What follows belongs to an exercise in optimizing a design on an open flow for small area; a production flow would make more cautious choices.
RTL that was checked went through simulation tests only; none was proved equivalent to the original.
Not every run is shown, and edits may drop behaviour that the tests do not exercise.
For runs 5 and 6, only the layout was checked, not whether the RTL still works.

### flow/config.mk
export PLATFORM = sky130hd
export DESIGN_NAME = top_park
export DESIGN_NICKNAME = top_park
export VERILOG_FILES = /design/flow/design.v
export SDC_FILE = /design/flow/constraint.sdc
export NUM_CORES = 4
export LEC_CHECK = 0
export CAP_MARGIN = 20
export CORE_MARGIN = 2
export CORE_UTILIZATION = 40
export SLEW_MARGIN = 20
### flow/constraint.sdc
create_clock -name core_clock -period 10.0 [get_ports {clk_50MHz}]
set_input_delay 2.0000 -clock core_clock [delete_from_list [all_inputs] [get_ports {clk_50MHz}]]
set_output_delay 2.0000 -clock core_clock [all_outputs]
set_load 0.01 [all_outputs]
### flow/design.v
module clock_divider(
    input clk_50MHz,
    input reset,
    output reg clk_1Hz,
    output tick          
);
    parameter DIV = 7;   
    reg [2:0] counter;
    assign tick = (counter == DIV) && !clk_1Hz;
    always @(posedge clk_50MHz or posedge reset) begin
        if (reset) begin
            counter <= 0;
            clk_1Hz <= 0;
        end
        else begin
            if (counter == DIV) begin
                counter <= 0;
                clk_1Hz <= ~clk_1Hz;
            end
            else begin
                counter <= counter + 1;
            end
        end
    end
endmodule
module debounce(
    input clk_1Hz,        
    input reset,
    input button_in,      
    output reg button_out  
);
parameter MAX_COUNT = 3;  
reg [1:0] counter;
reg btn_stable;
always @(posedge clk_1Hz or posedge reset) begin
    if (reset) begin
        counter <= 0;
        btn_stable <= 1'b0;
        button_out <= 1'b0;
    end
    else begin
    if (button_in == 1'b0) begin   
        if (counter < MAX_COUNT) begin
            counter <= counter + 1;
        end
        else begin
            btn_stable <= 1'b1;   
        end
    end
    else begin   
        counter <= 0;
        btn_stable <= 1'b0;   
    end
    button_out <= btn_stable;  
    end
end
endmodule
module parking_fsm(
    input clk,
    input tick,                
    input reset,
    input [4:0] token_input,   
    input entry_sensor,
    input exit_sensor,
    input entry_btn,
    input exit_btn,
    output reg [6:0] HEX0, HEX1, HEX2, HEX3, HEX4, HEX5,   
    output reg [3:0] state,      
    output reg [4:0] token_code   
);
parameter WAIT        = 4'b0000;
parameter ENTRY       = 4'b0001;
parameter TOKEN_STATE = 4'b0010;
parameter OPEN_ENTRY  = 4'b0011;
parameter CLOSE_ENTRY = 4'b0100;
parameter EXIT        = 4'b0101;
parameter OPEN_EXIT   = 4'b0110;
parameter CLOSE_EXIT  = 4'b0111;
parameter ERROR_CODE  = 4'b1000;
reg [4:0] slots_available;   
reg [4:0] slots_used;
wire [4:0] total_slots = 5'd9;
reg [2:0] timer_count;
reg [4:0] lfsr;
reg [4:0] stored_tokens [0:8];   
reg token_valid;
reg [2:0] token_attempts;   
parameter S_0 = 7'b1000000;   
parameter S_1 = 7'b1111001;   
parameter S_2 = 7'b0100100;   
parameter S_3 = 7'b0110000;   
parameter S_4 = 7'b0011001;   
parameter S_5 = 7'b0010010;   
parameter S_6 = 7'b0000010;   
parameter S_7 = 7'b1111000;   
parameter S_8 = 7'b0000000;   
parameter S_9 = 7'b0010000;   
parameter S_P = 7'b0001100;   
parameter S_R = 7'b0101111;   
parameter S_E = 7'b0000110;   
parameter S_S = 7'b0010010;   
parameter S_O = 7'b1000000;   
parameter S_N = 7'b0101011;   
parameter S_C = 7'b1000110;   
parameter S_L = 7'b1000111;   
parameter S_A = 7'b0001000;   
parameter S_D = 7'b0100001;   
parameter S_U = 7'b1000001;   
parameter S_T = 7'b0000111;   
parameter S_BLANK = 7'b1111111;  
integer i;
always @(posedge clk or posedge reset) begin
    if (reset) begin
        state <= WAIT;
        timer_count <= 3'd0;
        slots_available <= 5'd9;
        slots_used <= 5'd0;
        lfsr <= 5'b00001;
        token_code <= 5'b00001;
        token_attempts <= 0;
        for (i = 0; i < 9; i = i + 1) begin
            stored_tokens[i] <= 5'b00000;   
        end
    end
    else if (tick) begin
        case (state)
            WAIT: begin
                timer_count <= 3'd0;
                token_attempts <= 0;
                if (entry_sensor && (slots_available > 0)) begin
                    state <= ENTRY;
                end
                else if (exit_sensor && (slots_used > 0)) begin
                    state <= EXIT;
                end
            end
            ENTRY: begin
                if (!entry_sensor) begin
                    state <= WAIT;
                end
                else if (entry_btn) begin
                lfsr <= {lfsr[3:0], lfsr[4] ^ lfsr[2]};
                if (lfsr == 5'b00000) lfsr <= 5'b00001;   
                    state <= TOKEN_STATE;
                end
            end
            TOKEN_STATE: begin
                token_valid = 1'b1;
                if (stored_tokens[0] == lfsr) token_valid = 1'b0;
                if (stored_tokens[1] == lfsr) token_valid = 1'b0;
                if (stored_tokens[2] == lfsr) token_valid = 1'b0;
                if (stored_tokens[3] == lfsr) token_valid = 1'b0;
                if (stored_tokens[4] == lfsr) token_valid = 1'b0;
                if (stored_tokens[5] == lfsr) token_valid = 1'b0;
                if (stored_tokens[6] == lfsr) token_valid = 1'b0;
                if (stored_tokens[7] == lfsr) token_valid = 1'b0;
                if (stored_tokens[8] == lfsr) token_valid = 1'b0;
                if (token_valid) begin
                    token_code <= lfsr;
                    if (timer_count < 3'd2) begin
                        timer_count <= timer_count + 1;
                    end
                    else begin
                        timer_count <= 3'd0;
                        state <= OPEN_ENTRY;
                    end
                end
                else if (token_attempts >= 3'd7) begin
                    state <= ERROR_CODE;
                    token_attempts <= 0;
                end
                else begin
                    token_attempts <= token_attempts + 1;
                end
            end
            OPEN_ENTRY: begin
                if (timer_count < 3'd5) begin
                    timer_count <= timer_count + 1;
                end
                else begin
                    timer_count <= 3'd0;
                    state <= CLOSE_ENTRY;
                end
            end
            CLOSE_ENTRY: begin
                if (timer_count < 3'd5) begin
                    timer_count <= timer_count + 1;
                end
                else begin
                    timer_count <= 3'd0;
                    slots_available <= slots_available - 1;
                    slots_used <= slots_used + 1;
                    if (stored_tokens[0] == 5'b00000) stored_tokens[0] <= token_code;
                    else if (stored_tokens[1] == 5'b00000) stored_tokens[1] <= token_code;
                    else if (stored_tokens[2] == 5'b00000) stored_tokens[2] <= token_code;
                    else if (stored_tokens[3] == 5'b00000) stored_tokens[3] <= token_code;
                    else if (stored_tokens[4] == 5'b00000) stored_tokens[4] <= token_code;
                    else if (stored_tokens[5] == 5'b00000) stored_tokens[5] <= token_code;
                    else if (stored_tokens[6] == 5'b00000) stored_tokens[6] <= token_code;
                    else if (stored_tokens[7] == 5'b00000) stored_tokens[7] <= token_code;
                    else if (stored_tokens[8] == 5'b00000) stored_tokens[8] <= token_code;
                    state <= WAIT;
                end
            end
            EXIT: begin
                timer_count <= 3'd0;
                if (exit_btn && exit_sensor) begin
                    token_valid = 1'b0;
                    if (stored_tokens[0] == token_input && token_input != 5'b00000) begin
                        token_valid = 1'b1;
                        stored_tokens[0] <= 5'b00000;
                    end
                    else if (stored_tokens[1] == token_input && token_input != 5'b00000) begin
                        token_valid = 1'b1;
                        stored_tokens[1] <= 5'b00000;
                    end
                    else if (stored_tokens[2] == token_input && token_input != 5'b00000) begin
                        token_valid = 1'b1;
                        stored_tokens[2] <= 5'b00000;
                    end
                    else if (stored_tokens[3] == token_input && token_input != 5'b00000) begin
                        token_valid = 1'b1;
                        stored_tokens[3] <= 5'b00000;
                    end
                    else if (stored_tokens[4] == token_input && token_input != 5'b00000) begin
                        token_valid = 1'b1;
                        stored_tokens[4] <= 5'b00000;
                    end
                    else if (stored_tokens[5] == token_input && token_input != 5'b00000) begin
                        token_valid = 1'b1;
                        stored_tokens[5] <= 5'b00000;
                    end
                    else if (stored_tokens[6] == token_input && token_input != 5'b00000) begin
                        token_valid = 1'b1;
                        stored_tokens[6] <= 5'b00000;
                    end
                    else if (stored_tokens[7] == token_input && token_input != 5'b00000) begin
                        token_valid = 1'b1;
                        stored_tokens[7] <= 5'b00000;
                    end
                    else if (stored_tokens[8] == token_input && token_input != 5'b00000) begin
                        token_valid = 1'b1;
                        stored_tokens[8] <= 5'b00000;
                    end
                    if (token_valid) begin
                        state <= OPEN_EXIT;
                    end
                    else begin
                        state <= ERROR_CODE;
                    end
                end
                else if (!exit_sensor) begin
                    state <= WAIT;
                end
            end
            OPEN_EXIT: begin
                if (timer_count < 3'd5) begin
                    timer_count <= timer_count + 1;
                end
                else begin
                    timer_count <= 3'd0;
                    state <= CLOSE_EXIT;
                end
            end
            CLOSE_EXIT: begin
                if (timer_count < 3'd5) begin
                    timer_count <= timer_count + 1;
                end
                else begin
                    timer_count <= 3'd0;
                    slots_available <= slots_available + 1;
                    slots_used <= slots_used - 1;
                    state <= WAIT;
                end
            end
            ERROR_CODE: begin
                if (timer_count < 3'd3) begin
                    timer_count <= timer_count + 1;
                end
                else begin
                    timer_count <= 3'd0;
                    state <= WAIT;
                end
            end
            default: state <= WAIT;
        endcase
    end
end
always @(*) begin
    case (state)
        WAIT: begin
            HEX0 = (slots_used == 0) ? S_0 : 
                  (slots_used == 1) ? S_1 :
                  (slots_used == 2) ? S_2 :
                  (slots_used == 3) ? S_3 :
                  (slots_used == 4) ? S_4 :
                  (slots_used == 5) ? S_5 :
                  (slots_used == 6) ? S_6 :
                  (slots_used == 7) ? S_7 :
                  (slots_used == 8) ? S_8 : S_9;
            HEX1 = S_BLANK;
            HEX2 = (slots_available == 0) ? S_0 : 
                  (slots_available == 1) ? S_1 :
                  (slots_available == 2) ? S_2 :
                  (slots_available == 3) ? S_3 :
                  (slots_available == 4) ? S_4 :
                  (slots_available == 5) ? S_5 :
                  (slots_available == 6) ? S_6 :
                  (slots_available == 7) ? S_7 :
                  (slots_available == 8) ? S_8 : S_9;
            HEX3 = S_BLANK;
            HEX4 = S_BLANK;
            HEX5 = (total_slots == 0) ? S_0 : 
                  (total_slots == 1) ? S_1 :
                  (total_slots == 2) ? S_2 :
                  (total_slots == 3) ? S_3 :
                  (total_slots == 4) ? S_4 :
                  (total_slots == 5) ? S_5 :
                  (total_slots == 6) ? S_6 :
                  (total_slots == 7) ? S_7 :
                  (total_slots == 8) ? S_8 : S_9;
        end
        ENTRY: begin
            HEX5 = S_P;
            HEX4 = S_R;
            HEX3 = S_E;
            HEX2 = S_S;
            HEX1 = S_S;
            HEX0 = S_BLANK;
        end
        TOKEN_STATE: begin
            HEX0 = (token_code[0]) ? S_1 : S_0;
            HEX1 = (token_code[1]) ? S_1 : S_0;
            HEX2 = (token_code[2]) ? S_1 : S_0;
            HEX3 = (token_code[3]) ? S_1 : S_0;
            HEX4 = (token_code[4]) ? S_1 : S_0;
            HEX5 = S_BLANK;
        end
        OPEN_ENTRY: begin
            HEX5 = S_O;
            HEX4 = S_P;
            HEX3 = S_E;
            HEX2 = S_N;
            HEX1 = S_1;
            HEX0 = S_BLANK;
        end
        CLOSE_ENTRY: begin
            HEX5 = S_C;
            HEX4 = S_L;
            HEX3 = S_O;
            HEX2 = S_S;
            HEX1 = S_E;
            HEX0 = S_BLANK;
        end
        EXIT: begin
            HEX5 = S_E;
            HEX4 = S_N;
            HEX3 = S_T;
            HEX2 = S_E;
            HEX1 = S_R;
            HEX0 = S_BLANK;
        end
        OPEN_EXIT: begin
            HEX5 = S_O;
            HEX4 = S_P;
            HEX3 = S_E;
            HEX2 = S_N;
            HEX1 = S_2;
            HEX0 = S_BLANK;
        end
        CLOSE_EXIT: begin
            HEX5 = S_C;
            HEX4 = S_L;
            HEX3 = S_O;
            HEX2 = S_S;
            HEX1 = S_E;
            HEX0 = S_BLANK;
        end
        ERROR_CODE: begin
            HEX5 = S_E;
            HEX4 = S_R;
            HEX3 = S_R;
            HEX2 = S_O;
            HEX1 = S_R;
            HEX0 = S_BLANK;
        end
        default: begin
            HEX0 = S_BLANK;
            HEX1 = S_BLANK;
            HEX2 = S_BLANK;
            HEX3 = S_BLANK;
            HEX4 = S_BLANK;
            HEX5 = S_BLANK;
        end
    endcase
end
endmodule
module top_park(
    input clk_50MHz,
    input reset,
    input [4:0] token_input,   
    input entry_sensor,
    input exit_sensor,
    input entry_btn_raw,       
    input exit_btn_raw,        
    output [6:0] HEX0, HEX1, HEX2, HEX3, HEX4, HEX5,   
    output [3:0] state,        
    output [4:0] token_code    
);
wire clk_1Hz;
wire tick_1Hz;
wire entry_btn_db;
wire exit_btn_db;
clock_divider clk_div (
    .clk_50MHz(clk_50MHz),
    .reset(reset),
    .clk_1Hz(clk_1Hz),
    .tick(tick_1Hz)
);
debounce db_entry (
    .clk_1Hz(clk_50MHz),
    .reset(reset),
    .button_in(entry_btn_raw),
    .button_out(entry_btn_db)
);
debounce db_exit (
    .clk_1Hz(clk_50MHz),
    .reset(reset),
    .button_in(exit_btn_raw),
    .button_out(exit_btn_db)
);
parking_fsm parking_system (
    .clk(clk_50MHz),
    .tick(tick_1Hz),
    .reset(reset),
    .token_input(token_input),
    .entry_sensor(~entry_sensor),
    .exit_sensor(~exit_sensor),
    .entry_btn(entry_btn_db),
    .exit_btn(exit_btn_db),
    .HEX0(HEX0),
    .HEX1(HEX1),
    .HEX2(HEX2),
    .HEX3(HEX3),
    .HEX4(HEX4),
    .HEX5(HEX5),
    .state(state),
    .token_code(token_code)
);
endmodule
### flow/run.sh
#!/bin/bash
# synth_recipe.tcl (not shown) runs the flow's synth.tcl, then flattens the netlist and writes it again
# the make line also repeats each setting of config.mk as NAME=value (left out here)
make -C /OpenROAD-flow-scripts/flow DESIGN_CONFIG=/design/flow/config.mk WORK_HOME=/design/flow/orfs CLKGATE_MAP_FILE= SYNTH_SCRIPT=/design/flow/synth_recipe.tcl finish
**Run 1: I/O pins on the die edge**

Pins as bars across the die edge, other pins in gray.
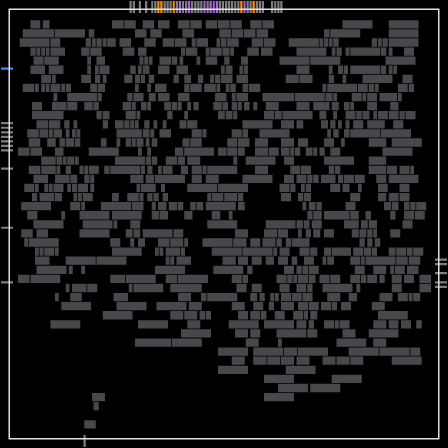
[token_code] orange | pins: 5 | direction: output | edge: north
[HEX4] purple | pins: 7 | direction: output | edge: north
[clk_50MHz] blue | pins: 1 | direction: input | edge: west

**Run 1: gate-type map**

The bar under the picture is 50 µm long.
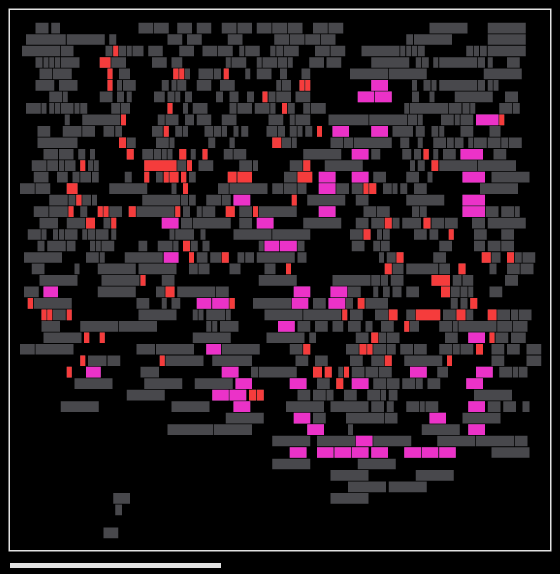
[NOR gates] red | cells: 98 | most used: nor2_1
[multiplexers] magenta | cells: 56 | most used: mux2_2
commonest non-fill, non-tap cell in the layout: dfrtp_1
Final Non-Filler Cells: 909
multi-input logic portion of the cell area: 51.83%

**Run 1: routed metal, one color a layer**

The bar under the picture is 50 µm long.
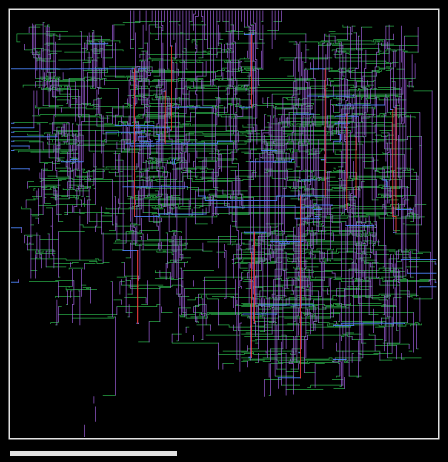
[met1] green | wire length: 7520 µm
[met4] red | wire length: 394 µm
[met3] blue | wire length: 532 µm
[met2] purple | wire length: 8400 µm
GRT Resource Usage Total: 21.28%
drt total wl: 16850 µm
WL/cell: 18.53 µm
via count: 5133

==> run notes, run 1 <==
* DP Cell Count at 893
* Slew Viols, Final at 0
* Postcts setup bufs at 0
* RSZ-0062 raised after global routing: false
* Layout cells sized above 1 at a little under an eighth
* Pre-antenna DRT Iters at 5
* Post-route ant nets at 0
* # nets final at between 700 and 800
* CTS tree: built
* Post-route cell area at 0.007138 mm²
* Cell taking the most area after synthesis: dfrtp_1
* Outcome: finished clean
* N_diodes at 0
* Area Overhead vs Synth at 15.98%
* Clock tree buffer depth at 2
* Net Count, Synth at 708
* Hold buffers post-CTS at 0
* Die area at between 0.015 and 0.02 mm²
* Crit-path slowest cell: nor4_1
* CP Launch Type: flop
* EDFF count, synth at 0
* Minimum clock period at ~5200 ps
* Largest cells by area after synthesis: dfrtp_1 (34%), xnor2_1 (10%), mux2_2 (8.2%)
* Post-synthesis sequential area ratio at a little over a third
* CTS Buf Count at 9
* Resize count post-CTS at 0
* Cell Chain, Critical Path: nor4_1 -> buf_4 -> nand2_1 -> o21ai_0 -> o21bai_1 -> clkdlybuf4s50_1
* CP Capture Type: output port
* CP Max Fanout at 24
* Total grt overflow at 0
* Finished Core Util at around 47%
* Number of remaining DRC errors at 0
* Worst Skew at 6.260 ps
* Fillers at approximately 1400
* Post-synth top area share at 33.75%
* Die Ht at about 130 µm
* # IOs at 62
* Total core area at 0.01515 mm²
* Global placement routability congestion at slightly below 0.9
* Cell chosen for the clock root: clkbuf_16
* Worst stage delay on the critical path at 880 ps
* Fin crit share at between 50% and 60%
* Crit Path Class: flop to output port
* Endpoints failing hold at 0
* Max Fclk at 193.0 MHz
* Mean Syn Cell Area at ~9 µm²
* Vias in the first global route at ~5000
* Mapped Cells at 680
* Placed wire-length estimate at roughly 12000 µm
* HP Class: flop to flop
* Crit-path leading delay family: simple AND/OR/NAND/NOR gates
* Most frequent cells in the layout: dfrtp_1 (83), nand2_1 (76), xnor2_1 (70)
* Setup_tns at 0 ps
* Yosys cell types at between 60 and 70
* Initial Utilization at 40.64%
* Ys flop type: dfrtp_1
* Initial DRC count at about 400
* CTS Sinks at 87
* IO buf count at 61
* Worst Path Arrival at ~3200 ps
* Setup Viol. Count Final at 0
* MaxCap Viol Count at 0
* First-pass GRT wire length at 27240 µm
* Clock latency (worst-skew pair) at 350 ps
* H-tree Lvls at 3
* Slew Limit Headroom at 40.81%
* WP buf/inv at 2
* Yosys warns at 4
* Placed cell areas at 0.006818 mm²
* Reg clk slew, reported paths at about 60 ps
* Pin count of the biggest net entering global routing at ~90
* Die W at about 130 µm
* Synthesized flop and latch total at 87
* Critical Path RT at 8000 ps
* Vias per Instance at about 5.6
* Tightest Pin Transition at 879.7 ps
* Mapped Area at between 0.006 and 0.007 mm²
* Initial antenna violation count at 0
* Ys async rst share at 100.0%
* Standard-cell row count at 45
[run 1: flip-flops by register name, summed over array words and instances (netlist names), 2 cells and up]
register / cells
clk_div.counter: 3
db_entry.counter: 2
db_exit.counter: 2
parking_system.lfsr: 5
parking_system.slots_available: 5
parking_system.slots_used: 5
parking_system.state: 4
parking_system.stored_tokens: 45
parking_system.timer_count: 3
parking_system.token_attempts: 3
parking_system.token_code: 5
[run 1: worst reg2reg max path, delay by kind of cell (launching register included)]
family	cells	cell delay, ps
flip-flops	1	840
buffers and inverters	1	310
AND/OR/NAND/NOR	2	1360
multiplexers	1	360
AO/OA/AOI/OAI	2	550
[run 1: per-stage QoR]
step           worst slack [ps]  hold WS (ps)
3_5_place_dp               4879         365.3
5_1_grt                    4600         384.9
6_report                   4819         377.4
2_1_floorplan              5756         354.3
3_3_place_gp               4918         367.8
4_1_cts                    4841         380.9
[run 1: worst paths after layout]
| check | cells after the start | endpoint | slack (ps) | start |
|---|---|---|---|---|
| hold reg to reg | 0 | db_entry.button_out$_DFF_PP0_ | 380 | db_entry.btn_stable$_DFFE_PP0P_ |
| setup / recovery | 6 | HEX0[3] | 4820 | parking_system.state[3]$_DFFE_PP0P_ |
| max in group asynchronous | 3 | parking_system.stored_tokens[1][1]$_DFFE_PP0P_ | 7270 | reset |
| min in group asynchronous | 3 | db_exit.btn_stable$_DFFE_PP0P_ | 2200 | reset |
| setup reg to reg | 6 | parking_system.stored_tokens[8][3]$_DFFE_PP0P_ | 6480 | parking_system.state[3]$_DFFE_PP0P_ |
| hold / removal | 0 | db_entry.button_out$_DFF_PP0_ | 380 | db_entry.btn_stable$_DFFE_PP0P_ |
[run 1: cells by family after synthesis]
kind of cell / share of synthesized area (%)
XOR/XNOR: 14.94
AO/OA/AOI/OAI: 11.85
buffers and inverters: 4.676
multiplexers: 10.43
adder cells (fa/ha/maj): 3.456
AND/OR/NAND/NOR: 19.19
flip-flops: 35.45
[run 1: Yosys cell counts, types with 2 or more instances]
master    number
and2_1         5
and2_0         5
dfrtp_1       83
inv_2          2
nand3_1       33
or3_1          4
mux2i_1        6
ha_1          17
nand4b_1       2
and3_1         2
a31oi_1        8
nor4_1         8
o22a_1         2
a21oi_1       21
nand2_1       76
xnor2_1       70
o211ai_1       4
nor3b_1        2
o31ai_1        7
buf_6          3
o22ai_1       10
nor2b_1        5
o32ai_1        2
dfstp_2        4
clkbuf_1      19
buf_2          5
o21ai_0       32
xor2_1        35
o41ai_1        3
mux2_4         5
nor3_1        27
nor2_1        52
mux2_2        45
inv_1         18
a211oi_1       2
or4_1          7
nand2b_1       7
nor3_2         2
buf_1          2
nand4_1        3
buf_4         10
[run 1: final cells by class]
cell class              count  area [µm²]  area share [%]
multi-input cells         534        3700           51.83
flip-flops and latches     87        2182           30.57
repair buffers             64       636.9           8.922
clock buffers              11       242.7           3.401
well taps                 188       235.2           3.295
inverters                  20       76.32           1.069
clock inverters             5       65.06          0.9115
[run 1: metal layers]
layer	vias up	part of all wire, %	global-route usage (%)
met5	-	0	0
met4	0	2.3	8.662
met3	28	3.2	2.922
met2	126	50	36.65
met1	2529	45	26.98
li1	2450	-	-
==> run 2: a larger rewrite; changed files in full <==
==> flow/design.v <==
module top_park(
    input clk_50MHz,
    input reset,
    input [4:0] token_input,   
    input entry_sensor,
    input exit_sensor,
    input entry_btn_raw,       
    input exit_btn_raw,        
    output reg [6:0] HEX0, HEX1, HEX2, HEX3, HEX4, HEX5,   
    output reg [3:0] state,        
    output reg [4:0] token_code    
);
localparam WAIT        = 4'd0;
localparam ENTRY       = 4'd1;
localparam TOKEN_STATE = 4'd2;
localparam OPEN_ENTRY  = 4'd3;
localparam CLOSE_ENTRY = 4'd4;
localparam EXIT        = 4'd5;
localparam OPEN_EXIT   = 4'd6;
localparam CLOSE_EXIT  = 4'd7;
localparam ERROR_CODE  = 4'd8;
localparam S_0 = 7'b1000000, S_1 = 7'b1111001, S_2 = 7'b0100100, S_3 = 7'b0110000,
           S_4 = 7'b0011001, S_5 = 7'b0010010, S_6 = 7'b0000010, S_7 = 7'b1111000,
           S_8 = 7'b0000000, S_9 = 7'b0010000, S_P = 7'b0001100, S_R = 7'b0101111,
           S_E = 7'b0000110, S_S = 7'b0010010, S_O = 7'b1000000, S_N = 7'b0101011,
           S_C = 7'b1000110, S_L = 7'b1000111, S_T = 7'b0000111, S_BLANK = 7'b1111111;
reg [3:0] div;
wire tick = (div == 4'd7);
always @(posedge clk_50MHz or posedge reset)
    if (reset) div <= 4'd0;
    else       div <= div + 4'd1;
reg btn_low;
wire btn_raw = state[2] ? exit_btn_raw : entry_btn_raw;
always @(posedge clk_50MHz)
    if (div == 4'd2)
        btn_low <= ~btn_raw;
    else if (div == 4'd3 || div == 4'd4 || div == 4'd5)
        btn_low <= btn_low & ~btn_raw;
reg [31:1] used_tok;
reg [2:0]  timer;             
reg [3:0]  slots_used;        
reg [4:0]  lfsr;
wire car_in  = ~entry_sensor;
wire car_out = ~exit_sensor;
wire [4:0] addr = state[0] ? token_input : lfsr;    
wire [31:0] tok_vec = {used_tok, 1'b0};
wire hit = tok_vec[addr];
wire t5 = (timer == 3'd5);
wire exit_go   = btn_low & car_out;
wire store     = (state == CLOSE_ENTRY) & t5;
wire remove    = (state == EXIT) & exit_go & hit;
wire tok_write = tick & (store | remove);
wire tok_clear = (state == WAIT) & (slots_used == 4'd0);
integer i;
always @(posedge clk_50MHz)
    for (i = 1; i < 32; i = i + 1)
        if (tok_clear) used_tok[i] <= 1'b0;
        else if (tok_write && addr == i) used_tok[i] <= ~used_tok[i];
reg [3:0] nstate;
always @(*) begin
    nstate = state;
    case (state)
        WAIT:        if (car_in && slots_used != 4'd9) nstate = ENTRY;
                     else if (car_out && slots_used != 4'd0) nstate = EXIT;
        ENTRY:       if (!car_in) nstate = WAIT;
                     else if (btn_low) nstate = TOKEN_STATE;
        TOKEN_STATE: if (!hit) begin if (timer == 3'd2) nstate = OPEN_ENTRY; end
                     else if (timer == 3'd7) nstate = ERROR_CODE;
        OPEN_ENTRY:  if (t5) nstate = CLOSE_ENTRY;
        CLOSE_ENTRY: if (t5) nstate = WAIT;
        EXIT:        if (exit_go) nstate = hit ? OPEN_EXIT : ERROR_CODE;
                     else if (!car_out) nstate = WAIT;
        OPEN_EXIT:   if (t5) nstate = CLOSE_EXIT;
        CLOSE_EXIT:  if (t5) nstate = WAIT;
        ERROR_CODE:  if (timer == 3'd3) nstate = WAIT;
        default:     nstate = WAIT;
    endcase
end
always @(posedge clk_50MHz)
    if (tick) timer <= (nstate != state) ? 3'd0 : timer + 3'd1;
always @(posedge clk_50MHz or posedge reset) begin
    if (reset) begin
        state      <= WAIT;
        slots_used <= 4'd0;
        lfsr       <= 5'b00001;
        token_code <= 5'b00001;
    end else if (tick) begin
        state <= nstate;
        if (state == ENTRY && car_in && btn_low)
            lfsr <= {lfsr[3:0], lfsr[4] ^ lfsr[2]};
        if (state == TOKEN_STATE && !hit)
            token_code <= lfsr;
        if (store)
            slots_used <= slots_used + 4'd1;
        if (state == CLOSE_EXIT && t5)
            slots_used <= slots_used - 4'd1;
    end
end
function [6:0] seg;
    input [3:0] v;
    case (v)
        4'd0: seg = S_0; 4'd1: seg = S_1; 4'd2: seg = S_2; 4'd3: seg = S_3;
        4'd4: seg = S_4; 4'd5: seg = S_5; 4'd6: seg = S_6; 4'd7: seg = S_7;
        4'd8: seg = S_8; default: seg = S_9;
    endcase
endfunction
always @(*) begin
    case (state)
        WAIT:        {HEX5, HEX4, HEX3, HEX2, HEX1, HEX0} =
                     {S_9, S_BLANK, S_BLANK, seg(4'd9 - slots_used), S_BLANK, seg(slots_used)};
        ENTRY:       {HEX5, HEX4, HEX3, HEX2, HEX1, HEX0} = {S_P, S_R, S_E, S_S, S_S, S_BLANK};
        TOKEN_STATE: {HEX5, HEX4, HEX3, HEX2, HEX1, HEX0} =
                     {S_BLANK, token_code[4] ? S_1 : S_0, token_code[3] ? S_1 : S_0,
                      token_code[2] ? S_1 : S_0, token_code[1] ? S_1 : S_0, token_code[0] ? S_1 : S_0};
        OPEN_ENTRY:  {HEX5, HEX4, HEX3, HEX2, HEX1, HEX0} = {S_O, S_P, S_E, S_N, S_1, S_BLANK};
        CLOSE_ENTRY: {HEX5, HEX4, HEX3, HEX2, HEX1, HEX0} = {S_C, S_L, S_O, S_S, S_E, S_BLANK};
        EXIT:        {HEX5, HEX4, HEX3, HEX2, HEX1, HEX0} = {S_E, S_N, S_T, S_E, S_R, S_BLANK};
        OPEN_EXIT:   {HEX5, HEX4, HEX3, HEX2, HEX1, HEX0} = {S_O, S_P, S_E, S_N, S_2, S_BLANK};
        CLOSE_EXIT:  {HEX5, HEX4, HEX3, HEX2, HEX1, HEX0} = {S_C, S_L, S_O, S_S, S_E, S_BLANK};
        ERROR_CODE:  {HEX5, HEX4, HEX3, HEX2, HEX1, HEX0} = {S_E, S_R, S_R, S_O, S_R, S_BLANK};
        default:     {HEX5, HEX4, HEX3, HEX2, HEX1, HEX0} = {6{S_BLANK}};
    endcase
end
endmodule
==> flow/config.mk <==
export PLATFORM = sky130hd
export DESIGN_NAME = top_park
export DESIGN_NICKNAME = top_park
export VERILOG_FILES = /design/flow/design.v
export SDC_FILE = /design/flow/constraint.sdc
export NUM_CORES = 4
export LEC_CHECK = 0
export ABC_AREA = 1
export CAP_MARGIN = 20
export CORE_MARGIN = 2
export CORE_UTILIZATION = 40
export SLEW_MARGIN = 20
**Run 2: routed metal, one color a layer**

The bar under the picture is 20 µm long.
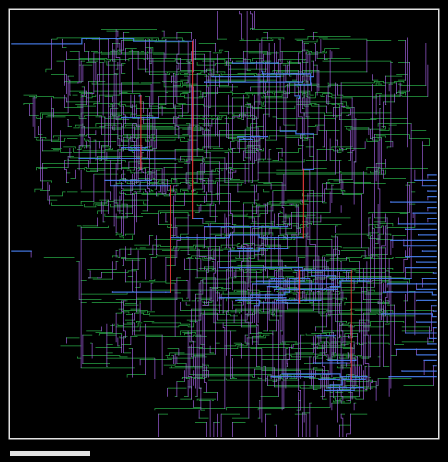
[met1] green | wire length: 5500 µm
[met4] red | wire length: 141 µm
[met2] purple | wire length: 4960 µm
[met3] blue | wire length: 794 µm

**Run 2: I/O pins on the die edge**

Pins as bars across the die edge, other pins in gray.
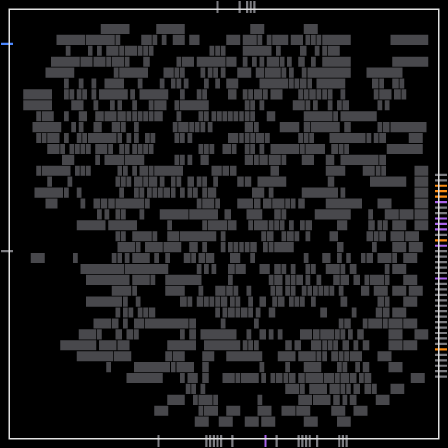
IO buf count: 61
Die W: 106.7 µm
Die Ht: 106.7 µm

**Run 2: congestion heat map**

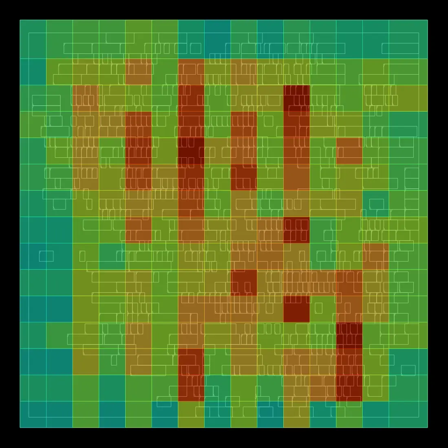
grt met3 use: 4.134%
busiest layer in global routing: met2
met2 usage: 31.62%

==> run 2 against run 1 <==
Setup slack improved by 85 ps. First-iteration DRC count decreased by 16%. Synthesized area decreased by 31%. Critical endpoint is now HEX2[6]. Largest cell class unchanged. Highest routed layer unchanged.
==> run notes, run 2 <==
* CTS Buf Count at 9
* Clock latency (worst-skew pair) at approximately 340 ps
* # IOs at 62
* Postcts setup bufs at 0
* Drt total wl at ~11000 µm
* # nets final at 727
* Slew Viols, Final at 0
* Initial antenna violation count at 0
* Crit-path slowest cell: dfrtp_1
* Ys async rst share at between 30% and 40%
* Net Count, Synth at 675
* CTS Sinks at 57
* Cell taking the most area after synthesis: nand2_1
* Worst setup path startpoint: state[0]$_DFFE_PP0P_
* Top post-synthesis cells by count: nand2_1 (181), nor2_1 (107), inv_1 (82)
* Cell chosen for the clock root: clkbuf_8
* Resize count post-CTS at 0
* Largest regs: used_tok (31), lfsr (5), token_code (5)
* Standard-cell row count at 37
* N_diodes at 0
* Mean Syn Cell Area at 6.545 µm²
* WP buf/inv at 3
* Hold buffers post-CTS at 0
* Most frequent cells in the layout: nand2_1 (181), nor2_1 (106), inv_1 (82)
* Number of remaining DRC errors at 0
* Total grt overflow at 0
* Setup_tns at 0 ps
* Initial DRC count at roughly 340
* Pin count of the biggest net entering global routing at 32
* Vias in the first global route at approximately 3800
* Global placement routability congestion at roughly 0.9
* CP Max Fanout at 15
* Largest cells by area after synthesis: nand2_1 (16%), dfxtp_1 (15%), dfrtp_1 (12%)
* Reg clk slew, reported paths at approximately 60 ps
* Minimum clock period at a little over 5000 ps
* Via count at 4142
* Crit-path leading delay family: simple AND/OR/NAND/NOR gates
* Vias per Instance at between 4 and 5
* Cell Chain, Critical Path: nor2_1 -> inv_1 -> nor2_1 -> clkinv_1 -> nor2_1 -> o211ai_1 -> nand3_1 -> clkdlybuf4s50_1
* Worst Path Arrival at between 3000 and 4000 ps
* Yosys warns at 1
* Crit path to: HEX2[6]
* Worst R2R End: used_tok[17]$_SDFFE_PP0P_
* Total core area at just over 0.01 mm²
* H-tree Lvls at 3
* Initial Utilization at between 40% and 50%
* Worst r2r path cells at 10
* Tightest Pin Transition at 963.4 ps
* Finished Core Util at roughly half
* First-pass GRT wire length at 18900 µm
* Outcome: finished clean
* Top reg by flops: used_tok
* GRT Resource Usage Total at about a fifth
* HP Class: flop to flop
* Yosys cell types at 40
* Mapped Area at 0.004222 mm²
* Clock tree buffer depth at 2
* Reg2Reg Launch Point: state[0]$_DFFE_PP0P_
* Post-synthesis sequential area ratio at 30.65%
* Crit Path Class: flop to output port
* WL/cell at 13.60 µm
* Endpoints failing hold at 0
* Hold path cells at 2
* Commonest non-fill, non-tap cell in the layout: nand2_1
* Slew Limit Headroom at 35.54%
* Fin crit share at about half
* Most numerous cell in the Yosys netlist: nand2_1
* RSZ-0062 raised after global routing: false
* CTS tree: built
* MaxCap Viol Count at 0
* Worst stage delay on the critical path at approximately 640 ps
* Area Overhead vs Synth at 20.12%
* Post-route ant nets at 0
* Max reg flops at 31
* Max Fclk at around 200 MHz
* Die area at roughly 0.011 mm²
* Critical Path Stages at 8
* Post-route setup slack at slightly below 5000 ps
* CP Launch Type: flop
* EDFF count, synth at 4
* Synthesized flop and latch total at between 50 and 60
* CP Capture Type: output port
* Setup Viol. Count Final at 0
* R2R setup slack at about 6700 ps
* Layout cells sized above 1 at 6.553%
* Ys flop type: dfxtp_1
* Placed wire-length estimate at roughly 8600 µm
* Critical Path RT at ~8000 ps
* Most common cell on crit path: nor2_1
* Mapped Cells at roughly 650
* Pre-antenna DRT Iters at 5
* Post-synth top area share at around 16%
* Worst slack at placement at about 5300 ps
* Worst Skew at around 16 ps
==> run 2: cell types whose count changed after synthesis, moves of 45 or more <==
cell     before  now
nand2_1      76  181
xnor2_1      70    2
inv_1        18   82
dfrtp_1      83   20
nor2_1       52  107
mux2_2       45    0
==> run 2: worst min-delay path by stage <==
stage | endpoint | startpoint | slack, ps
4_1_cts | lfsr[1]$_DFFE_PP0P_ | lfsr[1]$_DFFE_PP0P_ | 490
3_3_place_gp | lfsr[1]$_DFFE_PP0P_ | lfsr[1]$_DFFE_PP0P_ | 470
6_report | lfsr[1]$_DFFE_PP0P_ | lfsr[1]$_DFFE_PP0P_ | 480
2_1_floorplan | lfsr[1]$_DFFE_PP0P_ | lfsr[1]$_DFFE_PP0P_ | 450
5_1_grt | lfsr[1]$_DFFE_PP0P_ | lfsr[1]$_DFFE_PP0P_ | 510
3_5_place_dp | lfsr[1]$_DFFE_PP0P_ | lfsr[1]$_DFFE_PP0P_ | 470
==> run 2: area by class of cell <==
| type | count | area (µm²) |
|---|---|---|
| clock inverter | 4 | 50.05 |
| fill | 1058 | 5206 |
| sequential | 57 | 1294 |
| timing repair buffer | 62 | 618.1 |
| multi-input combinational | 482 | 2462 |
| clock buffer | 12 | 155.1 |
| tap | 136 | 170.2 |
| inverter | 85 | 321.6 |
==> run 2: layer usage <==
layer | part of all wire (%) | global-route usage (%) | vias up
met5 | 0 | 0 | -
met1 | 48 | 29.31 | 1884
met2 | 44 | 31.62 | 140
li1 | - | - | 2105
met4 | 1.2 | 6.215 | 0
met3 | 7.0 | 4.134 | 13
==> run 2: cells by family (layout without fill, tap and decap cells) <==
| kind of cell | Yosys count | count (layout) | share of synthesized area (%) |
|---|---|---|---|
| AO/OA/AOI/OAI | 64 | 64 | 8.566 |
| XOR/XNOR | 33 | 33 | 6.847 |
| adder cells (fa/ha/maj) | 19 | 19 | 5.809 |
| buffers and inverters | 106 | 163 | 11.08 |
| flip-flops | 57 | 57 | 30.65 |
| AND/OR/NAND/NOR | 366 | 366 | 37.05 |
==> run 2: worst reg2reg max path, stage by stage, from the launching register on <==
cell	delay, ps
dfrtp_1	640
o21ai_2	720
inv_1	460
a21oi_1	290
nand2_2	130
nand2_4	100
nand3_2	90
nand2_4	350
nand4_1	210
nor2_1	140
nor2_1	60
==> run 2: metrics by stage <==
stage / std cells / area [µm²] / hold WS [ps]
after floorplan: 645 / 4222 / 453.0
after global placement: 822 / 4866 / 467.6
after detailed placement: 822 / 4866 / 472.9
after CTS: 838 / 5071 / 487.6
after global routing: 838 / 5071 / 514.2
final: 838 / 5071 / 483.3
==> inputs of run 3 (changes only) <==
==> flow/flow/run.sh (new file) <==
#!/bin/bash
# Own layout flow: the standard ORFS flow with
#  - an area-oriented ABC mapping script in synthesis (registers untouched),
#  - the smallest buffer (buf_1) for the port buffers,
#  - a small-buffer clock tree without dummy loads.
# Each tool's full output goes to a log file in the work folder.
set -euo pipefail
W=$(pwd)
F=$W/flow

# synthesis: synth_recipe.tcl with only the ABC script replaced
{
  head -1 $W/synth_recipe.tcl
  cat <<EOT
proc abc {args} {
  set i [lsearch \$args -script]
  set args [lreplace \$args \$i [expr {\$i + 1}] -script $F/area.abc]
  yosys abc {*}\$args
}
EOT
  tail -n +2 $W/synth_recipe.tcl
} > $W/area_synth.tcl

ARGS=(
  SYNTH_SCRIPT=$W/area_synth.tcl
  "BUFFER_PORTS_ARGS=-buffer_cell sky130_fd_sc_hd__buf_1"
  "CTS_ARGS=$(cat $F/cts_args)"
)
if [[ -f $F/extra_args ]]; then
  while read -r a; do [[ -n "$a" ]] && ARGS+=("$a"); done < $F/extra_args
fi

bash $W/standard.sh "${ARGS[@]}" synth > $W/flow_synth.log 2>&1
bash $W/standard.sh "${ARGS[@]}" finish > $W/flow_finish.log 2>&1
==> flow/flow/area.abc (new file) <==
strash
dch
amap
topo
==> flow/flow/cts_args (new file) <==
-sink_clustering_enable -repair_clock_nets -buf_list sky130_fd_sc_hd__clkbuf_4 -dont_use_dummy_load
==> flow/flow/extra_args (new file) <==
==> flow/standard.sh (new file) <==
#!/bin/bash
# synth_recipe.tcl (not shown) runs the flow's synth.tcl, then flattens the netlist and writes it again
# the make line also repeats each setting of config.mk as NAME=value (left out here)
make -C /OpenROAD-flow-scripts/flow DESIGN_CONFIG=/design/flow/config.mk WORK_HOME=/design/flow/orfs CLKGATE_MAP_FILE= SYNTH_SCRIPT=/design/flow/synth_recipe.tcl "${@:-finish}"
removed: flow/run.sh
**Run 3: gate-type map**

The bar under the picture is 20 µm long.
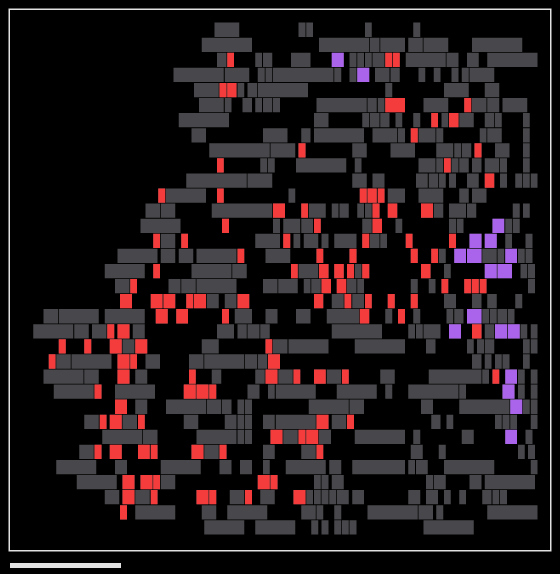
[AND and OR gates] purple | cells: 18 | most used: or3_1 | where: east
[NOR gates] red | cells: 120 | most used: nor2_1
Final Non-Filler Cells: 618
multi-input logic portion of the cell area: 50.42%

**Run 3: congestion heat map**

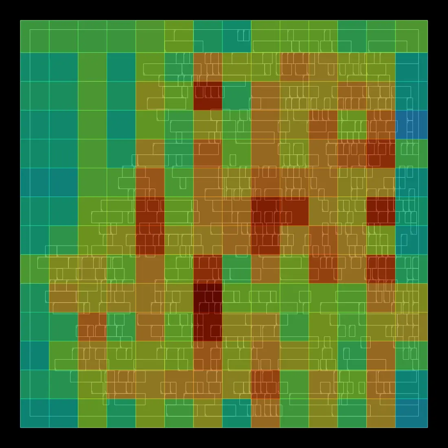
met1 Resource Use GR: 28.99%
GRT Resource Usage Total: 20.78%
WL/cell: 15.65 µm

**Run 3: I/O pins on the die edge**

Pins as bars across the die edge, other pins in gray.
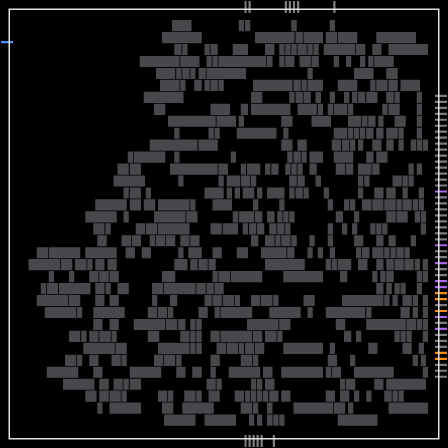
[HEX4] purple | pins: 7 | direction: output | edge: east
[token_code] orange | pins: 5 | direction: output | edge: east
[clk_50MHz] blue | pins: 1 | direction: input | edge: west
Die Ht: 97.40 µm
Die W: 97.40 µm

==> run 3 against run 2 <==
Still clean on timing, DRC and antenna. Synthesized cell count is 31% lower. Synthesized area shrank 17%. Critical endpoint is now timer[1]$_SDFFCE_PP0P_.
==> run notes, run 3 <==
* Outcome: finished clean
* Total grt overflow at 0
* Slew Viols, Final at 0
* Fin crit share at a little under three fifths
* # IOs at 62
* Clock latency (worst-skew pair) at about 420 ps
* Most frequent cells in the layout: nor2_1 (72), buf_1 (61), clkinv_1 (51)
* Initial antenna violation count at 0
* Cell taking the most area after synthesis: dfxtp_1
* Synthesized flop and latch total at 57
* Endpoints failing hold at 0
* Max reg flops at 31
* Worst Skew at about 45 ps
* Setup_tns at 0 ps
* Number of remaining DRC errors at 0
* Worst stage delay on the critical path at 610 ps
* Max Fclk at between 150 and 200 MHz
* Minimum clock period at 5599 ps
* Postcts setup bufs at 0
* H-tree Lvls at 3
* Critical Path RT at 10230 ps
* Initial DRC count at 200
* IO buf count at 61
* Cell chosen for the clock root: clkbuf_4
* First-pass GRT wire length at 15980 µm
* Total core area at about 0.0086 mm²
* Setup Viol. Count Final at 0
* Mapped Cells at approximately 440
* CTS Sinks at 57
* Ys flop type: dfxtp_1
* Resize count post-CTS at 0
* Crit Path Class: input pin to flop
* Hold buffers post-CTS at 0
* Tightest Pin Transition at ~850 ps
* Yosys warns at 1
* RSZ-0062 raised after global routing: false
* # nets final at 542
* CP Capture Type: flop
* Layout cells sized above 1 at 3.137%
* Post-route ant nets at 0
* Placed wire-length estimate at 7099 µm
* Finished Core Util at 45.52%
* Commonest non-fill, non-tap cell in the layout: nor2_1
* Area Overhead vs Synth at 12.08%
* Largest cells by area after synthesis: dfxtp_1 (18%), dfrtp_1 (14%), nor2_1 (7.7%)
* Largest regs: used_tok (31), lfsr (5), token_code (5)
* Pin count of the biggest net entering global routing at 32
* Vias per Instance at 5.733
* Yosys cell types at 40
* MaxCap Viol Count at 0
* Clock tree buffer depth at 2
* Pre-antenna DRT Iters at 5
* Standard-cell row count at 34
* HP Class: flop to flop
* Slew Limit Headroom at a little over two fifths
* Vias in the first global route at about 3200
* CTS Buf Count at 9
* Crit-path slowest cell: o32ai_1
* Cell Chain, Critical Path: buf_1 -> o22ai_1 -> clkinv_1 -> nand2_1 -> o22ai_1 -> a21oi_1 -> o22ai_1 -> o32ai_1 -> nor2_1 -> a211oi_1 -> nor2_1 -> a2111oi_0 -> o2111ai_1 -> nor2_1
* Initial Utilization at 40.61%
* Die area at roughly 0.0095 mm²
* Mean Syn Cell Area at just under 8 µm²
* CTS tree: built
* Global placement routability congestion at roughly 0.9
* Top post-synthesis cells by count: nor2_1 (72), clkinv_1 (51), o22ai_1 (39)
* Net Count, Synth at ~470
* Post-synthesis sequential area ratio at around 37%
* CP Max Fanout at 16
* Worst Path Arrival at a little under 6000 ps
-- run 3: changes by cell type after synthesis, sizes merged, moves of 13 or more --
cell,delta
a211oi,+30
clkinv,+50
nor2,-39
nor4,+31
nand2,-167
o21ai,-13
xor2,-31
inv,-84
o22ai,+39
nand3,-29
-- run 3: final timing paths --
check / startpoint / slack (ps) / cells past startpoint / end
max: token_input[0] / 4400 / 14 / timer[1]$_SDFFCE_PP0P_
max reg2reg: state[0]$_DFFE_PP0P_ / 4940 / 14 / timer[1]$_SDFFCE_PP0P_
min reg2reg: div[3]$_DFF_PP0_ / 470 / 1 / div[3]$_DFF_PP0_
min in group asynchronous: reset / 1600 / 2 / lfsr[3]$_DFFE_PP0P_
max in group asynchronous: reset / 7940 / 2 / div[0]$_DFF_PP0_
min: div[3]$_DFF_PP0_ / 470 / 1 / div[3]$_DFF_PP0_
-- run 3: cells by family after synthesis --
| kind of cell | Yosys count | share of synthesized area, % |
|---|---|---|
| and+or+nand+nor | 177 | 23.70 |
| AOI/OAI and AO/OA | 133 | 25.42 |
| buffers and inverters | 57 | 6.776 |
| DFF | 57 | 37.07 |
| adders and majority gates | 19 | 7.028 |
-- run 3: layout make-up --
class,count,area [µm²]
flip-flops and latches,57,1294
well taps,108,135.1
repair buffers,64,251.5
clock buffers,9,67.56
fillers,874,4682
inverters,51,191.4
multi-input cells,329,1972
-- run 3: layer usage --
| layer | vias to the layer above | wire length [µm] | global-route usage, % |
|---|---|---|---|
| li1 | 1788 | - | - |
| met1 | 1611 | 4651 | 28.99 |
| met2 | 122 | 4234 | 31.14 |
| met3 | 22 | 523 | 3.741 |
| met4 | 0 | 259 | 9.829 |
| met5 | - | 0 | 0 |
-- run 3: worst max-delay path, delay by kind of cell --
family | cells | cell delay, ps
buffers and inverters | 2 | 470
AOI/OAI and AO/OA | 8 | 2530
and+or+nand+nor | 4 | 820
-- run 3: through the flow --
stage               setup WS (ps)  hold WS (ps)  instances  cell area, µm²
floorplan                    4603         436.1        443            3490
global placement             4303         451.2        609            3844
detailed placement           4076         456.2        609            3844
CTS                          4473         474.2        618            3911
global route                 3961         490.2        618            3911
finish                       4401         470.1        618            3911
==> inputs of run 4 (changes only) <==
--- a/flow/design.v
+++ b/flow/design.v
@@ -44,11 +44,16 @@
 wire car_out = ~exit_sensor;
-wire [4:0] addr = state[0] ? token_input : lfsr;    
-wire [31:0] tok_vec = {used_tok, 1'b0};
-wire hit = tok_vec[addr];
+wire [4:0] addr = state[0] ? token_input : lfsr;
+wire tok_clear = (state == WAIT) & (slots_used == 4'd0);
+wire [3:0] lo = tok_clear ? 4'hf : (4'd1 << addr[1:0]);
+wire [7:0] hi = tok_clear ? 8'hff : (8'd1 << addr[4:2]);
+wire [31:0] dec;
+genvar g;
+generate for (g = 0; g < 32; g = g + 1) begin : dcd
+    assign dec[g] = lo[g % 4] & hi[g / 4];
+end endgenerate
+wire hit = |({used_tok, 1'b0} & dec);
 wire t5 = (timer == 3'd5);
-wire exit_go   = btn_low & car_out;
-wire store     = (state == CLOSE_ENTRY) & t5;
-wire remove    = (state == EXIT) & exit_go & hit;
-wire tok_write = tick & (store | remove);
-wire tok_clear = (state == WAIT) & (slots_used == 4'd0);
+wire exit_go = btn_low & car_out;
+wire store   = (state == CLOSE_ENTRY) & t5;
+wire tok_val = ~tok_clear & (tick & store | hit & ~(tick & (state == EXIT) & exit_go));
 integer i;
@@ -56,4 +61,3 @@
     for (i = 1; i < 32; i = i + 1)
-        if (tok_clear) used_tok[i] <= 1'b0;
-        else if (tok_write && addr == i) used_tok[i] <= ~used_tok[i];
+        if (dec[i]) used_tok[i] <= tok_val;
 reg [3:0] nstate;
==> flow/flow/area.abc (replaced) <==
strash
&get -n
&deepsyn -T 60
&put
dch
amap
topo
==> flow/flow/extra_args (replaced) <==
ADDER_MAP_FILE=
**Run 4: gate-type map**

The bar under the picture is 20 µm long.
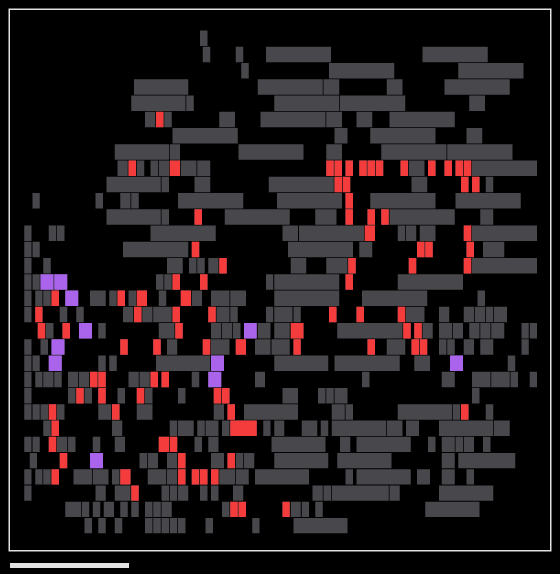
[NOR gates] red | cells: 92 | most used: nor2_1
[AND and OR gates] purple | cells: 11 | most used: or3_1
multi-input logic portion of the cell area: 34.44%
commonest non-fill, non-tap cell in the layout: nor2_1
Final Non-Filler Cells: 503

**Run 4: I/O pins on the die edge**

Pins as bars across the die edge, other pins in gray.
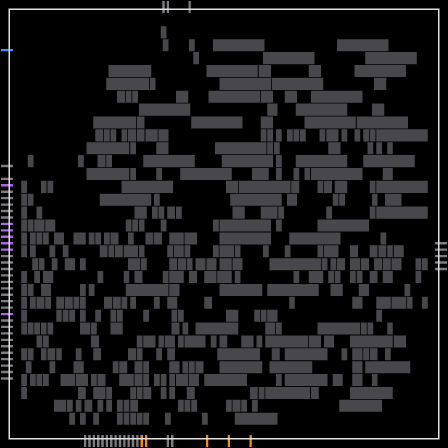
[HEX4] purple | pins: 7 | direction: output | edge: west
[clk_50MHz] blue | pins: 1 | direction: input | edge: west
[token_code] orange | pins: 5 | direction: output | edge: south
Die W: 90.41 µm
Die Ht: 90.41 µm

**Run 4: congestion heat map**

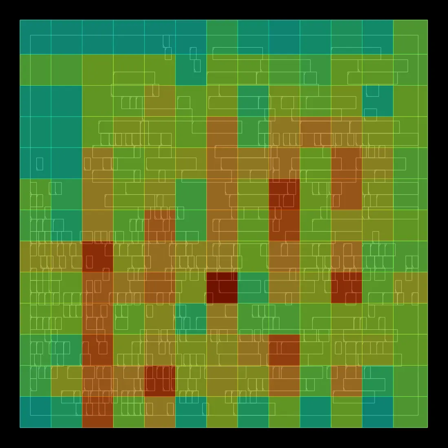
GRT Resource Usage Total: 19.01%
WL/cell: 15.11 µm
met2 usage: 29.57%
grt met3 use: 3.673%
met1 Resource Use GR: 26.27%

==> run 4 against run 3 <==
Via count decreased by 24%. Synthesized area decreased by 14%. Final area decreased by 13%. Largest cell class is now flip-flops and latches. Non-clock buffer count decreased by 1. Still clean.
==> run notes, run 4 <==
* CP Capture Type: output port
* # nets final at between 400 and 500
* Mean Syn Cell Area at 8.836 µm²
* Drt total wl at between 7000 and 8000 µm
* Cell chosen for the clock root: clkbuf_4
* Vias per Instance at around 5.4
* Post-synthesis sequential area ratio at roughly 54%
* Total grt overflow at 0
* Yosys cell types at 31
* Standard-cell row count at 31
* IO buf count at 61
* Reg clk slew, reported paths at 90 ps
* Placed wire-length estimate at a little under 6000 µm
* Hold path cells at 1
* Crit Path Class: flop to output port
* Worst r2r path cells at 15
* Slew Limit Headroom at between 30% and 40%
* Ys async rst share at 38.60%
* R2R setup slack at 5410 ps
* Number of remaining DRC errors at 0
* # IOs at between 60 and 70
* Worst Path Arrival at 3400 ps
* HP Class: flop to flop
* Clock latency (worst-skew pair) at between 300 and 400 ps
* Hold Path Origin: div[0]$_DFF_PP0_
* Reg2Reg Launch Point: state[1]$_DFFE_PP0P_
* Most numerous cell in the Yosys netlist: nor2_1
* Total core area at just over 0.007 mm²
* H-tree Lvls at 3
* EDFF count, synth at 35
* Critical Path RT at 8000 ps
* Area Overhead vs Synth at 13.36%
* Synthesized flop and latch total at 57
* CTS tree: built
* N_diodes at 0
* Worst Skew at between 30 and 40 ps
* CTS Sinks at 57
* Pre-antenna DRT Iters at 4
* Initial DRC count at between 100 and 150
* Postcts setup bufs at 0
* Max reg flops at 31
* CP Launch Type: flop
* Ys flop type: edfxtp_1
* CTS Buf Count at 9
* Net Count, Synth at ~350
* Minimum clock period at 5402 ps
* Busiest layer in global routing: met2
* Mapped Area at 0.002987 mm²
* Initial antenna violation count at 0
* Die area at 0.008174 mm²
* Fin crit share at a little over half
* Hold buffers post-CTS at 0
* Initial Utilization at between 40% and 50%
* Slew Viols, Final at 0
* Hold Path End: div[0]$_DFF_PP0_
* Worst R2R End: used_tok[11]$_DFFE_PN_
* Fin Hold WS at 470.2 ps
* Pin count of the biggest net entering global routing at 32
* Resize count post-CTS at 0
* Cell taking the most area after synthesis: edfxtp_1
* Post-route ant nets at 0
* Setup_tns at 0 ps
* Vias in the first global route at around 2600
* Top reg by flops: used_tok
* Layout cells sized above 1 at under 10%
* Setup Viol. Count Final at 0
* RSZ-0062 raised after global routing: false
* Max Fclk at 185.1 MHz
* Post-synth top area share at 35.19%
* MaxCap Viol Count at 0
* Global placement routability congestion at 0.8327
* Endpoints failing hold at 0
* CP Max Fanout at 13
* Yosys warns at 1
* Top post-synthesis cells by count: nor2_1 (84), clkinv_1 (48), edfxtp_1 (35)
* First-pass GRT wire length at approximately 12000 µm
* Tightest Pin Transition at a little over 1000 ps
* Largest cells by area after synthesis: edfxtp_1 (35%), dfrtp_1 (17%), nor2_1 (11%)
* Via count at around 2700
* Most frequent cells in the layout: nor2_1 (83), buf_1 (61), clkinv_1 (48)
* Largest regs: used_tok (31), lfsr (5), token_code (5)
* Outcome: finished clean
* Mapped Cells at approximately 340
* Clock tree buffer depth at 2
## run 4: changes by cell type in the layout (fill, tap and decap cells not counted), sizes merged, moves of 4 or more
| cell | change |
|---|---|
| edfxtp | +31 |
| nand2 | -12 |
| a211oi | -31 |
| nor3 | -8 |
| nor4 | -30 |
| a22oi | +8 |
| o22ai | -25 |
| nor2 | +12 |
| ha | -18 |
| a21oi | +11 |
| nand3 | -4 |
| dfxtp | -31 |
## run 4: metrics by stage
stage	setup WS, ps	instances	util, %	instance area (µm²)
detailed placement	4620	494	45.75	3318
global placement	4665	494	45.75	3318
global route	4186	503	46.68	3386
CTS	4569	503	46.68	3386
finish	4598	503	46.68	3386
floorplan	5290	338	-	2987
## run 4: layout make-up
cell class | count | area, µm²
Clock buffer | 9 | 67.56
Fill cell | 722 | 3867
Inverter | 48 | 180.2
Multi-Input combinational cell | 227 | 1166
Sequential cell | 57 | 1604
Tap cell | 99 | 123.9
Timing Repair Buffer | 63 | 244.0
## run 4: kinds of logic (layout without fill, tap and decap cells)
kind of cell,after synthesis,after routing,synth area share (%)
AND/OR/NAND/NOR,128,128,17.72
buffers and inverters,54,120,7.541
AO/OA/AOI/OAI,99,99,21.03
flip-flops,57,57,53.71
## run 4: worst max-delay path: stages, from the launching register on
cell and delay [ps]:
dfrtp_1 640, clkinv_1 420, nor2_1 280, nand2_1 190, o21ai_0 290, nor2_1 100
o21ai_0 250, a21oi_1 110, o21ai_0 140, o22ai_1 160, a21o_1 200, o21bai_1 150
buf_1 140
## run 4: worst max path at each step
stage | start | endpoint | slack [ps] | cells after the start
after floorplan | token_input[2] | used_tok[10]$_DFFE_PN_ | 5290 | 13
after global placement | token_input[2] | used_tok[26]$_DFFE_PN_ | 4670 | 14
after detailed placement | token_input[2] | token_code[2]$_DFFE_PP0P_ | 4620 | 16
after CTS | state[0]$_DFFE_PP0P_ | HEX2[3] | 4570 | 12
after global routing | state[0]$_DFFE_PP0P_ | HEX2[3] | 4190 | 12
final | state[0]$_DFFE_PP0P_ | HEX2[3] | 4600 | 12
## run 4: per-layer routing
| metal | vias up | part of all wire, % |
|---|---|---|
| met5 | - | 0 |
| met4 | 0 | 1.2 |
| met3 | 8 | 5.2 |
| met2 | 93 | 46 |
| met1 | 1265 | 48 |
| li1 | 1335 | - |
==> run 5: a larger rewrite; changed files in full <==
==> flow/design.v <==
module top_park(
    input clk_50MHz,
    input reset,
    input [4:0] token_input,   
    input entry_sensor,
    input exit_sensor,
    input entry_btn_raw,       
    input exit_btn_raw,        
    output reg [6:0] HEX0, HEX1, HEX2, HEX3, HEX4, HEX5,   
    output reg [3:0] state,        
    output reg [4:0] token_code    
);
localparam S_0 = 7'b1000000, S_1 = 7'b1111001, S_2 = 7'b0100100, S_9 = 7'b0010000,
           S_P = 7'b0001100, S_R = 7'b0101111, S_E = 7'b0000110, S_S = 7'b0010010,
           S_O = 7'b1000000, S_N = 7'b0101011, S_C = 7'b1000110, S_L = 7'b1000111,
           S_T = 7'b0000111, S_BLANK = 7'b1111111;
reg [3:0] div;
wire tick = (div == 4'd7);
always @(posedge clk_50MHz or posedge reset)
    if (reset) div <= 4'd0;
    else       div <= div + 4'd1;
wire s3 = state[3], s2 = state[2], s1 = state[1], s0 = state[0];
wire st_wait   = ~s3 & ~s2 & ~s1 & ~s0;
wire st_entry  = ~s2 & ~s1 &  s0;
wire st_token  = ~s2 &  s1 & ~s0;
wire st_close_e =  s2 & ~s1 & ~s0;
wire st_exit   =  s2 & ~s1 &  s0;
reg btn_low;
wire btn_raw = s2 ? exit_btn_raw : entry_btn_raw;
always @(posedge clk_50MHz)
    if (!(div[2] & div[1]))
        btn_low <= ~btn_raw & (btn_low | ~(div[2] | div[0]));
reg [31:1] used_tok;          
reg [2:0]  timer;             
reg [3:0]  slots_used;        
reg [4:0]  lfsr;
wire car_in  = ~entry_sensor;
wire car_out = ~exit_sensor;
wire exit_go = btn_low & car_out;
wire u_zero  = (slots_used == 4'd0);
wire u_full  = slots_used[3] & slots_used[0];     
wire [4:0] addr = s0 ? token_input : lfsr;
wire tok_clear = u_zero & ~s2;
wire [3:0] lo = tok_clear ? 4'hf : (4'd1 << addr[1:0]);
wire [7:0] hi = tok_clear ? 8'hff : (8'd1 << addr[4:2]);
wire [31:0] dec;
genvar g;
generate for (g = 0; g < 32; g = g + 1) begin : dcd
    assign dec[g] = lo[g % 4] & hi[g / 4];
end endgenerate
wire hit = |({used_tok, 1'b0} & dec);
wire tok_val = (hit | st_close_e) & ~(tick & st_exit & exit_go) & ~tok_clear;
integer i;
always @(posedge clk_50MHz)
    for (i = 1; i < 32; i = i + 1)
        if (dec[i]) used_tok[i] <= tok_val;
reg done;
always @(*) begin
    if (s3) done = timer[1] & timer[0];                         
    else case (state[2:0])
        3'd2:    done = hit ? &timer : timer[1];                
        3'd3, 3'd4, 3'd6, 3'd7: done = timer[2] & timer[0];     
        default: done = 1'b1;                                   
    endcase
end
reg [3:0] nstate;
always @(*) begin
    if (s3) nstate = done ? 4'd0 : 4'd8;
    else case (state[2:0])
        3'd0: nstate = (car_in & ~u_full) ? 4'd1 : (car_out & ~u_zero) ? 4'd5 : 4'd0;
        3'd1: nstate = ~car_in ? 4'd0 : btn_low ? 4'd2 : 4'd1;
        3'd2: nstate = ~done ? 4'd2 : hit ? 4'd8 : 4'd3;
        3'd3: nstate = done ? 4'd4 : 4'd3;
        3'd4: nstate = done ? 4'd0 : 4'd4;
        3'd5: nstate = exit_go ? (hit ? 4'd6 : 4'd8) : ~car_out ? 4'd0 : 4'd5;
        3'd6: nstate = done ? 4'd7 : 4'd6;
        3'd7: nstate = done ? 4'd0 : 4'd7;
    endcase
end
always @(posedge clk_50MHz)
    if (tick) timer <= done ? 3'd0 : timer + 3'd1;
wire count = done & s2 & (s1 ~^ s0);     
always @(posedge clk_50MHz or posedge reset) begin
    if (reset) begin
        state      <= 4'd0;
        slots_used <= 4'd0;
        lfsr       <= 5'b00001;
        token_code <= 5'b00001;
    end else if (tick) begin
        state <= nstate;
        if (st_entry & car_in & btn_low)
            lfsr <= {lfsr[3:0], lfsr[4] ^ lfsr[2]};
        if (st_token & ~hit)
            token_code <= lfsr;
        if (count)
            slots_used <= s1 ? slots_used - 4'd1 : slots_used + 4'd1;
    end
end
wire u3 = slots_used[3], u2 = slots_used[2], u1 = slots_used[1], u0 = slots_used[0];
wire [6:0] seg_u = {
    ~u3 & ~u2 & ~u1 | u2 & u1 & u0,
    ~u3 & ~u2 & u0 | ~u2 & u1 | u1 & u0,
    u2 & ~u1 | u0,
    ~u3 & ~u2 & ~u1 & u0 | u2 & ~u1 & ~u0 | u2 & u1 & u0,
    ~u2 & u1 & ~u0,
    u2 & ~u1 & u0 | u2 & u1 & ~u0,
    ~u3 & ~u2 & ~u1 & u0 | u2 & ~u1 & ~u0 };
wire [6:0] seg_a = {
    u3 | ~u2 & u1 & ~u0,
    ~(~u3 & ~u1 | ~u2 & u0),
    u2 & ~u1 | ~u0,
    ~(~u3 & ~u1 & ~u0 | ~u2 & u0 | u2 & u1),
    u2 & u1 & u0,
    ~u2 & u1 & u0 | u2 & ~u1 & ~u0,
    u3 & ~u0 | u2 & ~u1 & u0 };
wire [4:0] t = token_code;
always @(*) begin
    if (s3) {HEX5, HEX4, HEX3, HEX2, HEX1, HEX0} = {S_E, S_R, S_R, S_O, S_R, S_BLANK};
    else case (state[2:0])
        3'd0: {HEX5, HEX4, HEX3, HEX2, HEX1, HEX0} = {S_9, S_BLANK, S_BLANK, seg_a, S_BLANK, seg_u};
        3'd1: {HEX5, HEX4, HEX3, HEX2, HEX1, HEX0} = {S_P, S_R, S_E, S_S, S_S, S_BLANK};
        3'd2: {HEX5, HEX4, HEX3, HEX2, HEX1, HEX0} = {S_BLANK,
                  1'b1, t[4], t[4], t[4], 2'b00, t[4],
                  1'b1, t[3], t[3], t[3], 2'b00, t[3],
                  1'b1, t[2], t[2], t[2], 2'b00, t[2],
                  1'b1, t[1], t[1], t[1], 2'b00, t[1],
                  1'b1, t[0], t[0], t[0], 2'b00, t[0]};
        3'd3: {HEX5, HEX4, HEX3, HEX2, HEX1, HEX0} = {S_O, S_P, S_E, S_N, S_1, S_BLANK};
        3'd4: {HEX5, HEX4, HEX3, HEX2, HEX1, HEX0} = {S_C, S_L, S_O, S_S, S_E, S_BLANK};
        3'd5: {HEX5, HEX4, HEX3, HEX2, HEX1, HEX0} = {S_E, S_N, S_T, S_E, S_R, S_BLANK};
        3'd6: {HEX5, HEX4, HEX3, HEX2, HEX1, HEX0} = {S_O, S_P, S_E, S_N, S_2, S_BLANK};
        3'd7: {HEX5, HEX4, HEX3, HEX2, HEX1, HEX0} = {S_C, S_L, S_O, S_S, S_E, S_BLANK};
    endcase
end
endmodule
==> flow/flow/cts_args <==
-sink_clustering_enable -sink_clustering_size 60 -sink_clustering_max_diameter 300 -buf_list sky130_fd_sc_hd__clkbuf_16 -root_buf sky130_fd_sc_hd__clkbuf_16 -dont_use_dummy_load -repair_clock_nets
**Run 5: gate-type map**

The bar under the picture is 20 µm long.
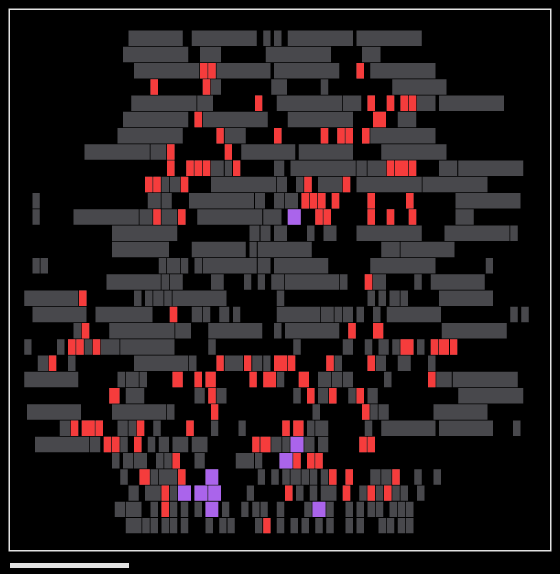
[AND and OR gates] purple | cells: 9 | most used: or2_0
[NOR gates] red | cells: 110 | most used: nor2_1
Final Non-Filler Cells: 504
multi-input logic portion of the cell area: 32.72%

**Run 5: congestion heat map**

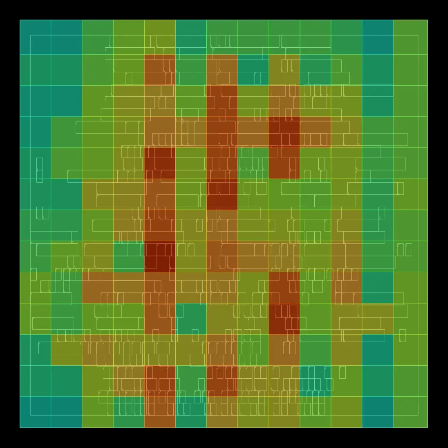
met2 usage: 27.51%
Finished Core Util: 48.56%
GRT Resource Usage Total: 18.46%
met1 Resource Use GR: 26.34%
WL/cell: 14.64 µm

**Run 5: sequential cells colored by netlist name**

The bar under the picture is 20 µm long.
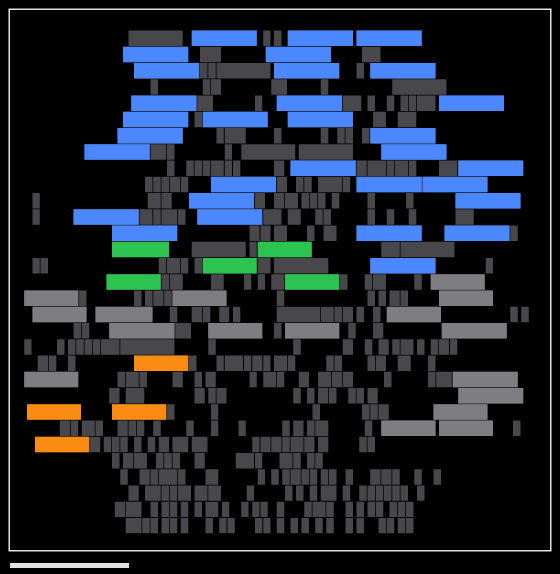
[slots_used] orange | placed flops: 4 | where: south-west
[lfsr] green | placed flops: 5
[used_tok] blue | placed flops: 31
not colored: 17

==> run 5 against run 4 <==
Still clean. Register-to-register slack lost 90 ps. Flip-flop and latch count is the same. Clock-buffer cell count is the same. Critical endpoint unchanged.
==> run notes, run 5 <==
* Outcome: finished clean
* Worst setup path startpoint: state[0]$_DFFE_PP0P_
* Ys flop type: edfxtp_1
* Ys async rst share at around 39%
* Drt total wl at roughly 7400 µm
* # nets final at ~420
* Yosys warns at 1
* WP buf/inv at 5
* Critical Path Stages at 14
* Initial DRC count at between 150 and 200
* RSZ-0062 raised after global routing: false
* Most numerous cell in the Yosys netlist: nor2_1
* Post-route setup slack at between 3000 and 4000 ps
* Register area at roughly 0.0016 mm²
* Clock tree buffer depth at 2
* H-tree Lvls at 3
* # IOs at 62
* Postcts setup bufs at 0
* Post-synth top area share at a little over a third
* HP Class: flop to flop
* Slew Limit Headroom at 46.20%
* Worst stage delay on the critical path at about 660 ps
* MaxCap Viol Count at 0
* Top reg by flops: used_tok
* First-pass GRT wire length at between 10000 and 15000 µm
* Crit-path slowest cell: dfrtp_1
* Most common cell on crit path: clkinv_1
* Standard-cell row count at 31
* CTS Buf Count at 9
* Setup Viol. Count Final at 0
* Worst r2r path cells at 19
* Multi-input gate area at between 0.001 and 0.0015 mm²
* Global placement routability congestion at 0.8651
* Post-route ant nets at 0
* CP Capture Type: output port
* Slew Viols, Final at 0
* Synthesized flop and latch total at 57
* Crit path to: HEX2[3]
* Crit-path leading delay family: simple AND/OR/NAND/NOR gates
* DP Cell Count at roughly 490
* Max Fclk at roughly 160 MHz
* Crit Path Class: flop to output port
* Die Ht at ~90 µm
* Net Count, Synth at roughly 350
* Mapped Cells at approximately 340
* Die W at around 90 µm
* Initial antenna violation count at 0
* Largest regs: used_tok (31), lfsr (5), token_code (5)
* Initial Utilization at between 40% and 50%
* EDFF count, synth at 35
* Placed cell areas at 0.003286 mm²
* Placed wire-length estimate at around 5500 µm
* Top post-synthesis cells by count: nor2_1 (95), clkinv_1 (45), edfxtp_1 (35)
* Cell Chain, Critical Path: clkinv_1 -> nor2_1 -> nor3_1 -> nor3_1 -> clkinv_1 -> a21oi_1 -> clkinv_1 -> nor2_1 -> clkinv_1 -> a22o_1 -> nor2_1 -> o21a_1 -> o21a_1 -> buf_1
* Number of remaining DRC errors at 0
* Reg2Reg Launch Point: state[0]$_DFFE_PP0P_
* Commonest non-fill, non-tap cell in the layout: nor2_1
* Minimum clock period at 6086 ps
* Fillers at between 700 and 800
* Vias per Instance at 5.183
* Max reg flops at 31
* Cell chosen for the clock root: clkbuf_16
* Via count at between 2000 and 3000
* Layout cells sized above 1 at roughly 3.5%
* Total core area at 0.007253 mm²
* CP Max Fanout at 13
* Tightest Pin Transition at about 800 ps
* CP Launch Type: flop
* Pin count of the biggest net entering global routing at 32
* Reg clk slew, reported paths at 50 ps
* N_diodes at 0
* Post-route cell area at around 0.0035 mm²
* Total grt overflow at 0
* Yosys cell types at 32
* Fin crit share at 60.86%
* IO buf count at 61
* Vias in the first global route at between 2000 and 2500
* Critical Path RT at about 8000 ps
* Endpoints failing hold at 0
* Pre-antenna DRT Iters at 5
* Area Overhead vs Synth at 17.88%
* Hold buffers post-CTS at 0
* CTS Sinks at between 50 and 60
* Most frequent cells in the layout: nor2_1 (95), buf_1 (61), clkinv_1 (45)
* Mapped Area at between 0.002 and 0.003 mm²
* CTS tree: built
* Resize count post-CTS at 0
* Worst R2R End: slots_used[3]$_DFFE_PP0P_
* Mean Syn Cell Area at roughly 8.7 µm²
* Largest cells by area after synthesis: edfxtp_1 (35%), dfrtp_1 (17%), nor2_1 (12%)
* Die area at 0.008177 mm²
* R2R setup slack at ~5300 ps
* Worst slack at placement at around 4300 ps
* Clock latency (worst-skew pair) at about 320 ps
* Cell taking the most area after synthesis: edfxtp_1
* Setup_tns at 0 ps
* Post-synthesis sequential area ratio at 53.69%
* Worst Skew at 15.13 ps
* Worst Path Arrival at approximately 4100 ps
[run 5: changes by cell type in the layout (fill, tap and decap cells not counted), moves of 4 or more]
cell	delta
clkbuf_4	-9
a22oi_1	-7
a21oi_1	-10
nand2_1	+5
a22o_1	+7
clkbuf_16	+9
nor4_1	+4
nor2_1	+12
[run 5: worst min-delay path by stage]
stage	start	to	cells after the start	slack, ps
6_report	div[3]$_DFF_PP0_	div[3]$_DFF_PP0_	2	490
4_1_cts	div[3]$_DFF_PP0_	div[3]$_DFF_PP0_	2	490
5_1_grt	div[0]$_DFF_PP0_	div[0]$_DFF_PP0_	1	530
3_3_place_gp	div[3]$_DFF_PP0_	div[3]$_DFF_PP0_	2	470
3_5_place_dp	div[3]$_DFF_PP0_	div[3]$_DFF_PP0_	2	480
2_1_floorplan	div[3]$_DFF_PP0_	div[3]$_DFF_PP0_	2	450
[run 5: metal layers]
metal / vias to the layer above / GRT usage [%] / part of all wire (%)
li1: 1314 / - / -
met1: 1215 / 26.34 / 50
met2: 71 / 27.51 / 44
met3: 12 / 4.841 / 4.9
met4: 0 / 5.897 / 1.3
met5: - / 0 / 0
[run 5: kinds of logic (layout without fill, tap and decap cells)]
| kind of cell | after synthesis | in the layout | synth area share (%) |
|---|---|---|---|
| AOI/OAI and AO/OA | 80 | 80 | 17.17 |
| buffers and inverters | 55 | 117 | 8.166 |
| DFF | 57 | 57 | 53.69 |
| and+or+nand+nor | 151 | 151 | 20.98 |
[run 5: final cells by class]
type	count	area share (%)
clock buffers	9	6.394
flip-flops and latches	57	45.54
inverters	45	4.796
well taps	99	3.517
multi-input cells	231	32.72
repair buffers	63	7.034
[run 5: worst register-to-register path: cells and delay by family (launching register included)]
family                 cells  cell delay, ps
AO/OA/AOI/OAI              7            1830
buffers and inverters      4             780
AND/OR/NAND/NOR            8            1300
flip-flops                 1             660
[run 5: per-stage QoR]
| step | hold WS, ps |
|---|---|
| 3_3_place_gp | 467.2 |
| 4_1_cts | 491.2 |
| 3_5_place_dp | 475.7 |
| 6_report | 491.7 |
| 2_1_floorplan | 445.7 |
| 5_1_grt | 531.8 |
==> inputs of run 6 (changes only) <==
==> flow/flow/cts_args (replaced) <==
-sink_clustering_enable -sink_clustering_size 30 -sink_clustering_max_diameter 100 -buf_list sky130_fd_sc_hd__clkbuf_8 -dont_use_dummy_load -repair_clock_nets
**Run 6: I/O pins on the die edge**

Pins as bars across the die edge, other pins in gray.
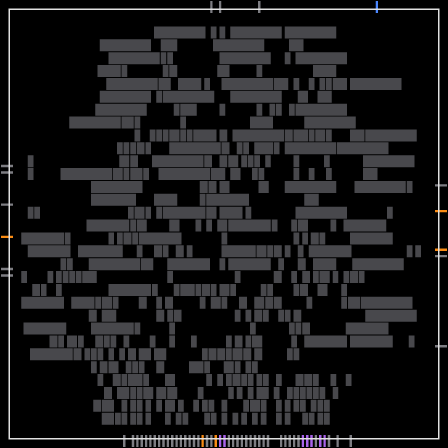
[token_code] orange | pins: 5 | direction: output | edge: 2 south, 2 east, 1 west
[HEX4] purple | pins: 7 | direction: output | edge: south
[clk_50MHz] blue | pins: 1 | direction: input | edge: north
Die Ht: 90.43 µm
Die W: 90.43 µm

**Run 6: gate-type map**

The bar under the picture is 20 µm long.
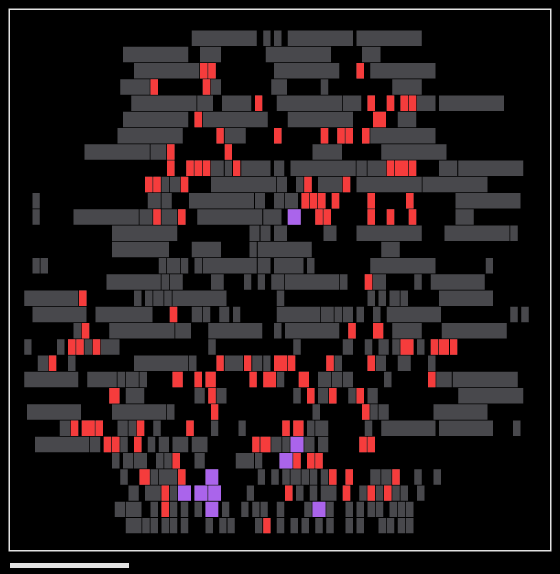
[NOR gates] red | cells: 110 | most used: nor2_1
[AND and OR gates] purple | cells: 9 | most used: or2_0

**Run 6: congestion heat map**

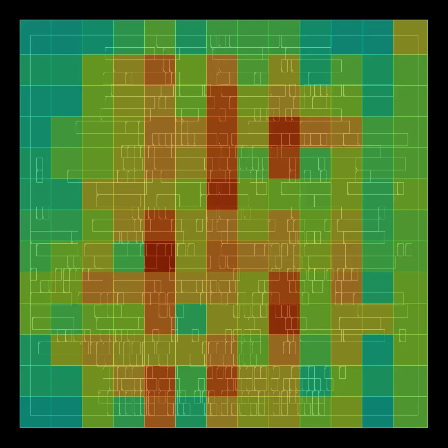
Finished Core Util: 47.16%
met2 usage: 27.32%
GRT Resource Usage Total: 18.51%

==> run 6 against run 5 <==
Sequential share of layout area grew 1.3 points. Clock-buffer cell count unchanged. Still clean on timing, DRC and antenna. Via count unchanged. Clock skew is 7.4 ps higher. Final area decreased by 2.9%. Wire length fell by 0.61%. Fmax down 0.32%. Flip-flop and latch count did not move.
==> run notes, run 6 <==
* Setup Viol. Count Final at 0
* Worst Skew at between 20 and 25 ps
* CTS Sinks at 57
* # nets final at around 420
* Clock latency (worst-skew pair) at ~340 ps
* Vias per Instance at approximately 5.2
* IO buf count at just over 60
* Via count at roughly 2600
* CP Max Fanout at 13
* Synthesized flop and latch total at 57
* Max reg flops at 31
* # IOs at 62
* Worst Path Arrival at slightly above 4000 ps
* Resize count post-CTS at 0
* Standard-cell row count at 31
* Register area at around 0.0016 mm²
* Top post-synthesis cells by count: nor2_1 (95), clkinv_1 (45), edfxtp_1 (35)
* Cell chosen for the clock root: clkbuf_8
* Max Fclk at 163.8 MHz
* Ys async rst share at between 30% and 40%
* Yosys warns at 1
* N_diodes at 0
* Mean Syn Cell Area at 8.711 µm²
* Fin crit share at ~61%
* Die area at roughly 0.0082 mm²
* Most frequent cells in the layout: nor2_1 (95), buf_1 (61), clkinv_1 (45)
* Setup_tns at 0 ps
* CP Launch Type: flop
* Mapped Area at 0.002988 mm²
* EDFF count, synth at 35
* Initial DRC count at about 190
* Layout cells sized above 1 at 3.457%
* Mapped Cells at approximately 340
* Global placement routability congestion at 0.8651
* Minimum clock period at about 6000 ps
* RSZ-0062 raised after global routing: false
* Reg clk slew, reported paths at about 60 ps
* Pin count of the biggest net entering global routing at 32
* Tightest Pin Transition at between 800 and 900 ps
* Slew Limit Headroom at a little under half
* Pre-antenna DRT Iters at 5
* Initial antenna violation count at 0
* Ys flop type: edfxtp_1
* Total grt overflow at 0
* Vias in the first global route at between 2000 and 2500
* Worst setup path startpoint: state[0]$_DFFE_PP0P_
* Post-route ant nets at 0
* Largest regs: used_tok (31), lfsr (5), token_code (5)
* CTS tree: built
* Initial Utilization at between 40% and 50%
* Post-synth top area share at about a third
* Area Overhead vs Synth at 14.49%
* Outcome: finished clean
* MaxCap Viol Count at 0
* WL/cell at around 15 µm
* Total core area at 0.007253 mm²
* Placed wire-length estimate at about 5500 µm
* Endpoints failing hold at 0
* Crit Path Class: flop to output port
* Multi-input gate area at roughly 0.0012 mm²
* Most numerous cell in the Yosys netlist: nor2_1
* Hold buffers post-CTS at 0
* Drt total wl at 7333 µm
* Clock tree buffer depth at 2
* H-tree Lvls at 3
* Hold Path Origin: div[3]$_DFF_PP0_
## run 6: cell types whose count changed in the layout (fill, tap and decap cells not counted)
cell,previous run,this run
clkbuf_16,9,0
clkbuf_8,0,9
## run 6: per-stage QoR
stage / setup slack [ps] / hold WS [ps] / instances / cell area [µm²]
floorplan: 4916 / 445.7 / 343 / 2988
global placement: 4216 / 467.2 / 494 / 3286
detailed placement: 4298 / 475.7 / 494 / 3286
CTS: 3917 / 494.6 / 503 / 3410
global route: 3448 / 536.0 / 504 / 3421
finish: 3894 / 496.7 / 504 / 3421
## run 6: layer usage
layer  global-route usage [%]  share of wire [%]  wire length [µm]
met1                    26.34                 50              3670
met3                    6.093                5.3               386
met4                    4.744               0.93                68
met2                    27.32                 44              3207
met5                        0                  0                 0
## run 6: worst max-delay path: stages, from the launching register on
cell      delay [ps]
dfrtp_1          660
clkinv_1         460
nor2_1           390
nor3_1           130
nor3_1           460
clkinv_1         230
a21oi_1          230
clkinv_1         110
nor2_1           150
clkinv_1         140
a22o_1           270
nor2_1           140
o21a_1           160
o21a_1           110
buf_1            140
## run 6: layout make-up
cell class | count | area share [%]
clock buffers | 9 | 3.621
inverters | 45 | 4.938
well taps | 99 | 3.621
multi-input cells | 231 | 33.69
flip-flops and latches | 57 | 46.89
repair buffers | 63 | 7.242
## run 6: path summary, 6_finish.rpt
path                       slack [ps]                        end  cells past startpoint
max                              3890                    HEX2[3]                     14
min                               500           div[3]$_DFF_PP0_                      2
max reg2reg                      5330  slots_used[3]$_DFFE_PP0P_                     19
min reg2reg                       500           div[3]$_DFF_PP0_                      2
max in group asynchronous        7920  token_code[4]$_DFFE_PP0P_                      2
min in group asynchronous        1680           div[2]$_DFF_PP0_                      2
## run 6: cell families (layout without fill, tap and decap cells)
family / count (synthesis) / count (layout) / synth area share [%]
buffers and inverters: 55 / 117 / 8.166
AO/OA/AOI/OAI: 80 / 80 / 17.17
AND/OR/NAND/NOR: 151 / 151 / 20.98
flip-flops: 57 / 57 / 53.69
==> inputs of run 7 (changes only) <==
--- a/flow/design.v
+++ b/flow/design.v
@@ -30,4 +30,3 @@
 always @(posedge clk_50MHz)
-    if (!(div[2] & div[1]))
-        btn_low <= ~btn_raw & (btn_low | ~(div[2] | div[0]));
+    btn_low <= (btn_low | ~(div[2] | div[0])) & (~btn_raw | (div[2] & div[1]));
 reg [31:1] used_tok;          
@@ -80,3 +79,3 @@
 always @(posedge clk_50MHz)
-    if (tick) timer <= done ? 3'd0 : timer + 3'd1;
+    timer <= (tick & done) ? 3'd0 : timer + {2'b00, tick};
 wire count = done & s2 & (s1 ~^ s0);     
==> flow/flow/run.sh (replaced) <==
#!/bin/bash
# Own layout flow: the standard ORFS flow (standard.sh) with
#  - synthesis: synth_recipe.tcl unchanged except the ABC mapping step, which
#    tries the area-oriented scripts area*.abc and keeps the smallest result
#    (ABC only maps combinational logic; registers are untouched);
#  - no adder extraction (ADDER_MAP_FILE empty), left to ABC;
#  - the smallest buffer (buf_1) for the port buffers;
#  - a clock tree of small buffers without dummy loads (cts_args).
# Each tool's full output goes to a log file in the work folder.
set -euo pipefail
W=$(pwd)
F=$W/flow

{
  head -1 $W/synth_recipe.tcl
  cat <<EOT
proc abc {args} {
  set i [lsearch \$args -script]
  set base [lreplace \$args \$i [expr {\$i + 1}]]
  set libs {}
  foreach k [lsearch -all \$args -liberty] { lappend libs -liberty [lindex \$args [expr {\$k + 1}]] }
  yosys design -save pre_abc
  set best ""
  foreach sc [lsort [glob $F/area*.abc]] {
    yosys design -load pre_abc
    yosys abc -script \$sc {*}\$base
    set out [tee -q -s result.string stat {*}\$libs]
    if {![regexp {Chip area for module '[^']*': ([0-9.]+)} \$out -> a]} { set a 1e9 }
    puts "ABC script \$sc: area \$a"
    if {\$best eq "" || \$a < \$best} { set best \$a; yosys design -save best_abc }
  }
  yosys design -load best_abc
  puts "ABC best area \$best"
}
EOT
  tail -n +2 $W/synth_recipe.tcl
} > $W/area_synth.tcl

ARGS=(
  SYNTH_SCRIPT=$W/area_synth.tcl
  ADDER_MAP_FILE=
  "BUFFER_PORTS_ARGS=-buffer_cell sky130_fd_sc_hd__buf_1"
  "CTS_ARGS=$(cat $F/cts_args)"
)

bash $W/standard.sh "${ARGS[@]}" synth > $W/flow_synth.log 2>&1
bash $W/standard.sh "${ARGS[@]}" finish > $W/flow_finish.log 2>&1
==> flow/flow/area0.abc (new file) <==
strash
dch
amap
topo
==> flow/flow/area1.abc (new file) <==
strash
&get -n
&deepsyn -T 40 -S 1
&put
dch
amap
topo
==> flow/flow/area11.abc (new file) <==
strash
&get -n
&deepsyn -T 40 -S 11
&put
dch
amap
topo
==> flow/flow/area3.abc (new file) <==
strash
&get -n
&deepsyn -T 40 -S 3
&put
dch
amap
topo
==> flow/flow/area7.abc (new file) <==
strash
&get -n
&deepsyn -T 40 -S 7
&put
dch
amap
topo
==> flow/flow/cts_args (replaced) <==
-sink_clustering_enable -repair_clock_nets -buf_list sky130_fd_sc_hd__clkbuf_4 -dont_use_dummy_load
removed: flow/flow/area.abc
removed: flow/flow/extra_args
**Run 7: sequential cells colored by netlist name**

The bar under the picture is 20 µm long.
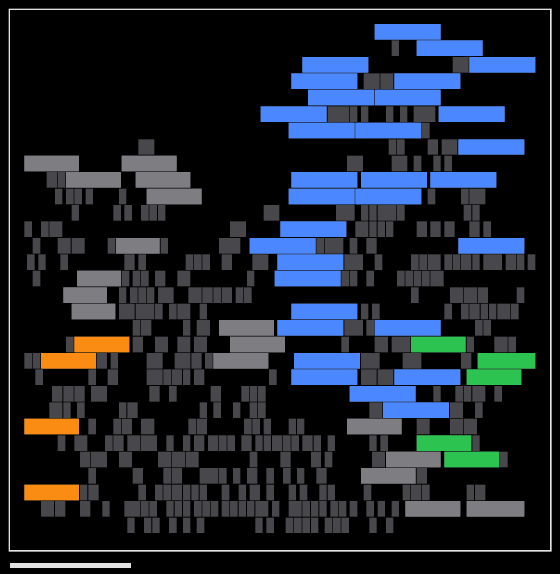
[used_tok] blue | placed flops: 31
[lfsr] green | placed flops: 5
[slots_used] orange | placed flops: 4
not colored: 17
register area: 0.001564 mm²
Finished Core Util: 45.79%

**Run 7: I/O pins on the die edge**

Pins as bars across the die edge, other pins in gray.
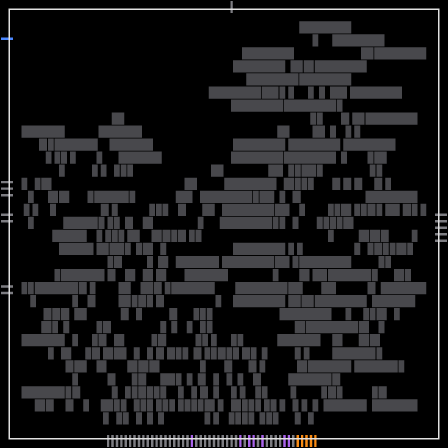
Die W: 89.30 µm
Die Ht: 89.30 µm

**Run 7: congestion heat map**

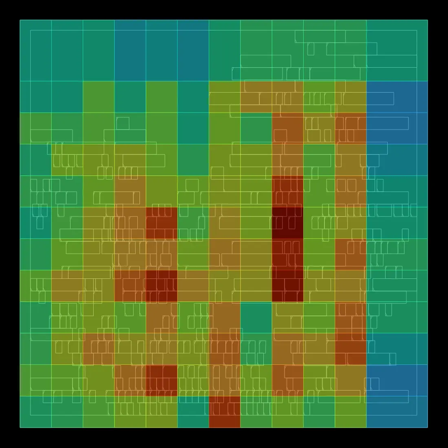
WL/cell: 14.86 µm
GRT Resource Usage Total: 19.13%
grt met3 use: 3.878%
met2 usage: 28.96%

==> run 7 against run 6 <==
Synthesized cell count is 2.6% lower. Via count is 0.54% lower. Critical path depth is 1 higher. Non-clock buffer count is 1 lower. First-iteration DRC count stayed put. Largest cell class unchanged. Still clean on timing, DRC and antenna. Cell count is 2.0% lower.
==> run notes, run 7 <==
* Outcome: finished clean
* Post-synthesis sequential area ratio at a little over half
* Largest regs: used_tok (31), lfsr (5), token_code (5)
* Post-synthesis mux area share at 0%
* Via count at 2598
* IO buf count at 61
* Worst r2r path cells at 17
* Ys flop type: edfxtp_1
* Slew Limit Headroom at ~44%
* Synth Area in Simple Gates at about a fifth
* Endpoints failing hold at 0
* EDFF count, synth at 31
* Post-route ant nets at 0
* Commonest non-fill, non-tap cell in the layout: nor2_1
* HP Class: flop to flop
* Main combinational cell family by area after synthesis: simple AND/OR/NAND/NOR gates
* N_diodes at 0
* CTS tree: built
* Post-synth top area share at around a third
* Net Count, Synth at 345
* Critical Path RT at about 8000 ps
* CTS Sinks at 57
* Mapped Cells at approximately 330
* R2R setup slack at approximately 5300 ps
* Post-route setup slack at 4372 ps
* Mapped Area at ~0.0029 mm²
* Top reg by flops: used_tok
* Top post-synthesis cells by count: nor2_1 (82), clkinv_1 (42), edfxtp_1 (31)
* Adder-cell share of the synthesized area at 0%
* Area Overhead vs Synth at 12.30%
* Hold buffers post-CTS at 0
* Worst R2R End: slots_used[3]$_DFFE_PP0P_
* Layout cells sized above 1 at 3.291%
* Post-route cell area at around 0.0033 mm²
* Worst setup path startpoint: state[0]$_DFFE_PP0P_
* Largest cells by area after synthesis: edfxtp_1 (32%), dfrtp_1 (17%), nor2_1 (11%)
* Initial Utilization at approximately 40%
* Reg clk slew, reported paths at approximately 70 ps
* CTS Buf Count at 9
* Pre-antenna DRT Iters at 4
* Worst Skew at 31.47 ps
* Cell chosen for the clock root: clkbuf_4
* Worst slack at placement at ~4300 ps
* Reg2Reg Launch Point: state[0]$_DFFE_PP0P_
* Initial antenna violation count at 0
* Placed cell areas at between 0.003 and 0.004 mm²
* Placed wire-length estimate at ~5500 µm
* Drt total wl at roughly 7300 µm
* Max Fclk at between 150 and 200 MHz
* Synthesized flop and latch total at 57
* Fin crit share at 56.28%
* Worst Path Arrival at about 3600 ps
* Hold Path Origin: div[3]$_DFF_PP0_
* # nets final at roughly 410
* Multi-input gate area at between 0.001 and 0.0015 mm²
* Hold path cells at 2
* Vias per Instance at 5.259
* Resize count post-CTS at 0
* CP Max Fanout at 10
* Total grt overflow at 0
* Mean Syn Cell Area at between 8 and 9 µm²
* First-pass GRT wire length at around 12000 µm
* Max reg flops at 31
* Postcts setup bufs at 0
* RSZ-0062 raised after global routing: false
* CP Capture Type: output port
* Total core area at around 0.0071 mm²
* MaxCap Viol Count at 0
* Minimum clock period at 5628 ps
* Number of remaining DRC errors at 0
* Standard-cell row count at 31
* Clock latency (worst-skew pair) at 390 ps
* Synth Area in XOR/XNOR at 0%
* Pin count of the biggest net entering global routing at 32
* Most frequent cells in the layout: nor2_1 (82), buf_1 (61), clkinv_1 (42)
* Initial DRC count at roughly 190
* Tightest Pin Transition at 831.9 ps
* Die area at between 0.007 and 0.008 mm²
* Clock tree buffer depth at 2
* H-tree Lvls at 3
* Most numerous cell in the Yosys netlist: nor2_1
* Cell taking the most area after synthesis: edfxtp_1
* Setup_tns at 0 ps
* Hold Path End: div[3]$_DFF_PP0_
* Global placement routability congestion at a little under 0.9
* Vias in the first global route at around 2300
* Yosys cell types at 28
* CP Launch Type: flop
* Fillers at 726
* Yosys warns at 1
* Crit Path Class: flop to output port
* Setup Viol. Count Final at 0
* Ys async rst share at just under 40%
* # IOs at just over 60
-- run 7: through the flow --
step	hold slack (ps)	utilization, %	instances
global route	501.0	45.79	494
finish	480.6	45.79	494
floorplan	440.8	-	334
detailed placement	462.6	44.85	485
CTS	483.7	45.79	494
global placement	461.4	44.85	485
-- run 7: metal layers --
metal | track usage, % | vias up | wire length, µm
met2 | 28.96 | 58 | 3482
met5 | 0 | - | 0
li1 | - | 1290 | -
met1 | 27.41 | 1242 | 3439
met3 | 3.878 | 8 | 324
met4 | 6.649 | 0 | 95
-- run 7: worst max-delay path by stage --
stage / slack [ps] / endpoint / depth (start not counted)
global route: 3900 / HEX2[3] / 15
floorplan: 5100 / slots_used[3]$_DFFE_PP0P_ / 15
detailed placement: 4310 / slots_used[3]$_DFFE_PP0P_ / 17
global placement: 4350 / slots_used[3]$_DFFE_PP0P_ / 17
finish: 4370 / HEX2[3] / 15
CTS: 4360 / HEX2[3] / 15
-- run 7: cells by family (layout without fill, tap and decap cells) --
group                  Yosys count  in the layout
AND/OR/NAND/NOR                139            139
AO/OA/AOI/OAI                   86             86
flip-flops                      57             57
buffers and inverters           52            113
-- run 7: final cells by class --
| type | instances | share of cell area, % |
|---|---|---|
| Sequential cell | 57 | 47.86 |
| Multi-Input combinational cell | 225 | 34.23 |
| Timing Repair Buffer | 62 | 7.236 |
| Inverter | 42 | 4.824 |
| Tap cell | 99 | 3.790 |
| Clock buffer | 9 | 2.067 |
-- run 7: critical path: stages, from the launching register on --
cell	delay, ps
dfrtp_1	540
clkinv_1	340
nor2_1	240
clkinv_1	160
nand3_1	150
nand2_1	80
nor2_1	190
nor2_1	110
o21ai_0	200
clkinv_1	200
nor2_1	210
o21ai_0	190
nor2_1	210
o21a_1	170
o21a_1	110
buf_1	140
==> inputs of run 8 (changes only) <==
--- a/flow/design.v
+++ b/flow/design.v
@@ -31,3 +31,2 @@
     btn_low <= (btn_low | ~(div[2] | div[0])) & (~btn_raw | (div[2] & div[1]));
-reg [31:1] used_tok;          
 reg [2:0]  timer;             
@@ -35,2 +34,3 @@
 reg [4:0]  lfsr;
+reg [4:0]  exit_tok;          
 wire car_in  = ~entry_sensor;
@@ -40,17 +40,26 @@
 wire u_full  = slots_used[3] & slots_used[0];     
-wire [4:0] addr = s0 ? token_input : lfsr;
+wire st_open_x = s2 & s1 & ~s0;
+reg [15:0] ring0, ring1;
+wire head_l = &(lfsr[3:0] ^ div);
+wire head_x = &(exit_tok[3:0] ^ div);
 wire tok_clear = u_zero & ~s2;
-wire [3:0] lo = tok_clear ? 4'hf : (4'd1 << addr[1:0]);
-wire [7:0] hi = tok_clear ? 8'hff : (8'd1 << addr[4:2]);
-wire [31:0] dec;
+wire set0 = st_close_e & head_l & ~lfsr[4];
+wire set1 = st_close_e & head_l &  lfsr[4];
+wire clr0 = st_open_x & head_x & ~exit_tok[4];
+wire clr1 = st_open_x & head_x &  exit_tok[4];
+always @(posedge clk_50MHz) begin
+    ring0 <= {ring0[14:0], ~tok_clear & (set0 | ring0[15] & ~clr0)};
+    ring1 <= {ring1[14:0], ~tok_clear & (set1 | ring1[15] & ~clr1)};
+end
+always @(posedge clk_50MHz)
+    if (st_exit) exit_tok <= token_input;
+wire [4:0] addr = s0 ? token_input : lfsr;        
+wire [31:0] tok_vec;
 genvar g;
-generate for (g = 0; g < 32; g = g + 1) begin : dcd
-    assign dec[g] = lo[g % 4] & hi[g / 4];
+generate for (g = 0; g < 16; g = g + 1) begin : tv
+    if (g == 0) assign tok_vec[0] = 1'b0;          
+    else        assign tok_vec[g] = ring0[(g + 7) % 16];
+    assign tok_vec[g + 16] = ring1[(g + 7) % 16];
 end endgenerate
-wire hit = |({used_tok, 1'b0} & dec);
-wire tok_val = (hit | st_close_e) & ~(tick & st_exit & exit_go) & ~tok_clear;
-integer i;
-always @(posedge clk_50MHz)
-    for (i = 1; i < 32; i = i + 1)
-        if (dec[i]) used_tok[i] <= tok_val;
+wire hit = tok_vec[addr];
 reg done;
**Run 8: gate-type map**

The bar under the picture is 20 µm long.
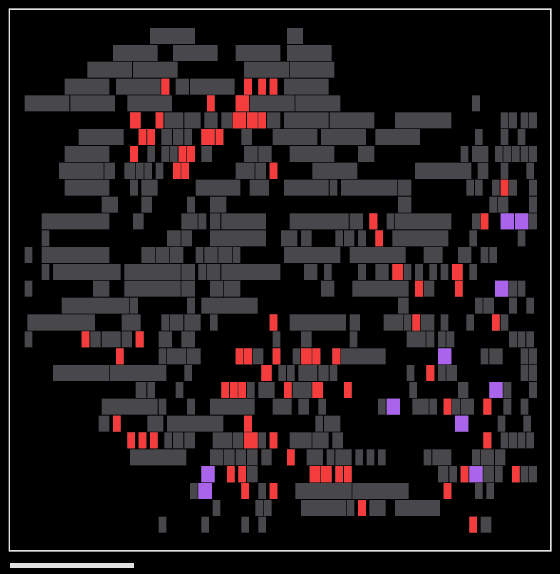
[NOR gates] red | cells: 73 | most used: nor2_1
[AND and OR gates] purple | cells: 10

**Run 8: congestion heat map**

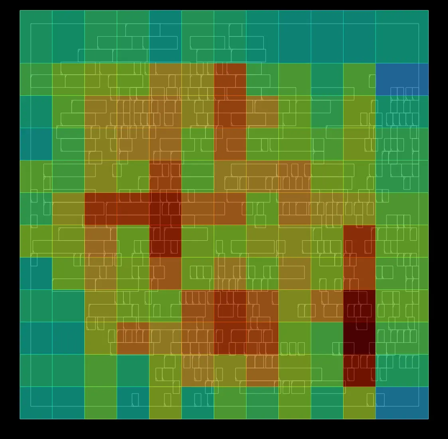
met2 usage: 32.20%
grt met3 use: 5.024%
Finished Core Util: 45.70%

**Run 8: routed metal, one color a layer**

The bar under the picture is 20 µm long.
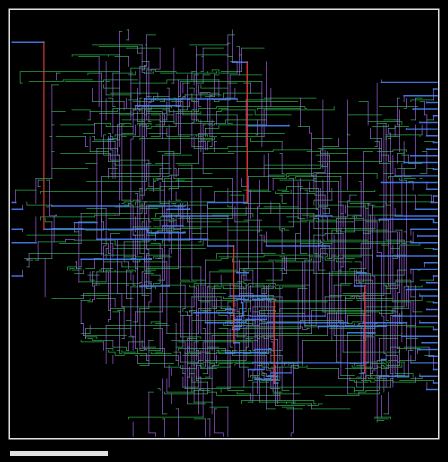
[met2] purple | wire length: 3470 µm
[met1] green | wire length: 3650 µm
[met4] red | wire length: 121 µm
[met3] blue | wire length: 574 µm
GRT Resource Usage Total: 21.37%
WL/cell: 16.54 µm
via count: 2672

==> run 8 against run 7 <==
Setup slack improved by 36 ps. Non-clock buffer count is 1 lower. Clock-buffer cell count did not move. Register-to-register slack improved by 840 ps. Fmax up 0.65%. Synthesized area fell by 4.9%. Cell count shrank 4.5%. Synthesized cell count decreased by 0.60%. Die area decreased by 4.7%.
==> run notes, run 8 <==
* Outcome: finished clean
* Slew Viols, Final at 0
* Critical Path RT at around 8000 ps
* First-pass GRT wire length at approximately 12000 µm
* Vias in the first global route at between 2000 and 2500
* Reg clk slew, reported paths at around 100 ps
* Total grt overflow at 0
* Die area at between 0.007 and 0.008 mm²
* Crit-path slowest cell: dfrtp_1
* MaxCap Viol Count at 0
* Minimum clock period at between 5000 and 6000 ps
* IO buf count at 61
* CP Max Fanout at 11
* EDFF count, synth at 5
* Synthesized flop and latch total at 63
* Worst stage delay on the critical path at approximately 630 ps
* Reg2Reg Launch Point: state[0]$_DFFE_PP0P_
* Initial antenna violation count at 0
* Post-route ant nets at 0
* Number of remaining DRC errors at 0
* Die Ht at 87.16 µm
* Mapped Cells at approximately 330
* Post-synthesis sequential area ratio at between 50% and 60%
* Die W at approximately 87 µm
* Most numerous cell in the Yosys netlist: nor2_1
* Endpoints failing hold at 0
* Total core area at between 0.006 and 0.007 mm²
* Busiest layer in global routing: met2
* R2R setup slack at between 6000 and 7000 ps
* Net Count, Synth at around 340
* Area Overhead vs Synth at 11.62%
* Ys flop type: dfxtp_1
* Placed wire-length estimate at 6003 µm
* CP Capture Type: output port
* Slew Limit Headroom at between 40 and 50%
* Final Non-Filler Cells at 472
* DP Cell Count at around 460
* Worst Path Arrival at 3590 ps
* Top post-synthesis cells by count: nor2_1 (60), clkinv_1 (48), dfxtp_1 (36)
* Initial DRC count at around 190
* # nets final at about 410
* Mean Syn Cell Area at between 8 and 9 µm²
* Clock latency (worst-skew pair) at ~400 ps
* Hold path cells at 0
* Fin crit share at between 50 and 60%
* Hold Path Origin: ring0[3]$_DFF_P_
* CTS Buf Count at 9
* Yosys warns at 1
* Largest cells by area after synthesis: dfxtp_1 (26%), dfrtp_1 (18%), nor2_1 (8.1%)
* Yosys cell types at 34
* CTS tree: built
* Global placement routability congestion at just over 0.9
* Hold Path End: ring0[4]$_DFF_P_
* Largest regs: ring0 (16), ring1 (16)
* Postcts setup bufs at 0
* Fillers at about 700
* Tightest Pin Transition at about 840 ps
* Most common cell on crit path: nor2_1
* CTS Sinks at 63
* Post-synth top area share at a little over a quarter
* Standard-cell row count at 30
* Pin count of the biggest net entering global routing at 23
* Clock tree buffer depth at 2
* Mapped Area at roughly 0.0028 mm²
* H-tree Lvls at 3
* Resize count post-CTS at 0
* Commonest non-fill, non-tap cell in the layout: buf_1
* WP buf/inv at 3
* Met1 Resource Use GR at between 20% and 30%
* Cell taking the most area after synthesis: dfxtp_1
* Layout cells sized above 1 at 2.806%
* # IOs at 62
* Worst r2r path cells at 19
* Cell chosen for the clock root: clkbuf_4
* Worst R2R End: slots_used[3]$_DFFE_PP0P_
* Crit Path Class: flop to output port
* Crit-path leading delay family: simple AND/OR/NAND/NOR gates
* Pre-antenna DRT Iters at 5
* Ys async rst share at between 30% and 40%
* Setup_tns at 0 ps
* Initial Utilization at approximately 41%
* N_diodes at 0
* Drt total wl at about 7800 µm
* RSZ-0062 raised after global routing: false
* CP Launch Type: flop
* HP Class: flop to flop
* Worst Skew at roughly 32 ps
* Vias per Instance at around 5.7
* Cell Chain, Critical Path: clkinv_1 -> nor2_1 -> nor2_1 -> nor2_1 -> clkinv_1 -> a21oi_1 -> nand2_1 -> nand2_1 -> or3_1 -> o21a_1 -> a31o_1 -> o22ai_1 -> buf_1
* Max Fclk at 178.8 MHz
* Most frequent cells in the layout: buf_1 (61), nor2_1 (60), clkinv_1 (48)
* Setup Viol. Count Final at 0
* Hold buffers post-CTS at 0
==> run 8: cell count changes after synthesis, moves of 4 or more <==
cell / change
dfxtp_1: +32
a22o_1: -8
edfxtp_1: -26
o221ai_1: +4
or3_1: +5
clkinv_1: +6
a21oi_1: -7
o22ai_1: +8
nor2_1: -22
==> run 8: metal layers <==
metal | vias to the layer above | wire length, µm
met4 | 0 | 121
met5 | - | 0
li1 | 1289 | -
met2 | 146 | 3468
met1 | 1226 | 3646
met3 | 11 | 573
==> run 8: stage by stage <==
step	setup slack, ps	area [µm²]	hold slack, ps
floorplan	5577	2766	309.6
global placement	4968	3020	314.4
global route	4197	3088	341.5
CTS	4527	3088	335.5
finish	4408	3088	332.2
detailed placement	4989	3020	314.4
==> run 8: cells by family (layout without fill, tap and decap cells) <==
kind of cell	count (synthesis)	after routing	share of synthesized area, %
flops	63	63	51.47
simple gates	122	122	18.77
compound gates	89	89	20.53
buf+inv	58	118	9.226
==> run 8: area by class of cell <==
cell class	count	area, µm²	area share, %
Tap cell	80	100.1	3.241
Multi-Input combinational cell	211	1087	35.21
Timing Repair Buffer	61	229.0	7.415
Inverter	48	180.2	5.835
Clock buffer	9	67.56	2.188
Sequential cell	63	1424	46.11
==> run 8: how the worst max path moves through the flow <==
| stage | depth (start not counted) | startpoint | to | slack, ps |
|---|---|---|---|---|
| final | 13 | state[1]$_DFFE_PP0P_ | HEX2[3] | 4410 |
| after detailed placement | 13 | state[1]$_DFFE_PP0P_ | HEX2[4] | 4990 |
| after CTS | 13 | state[1]$_DFFE_PP0P_ | HEX2[4] | 4530 |
| after global routing | 13 | state[1]$_DFFE_PP0P_ | HEX2[3] | 4200 |
| after floorplan | 12 | state[0]$_DFFE_PP0P_ | HEX2[4] | 5580 |
| after global placement | 13 | state[1]$_DFFE_PP0P_ | HEX2[3] | 4970 |
==> run 8: worst register-to-register path: stages (launching register included) <==
cell,delay (ps)
dfrtp_1,590
clkinv_1,380
o22ai_1,390
clkinv_1,210
nand2_1,230
o22ai_1,110
o32ai_1,310
nor4_1,80
a31oi_1,300
clkinv_1,150
nand2_1,100
o221ai_1,140
o21ai_0,150
nor2_1,100
o221ai_1,130
nor2_1,120
clkinv_1,70
nor2_1,50
nand2_1,70
o21ai_0,80
==> inputs of run 9 (changes only) <==
--- a/flow/design.v
+++ b/flow/design.v
@@ -17,6 +17,6 @@
 reg [3:0] div;
-wire tick = (div == 4'd7);
+wire tick = (div == 4'b1101);                      
 always @(posedge clk_50MHz or posedge reset)
     if (reset) div <= 4'd0;
-    else       div <= div + 4'd1;
+    else       div <= {div[2:0], div[3] ^ div[2] ^ ~|div[2:0]};
 wire s3 = state[3], s2 = state[2], s1 = state[1], s0 = state[0];
@@ -32,3 +32,3 @@
 reg [2:0]  timer;             
-reg [3:0]  slots_used;        
+reg [3:0]  slots_q;           
 reg [4:0]  lfsr;
@@ -38,4 +38,27 @@
 wire exit_go = btn_low & car_out;
-wire u_zero  = (slots_used == 4'd0);
-wire u_full  = slots_used[3] & slots_used[0];     
+wire [3:0] q = slots_q;
+wire seg_u0 = ~q[2] & ~q[1];
+wire seg_u1 = ~q[3] & q[2] & ~q[0];
+wire seg_u2 = q[2] & q[0];
+wire seg_u3 = q[3] & ~q[1] | ~q[3] & ~q[2] & ~q[0];
+wire seg_u4 = ~(~q[3] & q[0] | q[2] & q[1]);
+wire seg_u5 = ~(q[3] & ~q[1] | ~q[2] & q[0] | q[2] & ~q[0]);
+wire seg_u6 = q[3] & q[2] | ~q[3] & ~q[2] & ~q[0];
+wire seg_a0 = q[2] & ~q[1] | ~q[3] & ~q[2] & q[0];
+wire seg_a1 = q[3] & ~q[2] & ~q[0];
+wire seg_a2 = ~q[3] & ~q[2] & q[1] & ~q[0];
+wire seg_a3 = ~q[3] & q[0] | q[2] & ~q[1];
+wire seg_a4 = q[2] | ~q[3] & q[0] | q[3] & ~q[1];
+wire seg_a5 = ~q[3] & q[1];
+wire seg_a6 = q[0];
+wire u_zero = q[3] & q[2];
+wire u_full = q[3] & q[0];
+wire q_inc0 = ~q[3] & ~q[2];
+wire q_dec0 = q[3] & q[1];
+wire q_inc1 = ~q[3];
+wire q_dec1 = ~q[2];
+wire q_inc2 = ~q[1];
+wire q_dec2 = q[1] & ~q[0] | ~q[3] & ~q[2] & ~q[1];
+wire q_inc3 = q[0] | q[3] & ~q[2] & q[1];
+wire q_dec3 = ~q[1];
 wire st_open_x = s2 & s1 & ~s0;
@@ -58,6 +81,7 @@
 genvar g;
+localparam [63:0] PLACE_AT_TICK = {4'd6, 4'd5, 4'd4, 4'd1, 4'd3, 4'd13, 4'd0, 4'd11, 4'd7, 4'd2, 4'd14, 4'd12, 4'd8, 4'd15, 4'd9, 4'd10};
 generate for (g = 0; g < 16; g = g + 1) begin : tv
     if (g == 0) assign tok_vec[0] = 1'b0;          
-    else        assign tok_vec[g] = ring0[(g + 7) % 16];
-    assign tok_vec[g + 16] = ring1[(g + 7) % 16];
+    else        assign tok_vec[g] = ring0[PLACE_AT_TICK[4*g +: 4]];
+    assign tok_vec[g + 16] = ring1[PLACE_AT_TICK[4*g +: 4]];
 end endgenerate
@@ -93,3 +117,3 @@
         state      <= 4'd0;
-        slots_used <= 4'd0;
+        slots_q    <= 4'd14;
         lfsr       <= 5'b00001;
@@ -103,22 +127,7 @@
         if (count)
-            slots_used <= s1 ? slots_used - 4'd1 : slots_used + 4'd1;
+            slots_q <= s1 ? {q_dec3, q_dec2, q_dec1, q_dec0} : {q_inc3, q_inc2, q_inc1, q_inc0};
     end
 end
-wire u3 = slots_used[3], u2 = slots_used[2], u1 = slots_used[1], u0 = slots_used[0];
-wire [6:0] seg_u = {
-    ~u3 & ~u2 & ~u1 | u2 & u1 & u0,
-    ~u3 & ~u2 & u0 | ~u2 & u1 | u1 & u0,
-    u2 & ~u1 | u0,
-    ~u3 & ~u2 & ~u1 & u0 | u2 & ~u1 & ~u0 | u2 & u1 & u0,
-    ~u2 & u1 & ~u0,
-    u2 & ~u1 & u0 | u2 & u1 & ~u0,
-    ~u3 & ~u2 & ~u1 & u0 | u2 & ~u1 & ~u0 };
-wire [6:0] seg_a = {
-    u3 | ~u2 & u1 & ~u0,
-    ~(~u3 & ~u1 | ~u2 & u0),
-    u2 & ~u1 | ~u0,
-    ~(~u3 & ~u1 & ~u0 | ~u2 & u0 | u2 & u1),
-    u2 & u1 & u0,
-    ~u2 & u1 & u0 | u2 & ~u1 & ~u0,
-    u3 & ~u0 | u2 & ~u1 & u0 };
+wire [6:0] seg_u = {seg_u6, seg_u5, seg_u4, seg_u3, seg_u2, seg_u1, seg_u0};
+wire [6:0] seg_a = {seg_a6, seg_a5, seg_a4, seg_a3, seg_a2, seg_a1, seg_a0};
 wire [4:0] t = token_code;
**Run 9: routed metal, one color a layer**

The bar under the picture is 20 µm long.
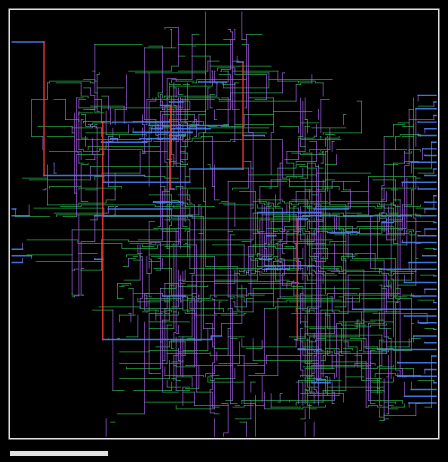
[met4] red | wire length: 135 µm
[met2] purple | wire length: 3130 µm
[met1] green | wire length: 3330 µm
[met3] blue | wire length: 487 µm
via count: 2578
GRT Resource Usage Total: 20.01%
drt total wl: 7088 µm
WL/cell: 15.31 µm

**Run 9: I/O pins on the die edge**

Pins as bars across the die edge, other pins in gray.
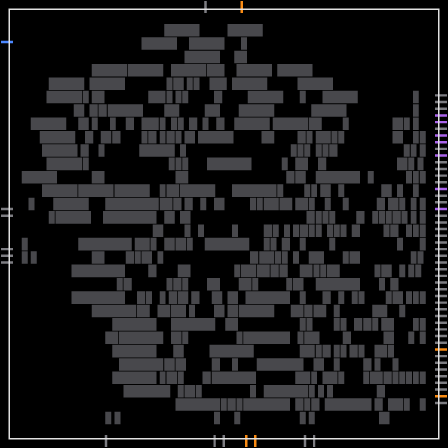
[token_code] orange | pins: 5 | direction: output | edge: 2 south, 2 east, 1 north
[HEX4] purple | pins: 7 | direction: output | edge: east
[clk_50MHz] blue | pins: 1 | direction: input | edge: west
Die Ht: 87.07 µm
Die W: 87.07 µm

**Run 9: gate-type map**

The bar under the picture is 20 µm long.
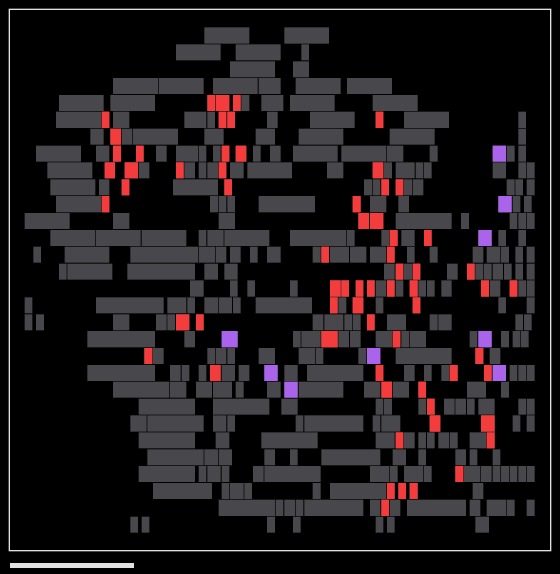
[NOR gates] red | cells: 66 | most used: nor2_1
[AND and OR gates] purple | cells: 9 | most used: or2_0
multi-input logic portion of the cell area: 34.87%
Final Non-Filler Cells: 463
commonest non-fill, non-tap cell in the layout: buf_1

==> run 9 against run 8 <==
Final area about the same. Clock skew up 14 ps. Highest routed layer unchanged. Setup slack better by 60 ps. Critical endpoint is now HEX2[0].
==> run notes, run 9 <==
* Yosys warns at 1
* Slew Viols, Final at 0
* Initial Utilization at 41.08%
* First-pass GRT wire length at 11680 µm
* Clock tree buffer depth at 2
* Placed cell areas at between 0.003 and 0.004 mm²
* Worst Path Arrival at 3530 ps
* IO buf count at 61
* Die area at roughly 0.0076 mm²
* Reg clk slew, reported paths at 80 ps
* CTS tree: built
* Net Count, Synth at 333
* Top post-synthesis cells by count: nor2_1 (50), clkinv_1 (48), dfxtp_1 (36)
* Endpoints failing hold at 0
* Slew Limit Headroom at 47.08%
* Initial DRC count at about 230
* Hold buffers post-CTS at 0
* Synthesized flop and latch total at 63
* Crit Path Class: flop to output port
* CTS Buf Count at 9
* HP Class: flop to flop
* Mean Syn Cell Area at around 8.6 µm²
* Largest regs: ring0 (16), ring1 (16)
* Minimum clock period at ~5500 ps
* Area Overhead vs Synth at 11.92%
* EDFF count, synth at 5
* Resize count post-CTS at 0
* H-tree Lvls at 3
* # nets final at approximately 400
* Mapped Area at approximately 0.0028 mm²
* Cell taking the most area after synthesis: dfxtp_1
* N_diodes at 0
* Setup Viol. Count Final at 0
* Post-route cell area at roughly 0.0031 mm²
* CP Max Fanout at 12
* Standard-cell row count at 30
* Most frequent cells in the layout: buf_1 (61), nor2_1 (50), clkinv_1 (48)
* Ys async rst share at around a third
* Fin crit share at a little under three fifths
* R2R setup slack at ~5500 ps
* Most numerous cell in the Yosys netlist: nor2_1
* Total core area at between 0.006 and 0.007 mm²
* Tightest Pin Transition at roughly 800 ps
* Critical Path RT at 8000 ps
* Post-synth top area share at 26.11%
* # IOs at just over 60
* Vias per Instance at approximately 5.6
* Placed wire-length estimate at 5596 µm
* Post-synthesis sequential area ratio at between 50% and 60%
* Mapped Cells at ~320
* Largest cells by area after synthesis: dfxtp_1 (26%), dfrtp_1 (15%), nor2_1 (6.8%)
* Setup_tns at 0 ps
* Layout cells sized above 1 at 3.916%
* CP Launch Type: flop
* Post-route ant nets at 0
* Total grt overflow at 0
* Cell chosen for the clock root: clkbuf_4
* Initial antenna violation count at 0
* Fillers at 669
* Max Fclk at roughly 180 MHz
* Vias in the first global route at 2369
* RSZ-0062 raised after global routing: false
* Number of remaining DRC errors at 0
* Pin count of the biggest net entering global routing at 23
* MaxCap Viol Count at 0
* CP Capture Type: output port
* Ys flop type: dfxtp_1
* Global placement routability congestion at around 0.92
* DP Cell Count at between 400 and 500
* Yosys cell types at 35
* Worst Skew at 46.15 ps
* Pre-antenna DRT Iters at 5
* Postcts setup bufs at 0
* Clock latency (worst-skew pair) at approximately 400 ps
* CTS Sinks at 63
* Finished Core Util at a little under half
* Outcome: finished clean
==> run 9: cell types whose count changed in the layout (fill, tap and decap cells not counted), sizes merged, moves of 3 or more <==
| cell | change |
|---|---|
| o22ai | -4 |
| dfstp | +3 |
| nand3 | -5 |
| a221oi | +3 |
| dfrtp | -3 |
| or3 | -3 |
| o31ai | +4 |
| nand2 | -3 |
| a31oi | -3 |
| a222oi | +4 |
| nor2 | -10 |
| o21ai | +3 |
==> run 9: cells by family after synthesis <==
logic type / Yosys count / synth area share (%)
AOI/OAI and AO/OA: 95 / 22.39
buffers and inverters: 58 / 9.247
DFF: 63 / 51.72
and+or+nand+nor: 106 / 16.64
==> run 9: per-stage QoR <==
stage,setup slack [ps],hold slack (ps)
after floorplan,5140,309.6
after global placement,4543,316.8
after detailed placement,4486,315.0
after CTS,4511,334.5
after global routing,4098,340.4
final,4468,332.0
==> run 9: critical path, stage by stage (launching register included) <==
cell and delay [ps]:
dfrtp_1 560, clkinv_1 370, nor2_1 360, nand2_1 150, clkinv_1 210, nor2_1 90
nand2_1 100, a21oi_1 100, o21ai_0 220, nand2_1 140, nor2_1 290, a21oi_1 100
nor2_1 160, o31a_1 160, buf_1 150
==> run 9: path summary, 6_finish.rpt <==
path | start | endpoint | cells after the start
worst min register to register | ring0[10]$_DFF_P_ | ring0[11]$_DFF_P_ | 0
worst max register to register | state[0]$_DFFE_PP0P_ | slots_q[0]$_DFFE_PP0P_ | 16
max in group asynchronous | reset | div[2]$_DFF_PP0_ | 2
worst max-delay path | state[0]$_DFFE_PP0P_ | HEX2[0] | 14
min in group asynchronous | reset | lfsr[1]$_DFFE_PP0P_ | 2
worst min-delay path | ring0[10]$_DFF_P_ | ring0[11]$_DFF_P_ | 0
==> run 9: layer usage <==
metal,up-vias,wire [µm],GRT usage (%),share of wire [%]
li1,1252,-,-,-
met1,1188,3334,27.85,47
met2,124,3131,30.74,44
met3,14,487,2.749,6.9
met4,0,134,9.517,1.9
met5,-,0,0,0
==> run 9: final cells by class <==
cell class                 instances  area, µm²  area share [%]
timing repair buffer              62      236.5           7.655
clock buffer                       9      67.56           2.187
multi-input combinational        201       1077           34.87
inverter                          48      180.2           5.832
tap                               80      100.1           3.240
sequential                        63       1428           46.21
==> inputs of run 10 (changes only) <==
==> flow/flow/area00.abc (new file) <==
strash
dch
amap
topo
==> flow/flow/area01.abc (new file) <==
strash
&get -n
&deepsyn -T 40 -S 1
&put
dch
amap
topo
==> flow/flow/area02.abc (new file) <==
strash
&get -n
&deepsyn -T 40 -S 2
&put
dch
amap
topo
==> flow/flow/area03.abc (new file) <==
strash
&get -n
&deepsyn -T 40 -S 3
&put
dch
amap
topo
==> flow/flow/area05.abc (new file) <==
strash
&get -n
&deepsyn -T 40 -S 5
&put
dch
amap
topo
==> flow/flow/area07.abc (new file) <==
strash
&get -n
&deepsyn -T 40 -S 7
&put
dch
amap
topo
==> flow/flow/area13.abc (new file) <==
strash
&get -n
&deepsyn -T 40 -S 13
&put
dch
amap
topo
==> flow/flow/area17.abc (new file) <==
strash
&get -n
&deepsyn -T 40 -S 17
&put
dch
amap
topo
==> flow/flow/area19.abc (new file) <==
strash
&get -n
&deepsyn -T 40 -S 19
&put
dch
amap
topo
removed: flow/flow/area0.abc
removed: flow/flow/area1.abc
removed: flow/flow/area3.abc
removed: flow/flow/area7.abc
**Run 10: congestion heat map**

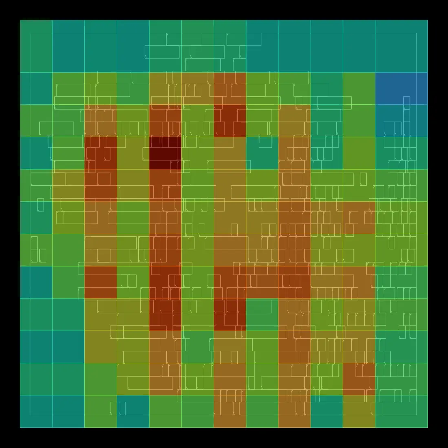
met2 usage: 30.74%
grt met3 use: 2.749%
Finished Core Util: 45.98%
met1 Resource Use GR: 27.85%

**Run 10: sequential cells colored by netlist name**

The bar under the picture is 20 µm long.
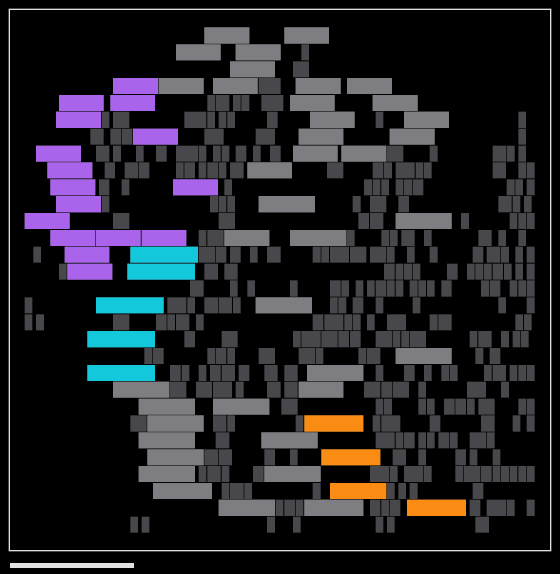
Seq/total area: 46.21%
register area: 0.001428 mm²

==> run 10 against run 9 <==
Sequential share of layout area unchanged. Critical path depth unchanged. Setup slack unchanged. Die area unchanged. Clock-buffer cell count unchanged. Global-route usage unchanged. Via count unchanged.
==> run notes, run 10 <==
* Outcome: finished clean
* Setup_tns at 0 ps
* Post-synth top area share at between 20% and 30%
* Reg2Reg Launch Point: state[0]$_DFFE_PP0P_
* Slew Limit Headroom at 47.08%
* Net Count, Synth at between 300 and 400
* Mapped Cells at roughly 320
* Mean Syn Cell Area at 8.572 µm²
* Crit Path Class: flop to output port
* Fin Hold WS at around 330 ps
* Worst slack at placement at 4486 ps
* Placed wire-length estimate at 5596 µm
* RSZ-0062 raised after global routing: false
* Mapped Area at ~0.0028 mm²
* CTS tree: built
* Hold buffers post-CTS at 0
* Yosys warns at 1
* Resize count post-CTS at 0
* Cell chosen for the clock root: clkbuf_4
* CP Launch Type: flop
* Post-synthesis sequential area ratio at approximately 52%
* Layout cells sized above 1 at about 4%
* WL met1 at 3334 µm
* EDFF count, synth at 5
* Post-route setup slack at around 4500 ps
* GRT Resource Usage Total at about a fifth
* Setup Viol. Count Final at 0
* Commonest non-fill, non-tap cell in the layout: buf_1
* Postcts setup bufs at 0
* Initial Utilization at just over 40%
* First-pass GRT wire length at between 10000 and 15000 µm
* Global placement routability congestion at about 0.9
* Ys async rst share at 34.92%
* Reg clk slew, reported paths at 80 ps
* Slew Viols, Final at 0
* Most frequent cells in the layout: buf_1 (61), nor2_1 (50), clkinv_1 (48)
* Max Fclk at approximately 180 MHz
* H-tree Lvls at 3
* Post-route ant nets at 0
* Area Overhead vs Synth at 11.92%
* Yosys cell types at 35
* Worst setup path startpoint: state[0]$_DFFE_PP0P_
* Worst Skew at ~46 ps
* CP Max Fanout at 12
* Vias per Instance at approximately 5.6
* Hold Path Origin: ring0[10]$_DFF_P_
* Fin crit share at 55.32%
* N_diodes at 0
* Die area at 0.007581 mm²
* Number of remaining DRC errors at 0
* # nets final at approximately 400
* Initial antenna violation count at 0
* Tightest Pin Transition at ~800 ps
* Cell taking the most area after synthesis: dfxtp_1
* HP Class: flop to flop
* CTS Buf Count at 9
* Via count at roughly 2600
* Most numerous cell in the Yosys netlist: nor2_1
* Met2 WL at roughly 3100 µm
* Clock tree buffer depth at 2
* CP Capture Type: output port
* Initial DRC count at 226
* IO buf count at 61
* Minimum clock period at between 5000 and 6000 ps
* Die W at between 80 and 90 µm
* Top Metal Used: met4
* Worst Path Arrival at 3530 ps
* Clock latency (worst-skew pair) at about 400 ps
* MaxCap Viol Count at 0
* Endpoints failing hold at 0
* Drt total wl at 7088 µm
* # IOs at 62
* Critical Path RT at 8000 ps
## run 10: through the flow
step           util, %  instance area, µm²  instances
3_5_place_dp     44.97                3022        454
3_3_place_gp     44.97                3022        454
6_report         45.98                3089        463
4_1_cts          45.98                3089        463
5_1_grt          45.98                3089        463
2_1_floorplan        -                2760        322
## run 10: per-layer routing
metal | GRT usage (%) | vias up
li1 | - | 1252
met5 | 0 | -
met2 | 30.74 | 124
met1 | 27.85 | 1188
met4 | 9.517 | 0
met3 | 2.749 | 14
## run 10: worst max-delay path: stages (launching register included)
cell and delay [ps]:
dfrtp_1 560, clkinv_1 370, nor2_1 360, nand2_1 150, clkinv_1 210, nor2_1 90
nand2_1 100, a21oi_1 100, o21ai_0 220, nand2_1 140, nor2_1 290, a21oi_1 100
nor2_1 160, o31a_1 160, buf_1 150
## run 10: cell families (layout without fill, tap and decap cells)
kind of cell / count (synthesis) / in the layout / synth area share, %
buffers and inverters: 58 / 119 / 9.247
DFF: 63 / 63 / 51.72
AOI/OAI and AO/OA: 95 / 95 / 22.39
and+or+nand+nor: 106 / 106 / 16.64
## run 10: cell type report
cell class | instances | area, µm²
Multi-Input combinational cell | 201 | 1077
Sequential cell | 63 | 1428
Timing Repair Buffer | 62 | 236.5
Tap cell | 80 | 100.1
Inverter | 48 | 180.2
Fill cell | 669 | 3630
Clock buffer | 9 | 67.56
## run 10: worst paths after layout
path	to	slack, ps	cells past startpoint
worst max register to register	slots_q[0]$_DFFE_PP0P_	5510	16
worst min-delay path	ring0[11]$_DFF_P_	330	0
worst min register to register	ring0[11]$_DFF_P_	330	0
min in group asynchronous	lfsr[1]$_DFFE_PP0P_	1600	2
worst max-delay path	HEX2[0]	4470	14
max in group asynchronous	div[2]$_DFF_PP0_	7970	2

[afterwards: timing with drivers on the ports]
The flow's constraints put no driver on any port. The routed layouts listed below were extracted and timed again, unchanged, in two steps. Step 1 sets driving cells, clkbuf_16 on the clock port and buf_2 on the other inputs (assumed; they add their load-dependent delay and slew). Step 2, shift: input delay + t, output delay - t, t = (earliest + latest rising clock arrival at the registers) / 2. This alone moves slack from input paths to output paths. a / b / c = ideal / step 1 / step 2; a / b = the first two.
run | t (ns) | slack for setup (ns) | worst hold slack (ns) | clock arrival spread, ns
run 1 | 0.388 | 4.819 / 4.777 / 4.856 | 0.377 / 0.377 / 0.377 | 0.006 / 0.006
run 2 | 0.367 | 4.904 / 4.869 / 5.200 | 0.483 / 0.483 / 0.483 | 0.016 / 0.016
run 3 | 0.423 | 4.401 / 4.410 / 3.987 | 0.470 / 0.470 / 0.470 | 0.044 / 0.044
run 4 | 0.390 | 4.598 / 4.572 / 4.590 | 0.470 / 0.470 / 0.470 | 0.036 / 0.036
run 5 | 0.348 | 3.914 / 3.882 / 4.229 | 0.492 / 0.492 / 0.492 | 0.015 / 0.015
run 6 | 0.356 | 3.894 / 3.867 / 4.223 | 0.497 / 0.497 / 0.497 | 0.023 / 0.023
run 7 | 0.397 | 4.372 / 4.345 / 4.224 | 0.481 / 0.481 / 0.481 | 0.031 / 0.031
run 8 | 0.413 | 4.408 / 4.381 / 4.794 | 0.332 / 0.332 / 0.332 | 0.032 / 0.032
run 9 | 0.402 | 4.468 / 4.444 / 4.418 | 0.332 / 0.332 / 0.332 | 0.046 / 0.046
run 10 | 0.402 | 4.468 / 4.444 / 4.418 | 0.332 / 0.332 / 0.332 | 0.046 / 0.046
After both steps setup and hold are still met in every run listed. The setup slack of run 3, which loses most, moves by +0.009 ns with the drivers and by -0.414 ns with both steps.
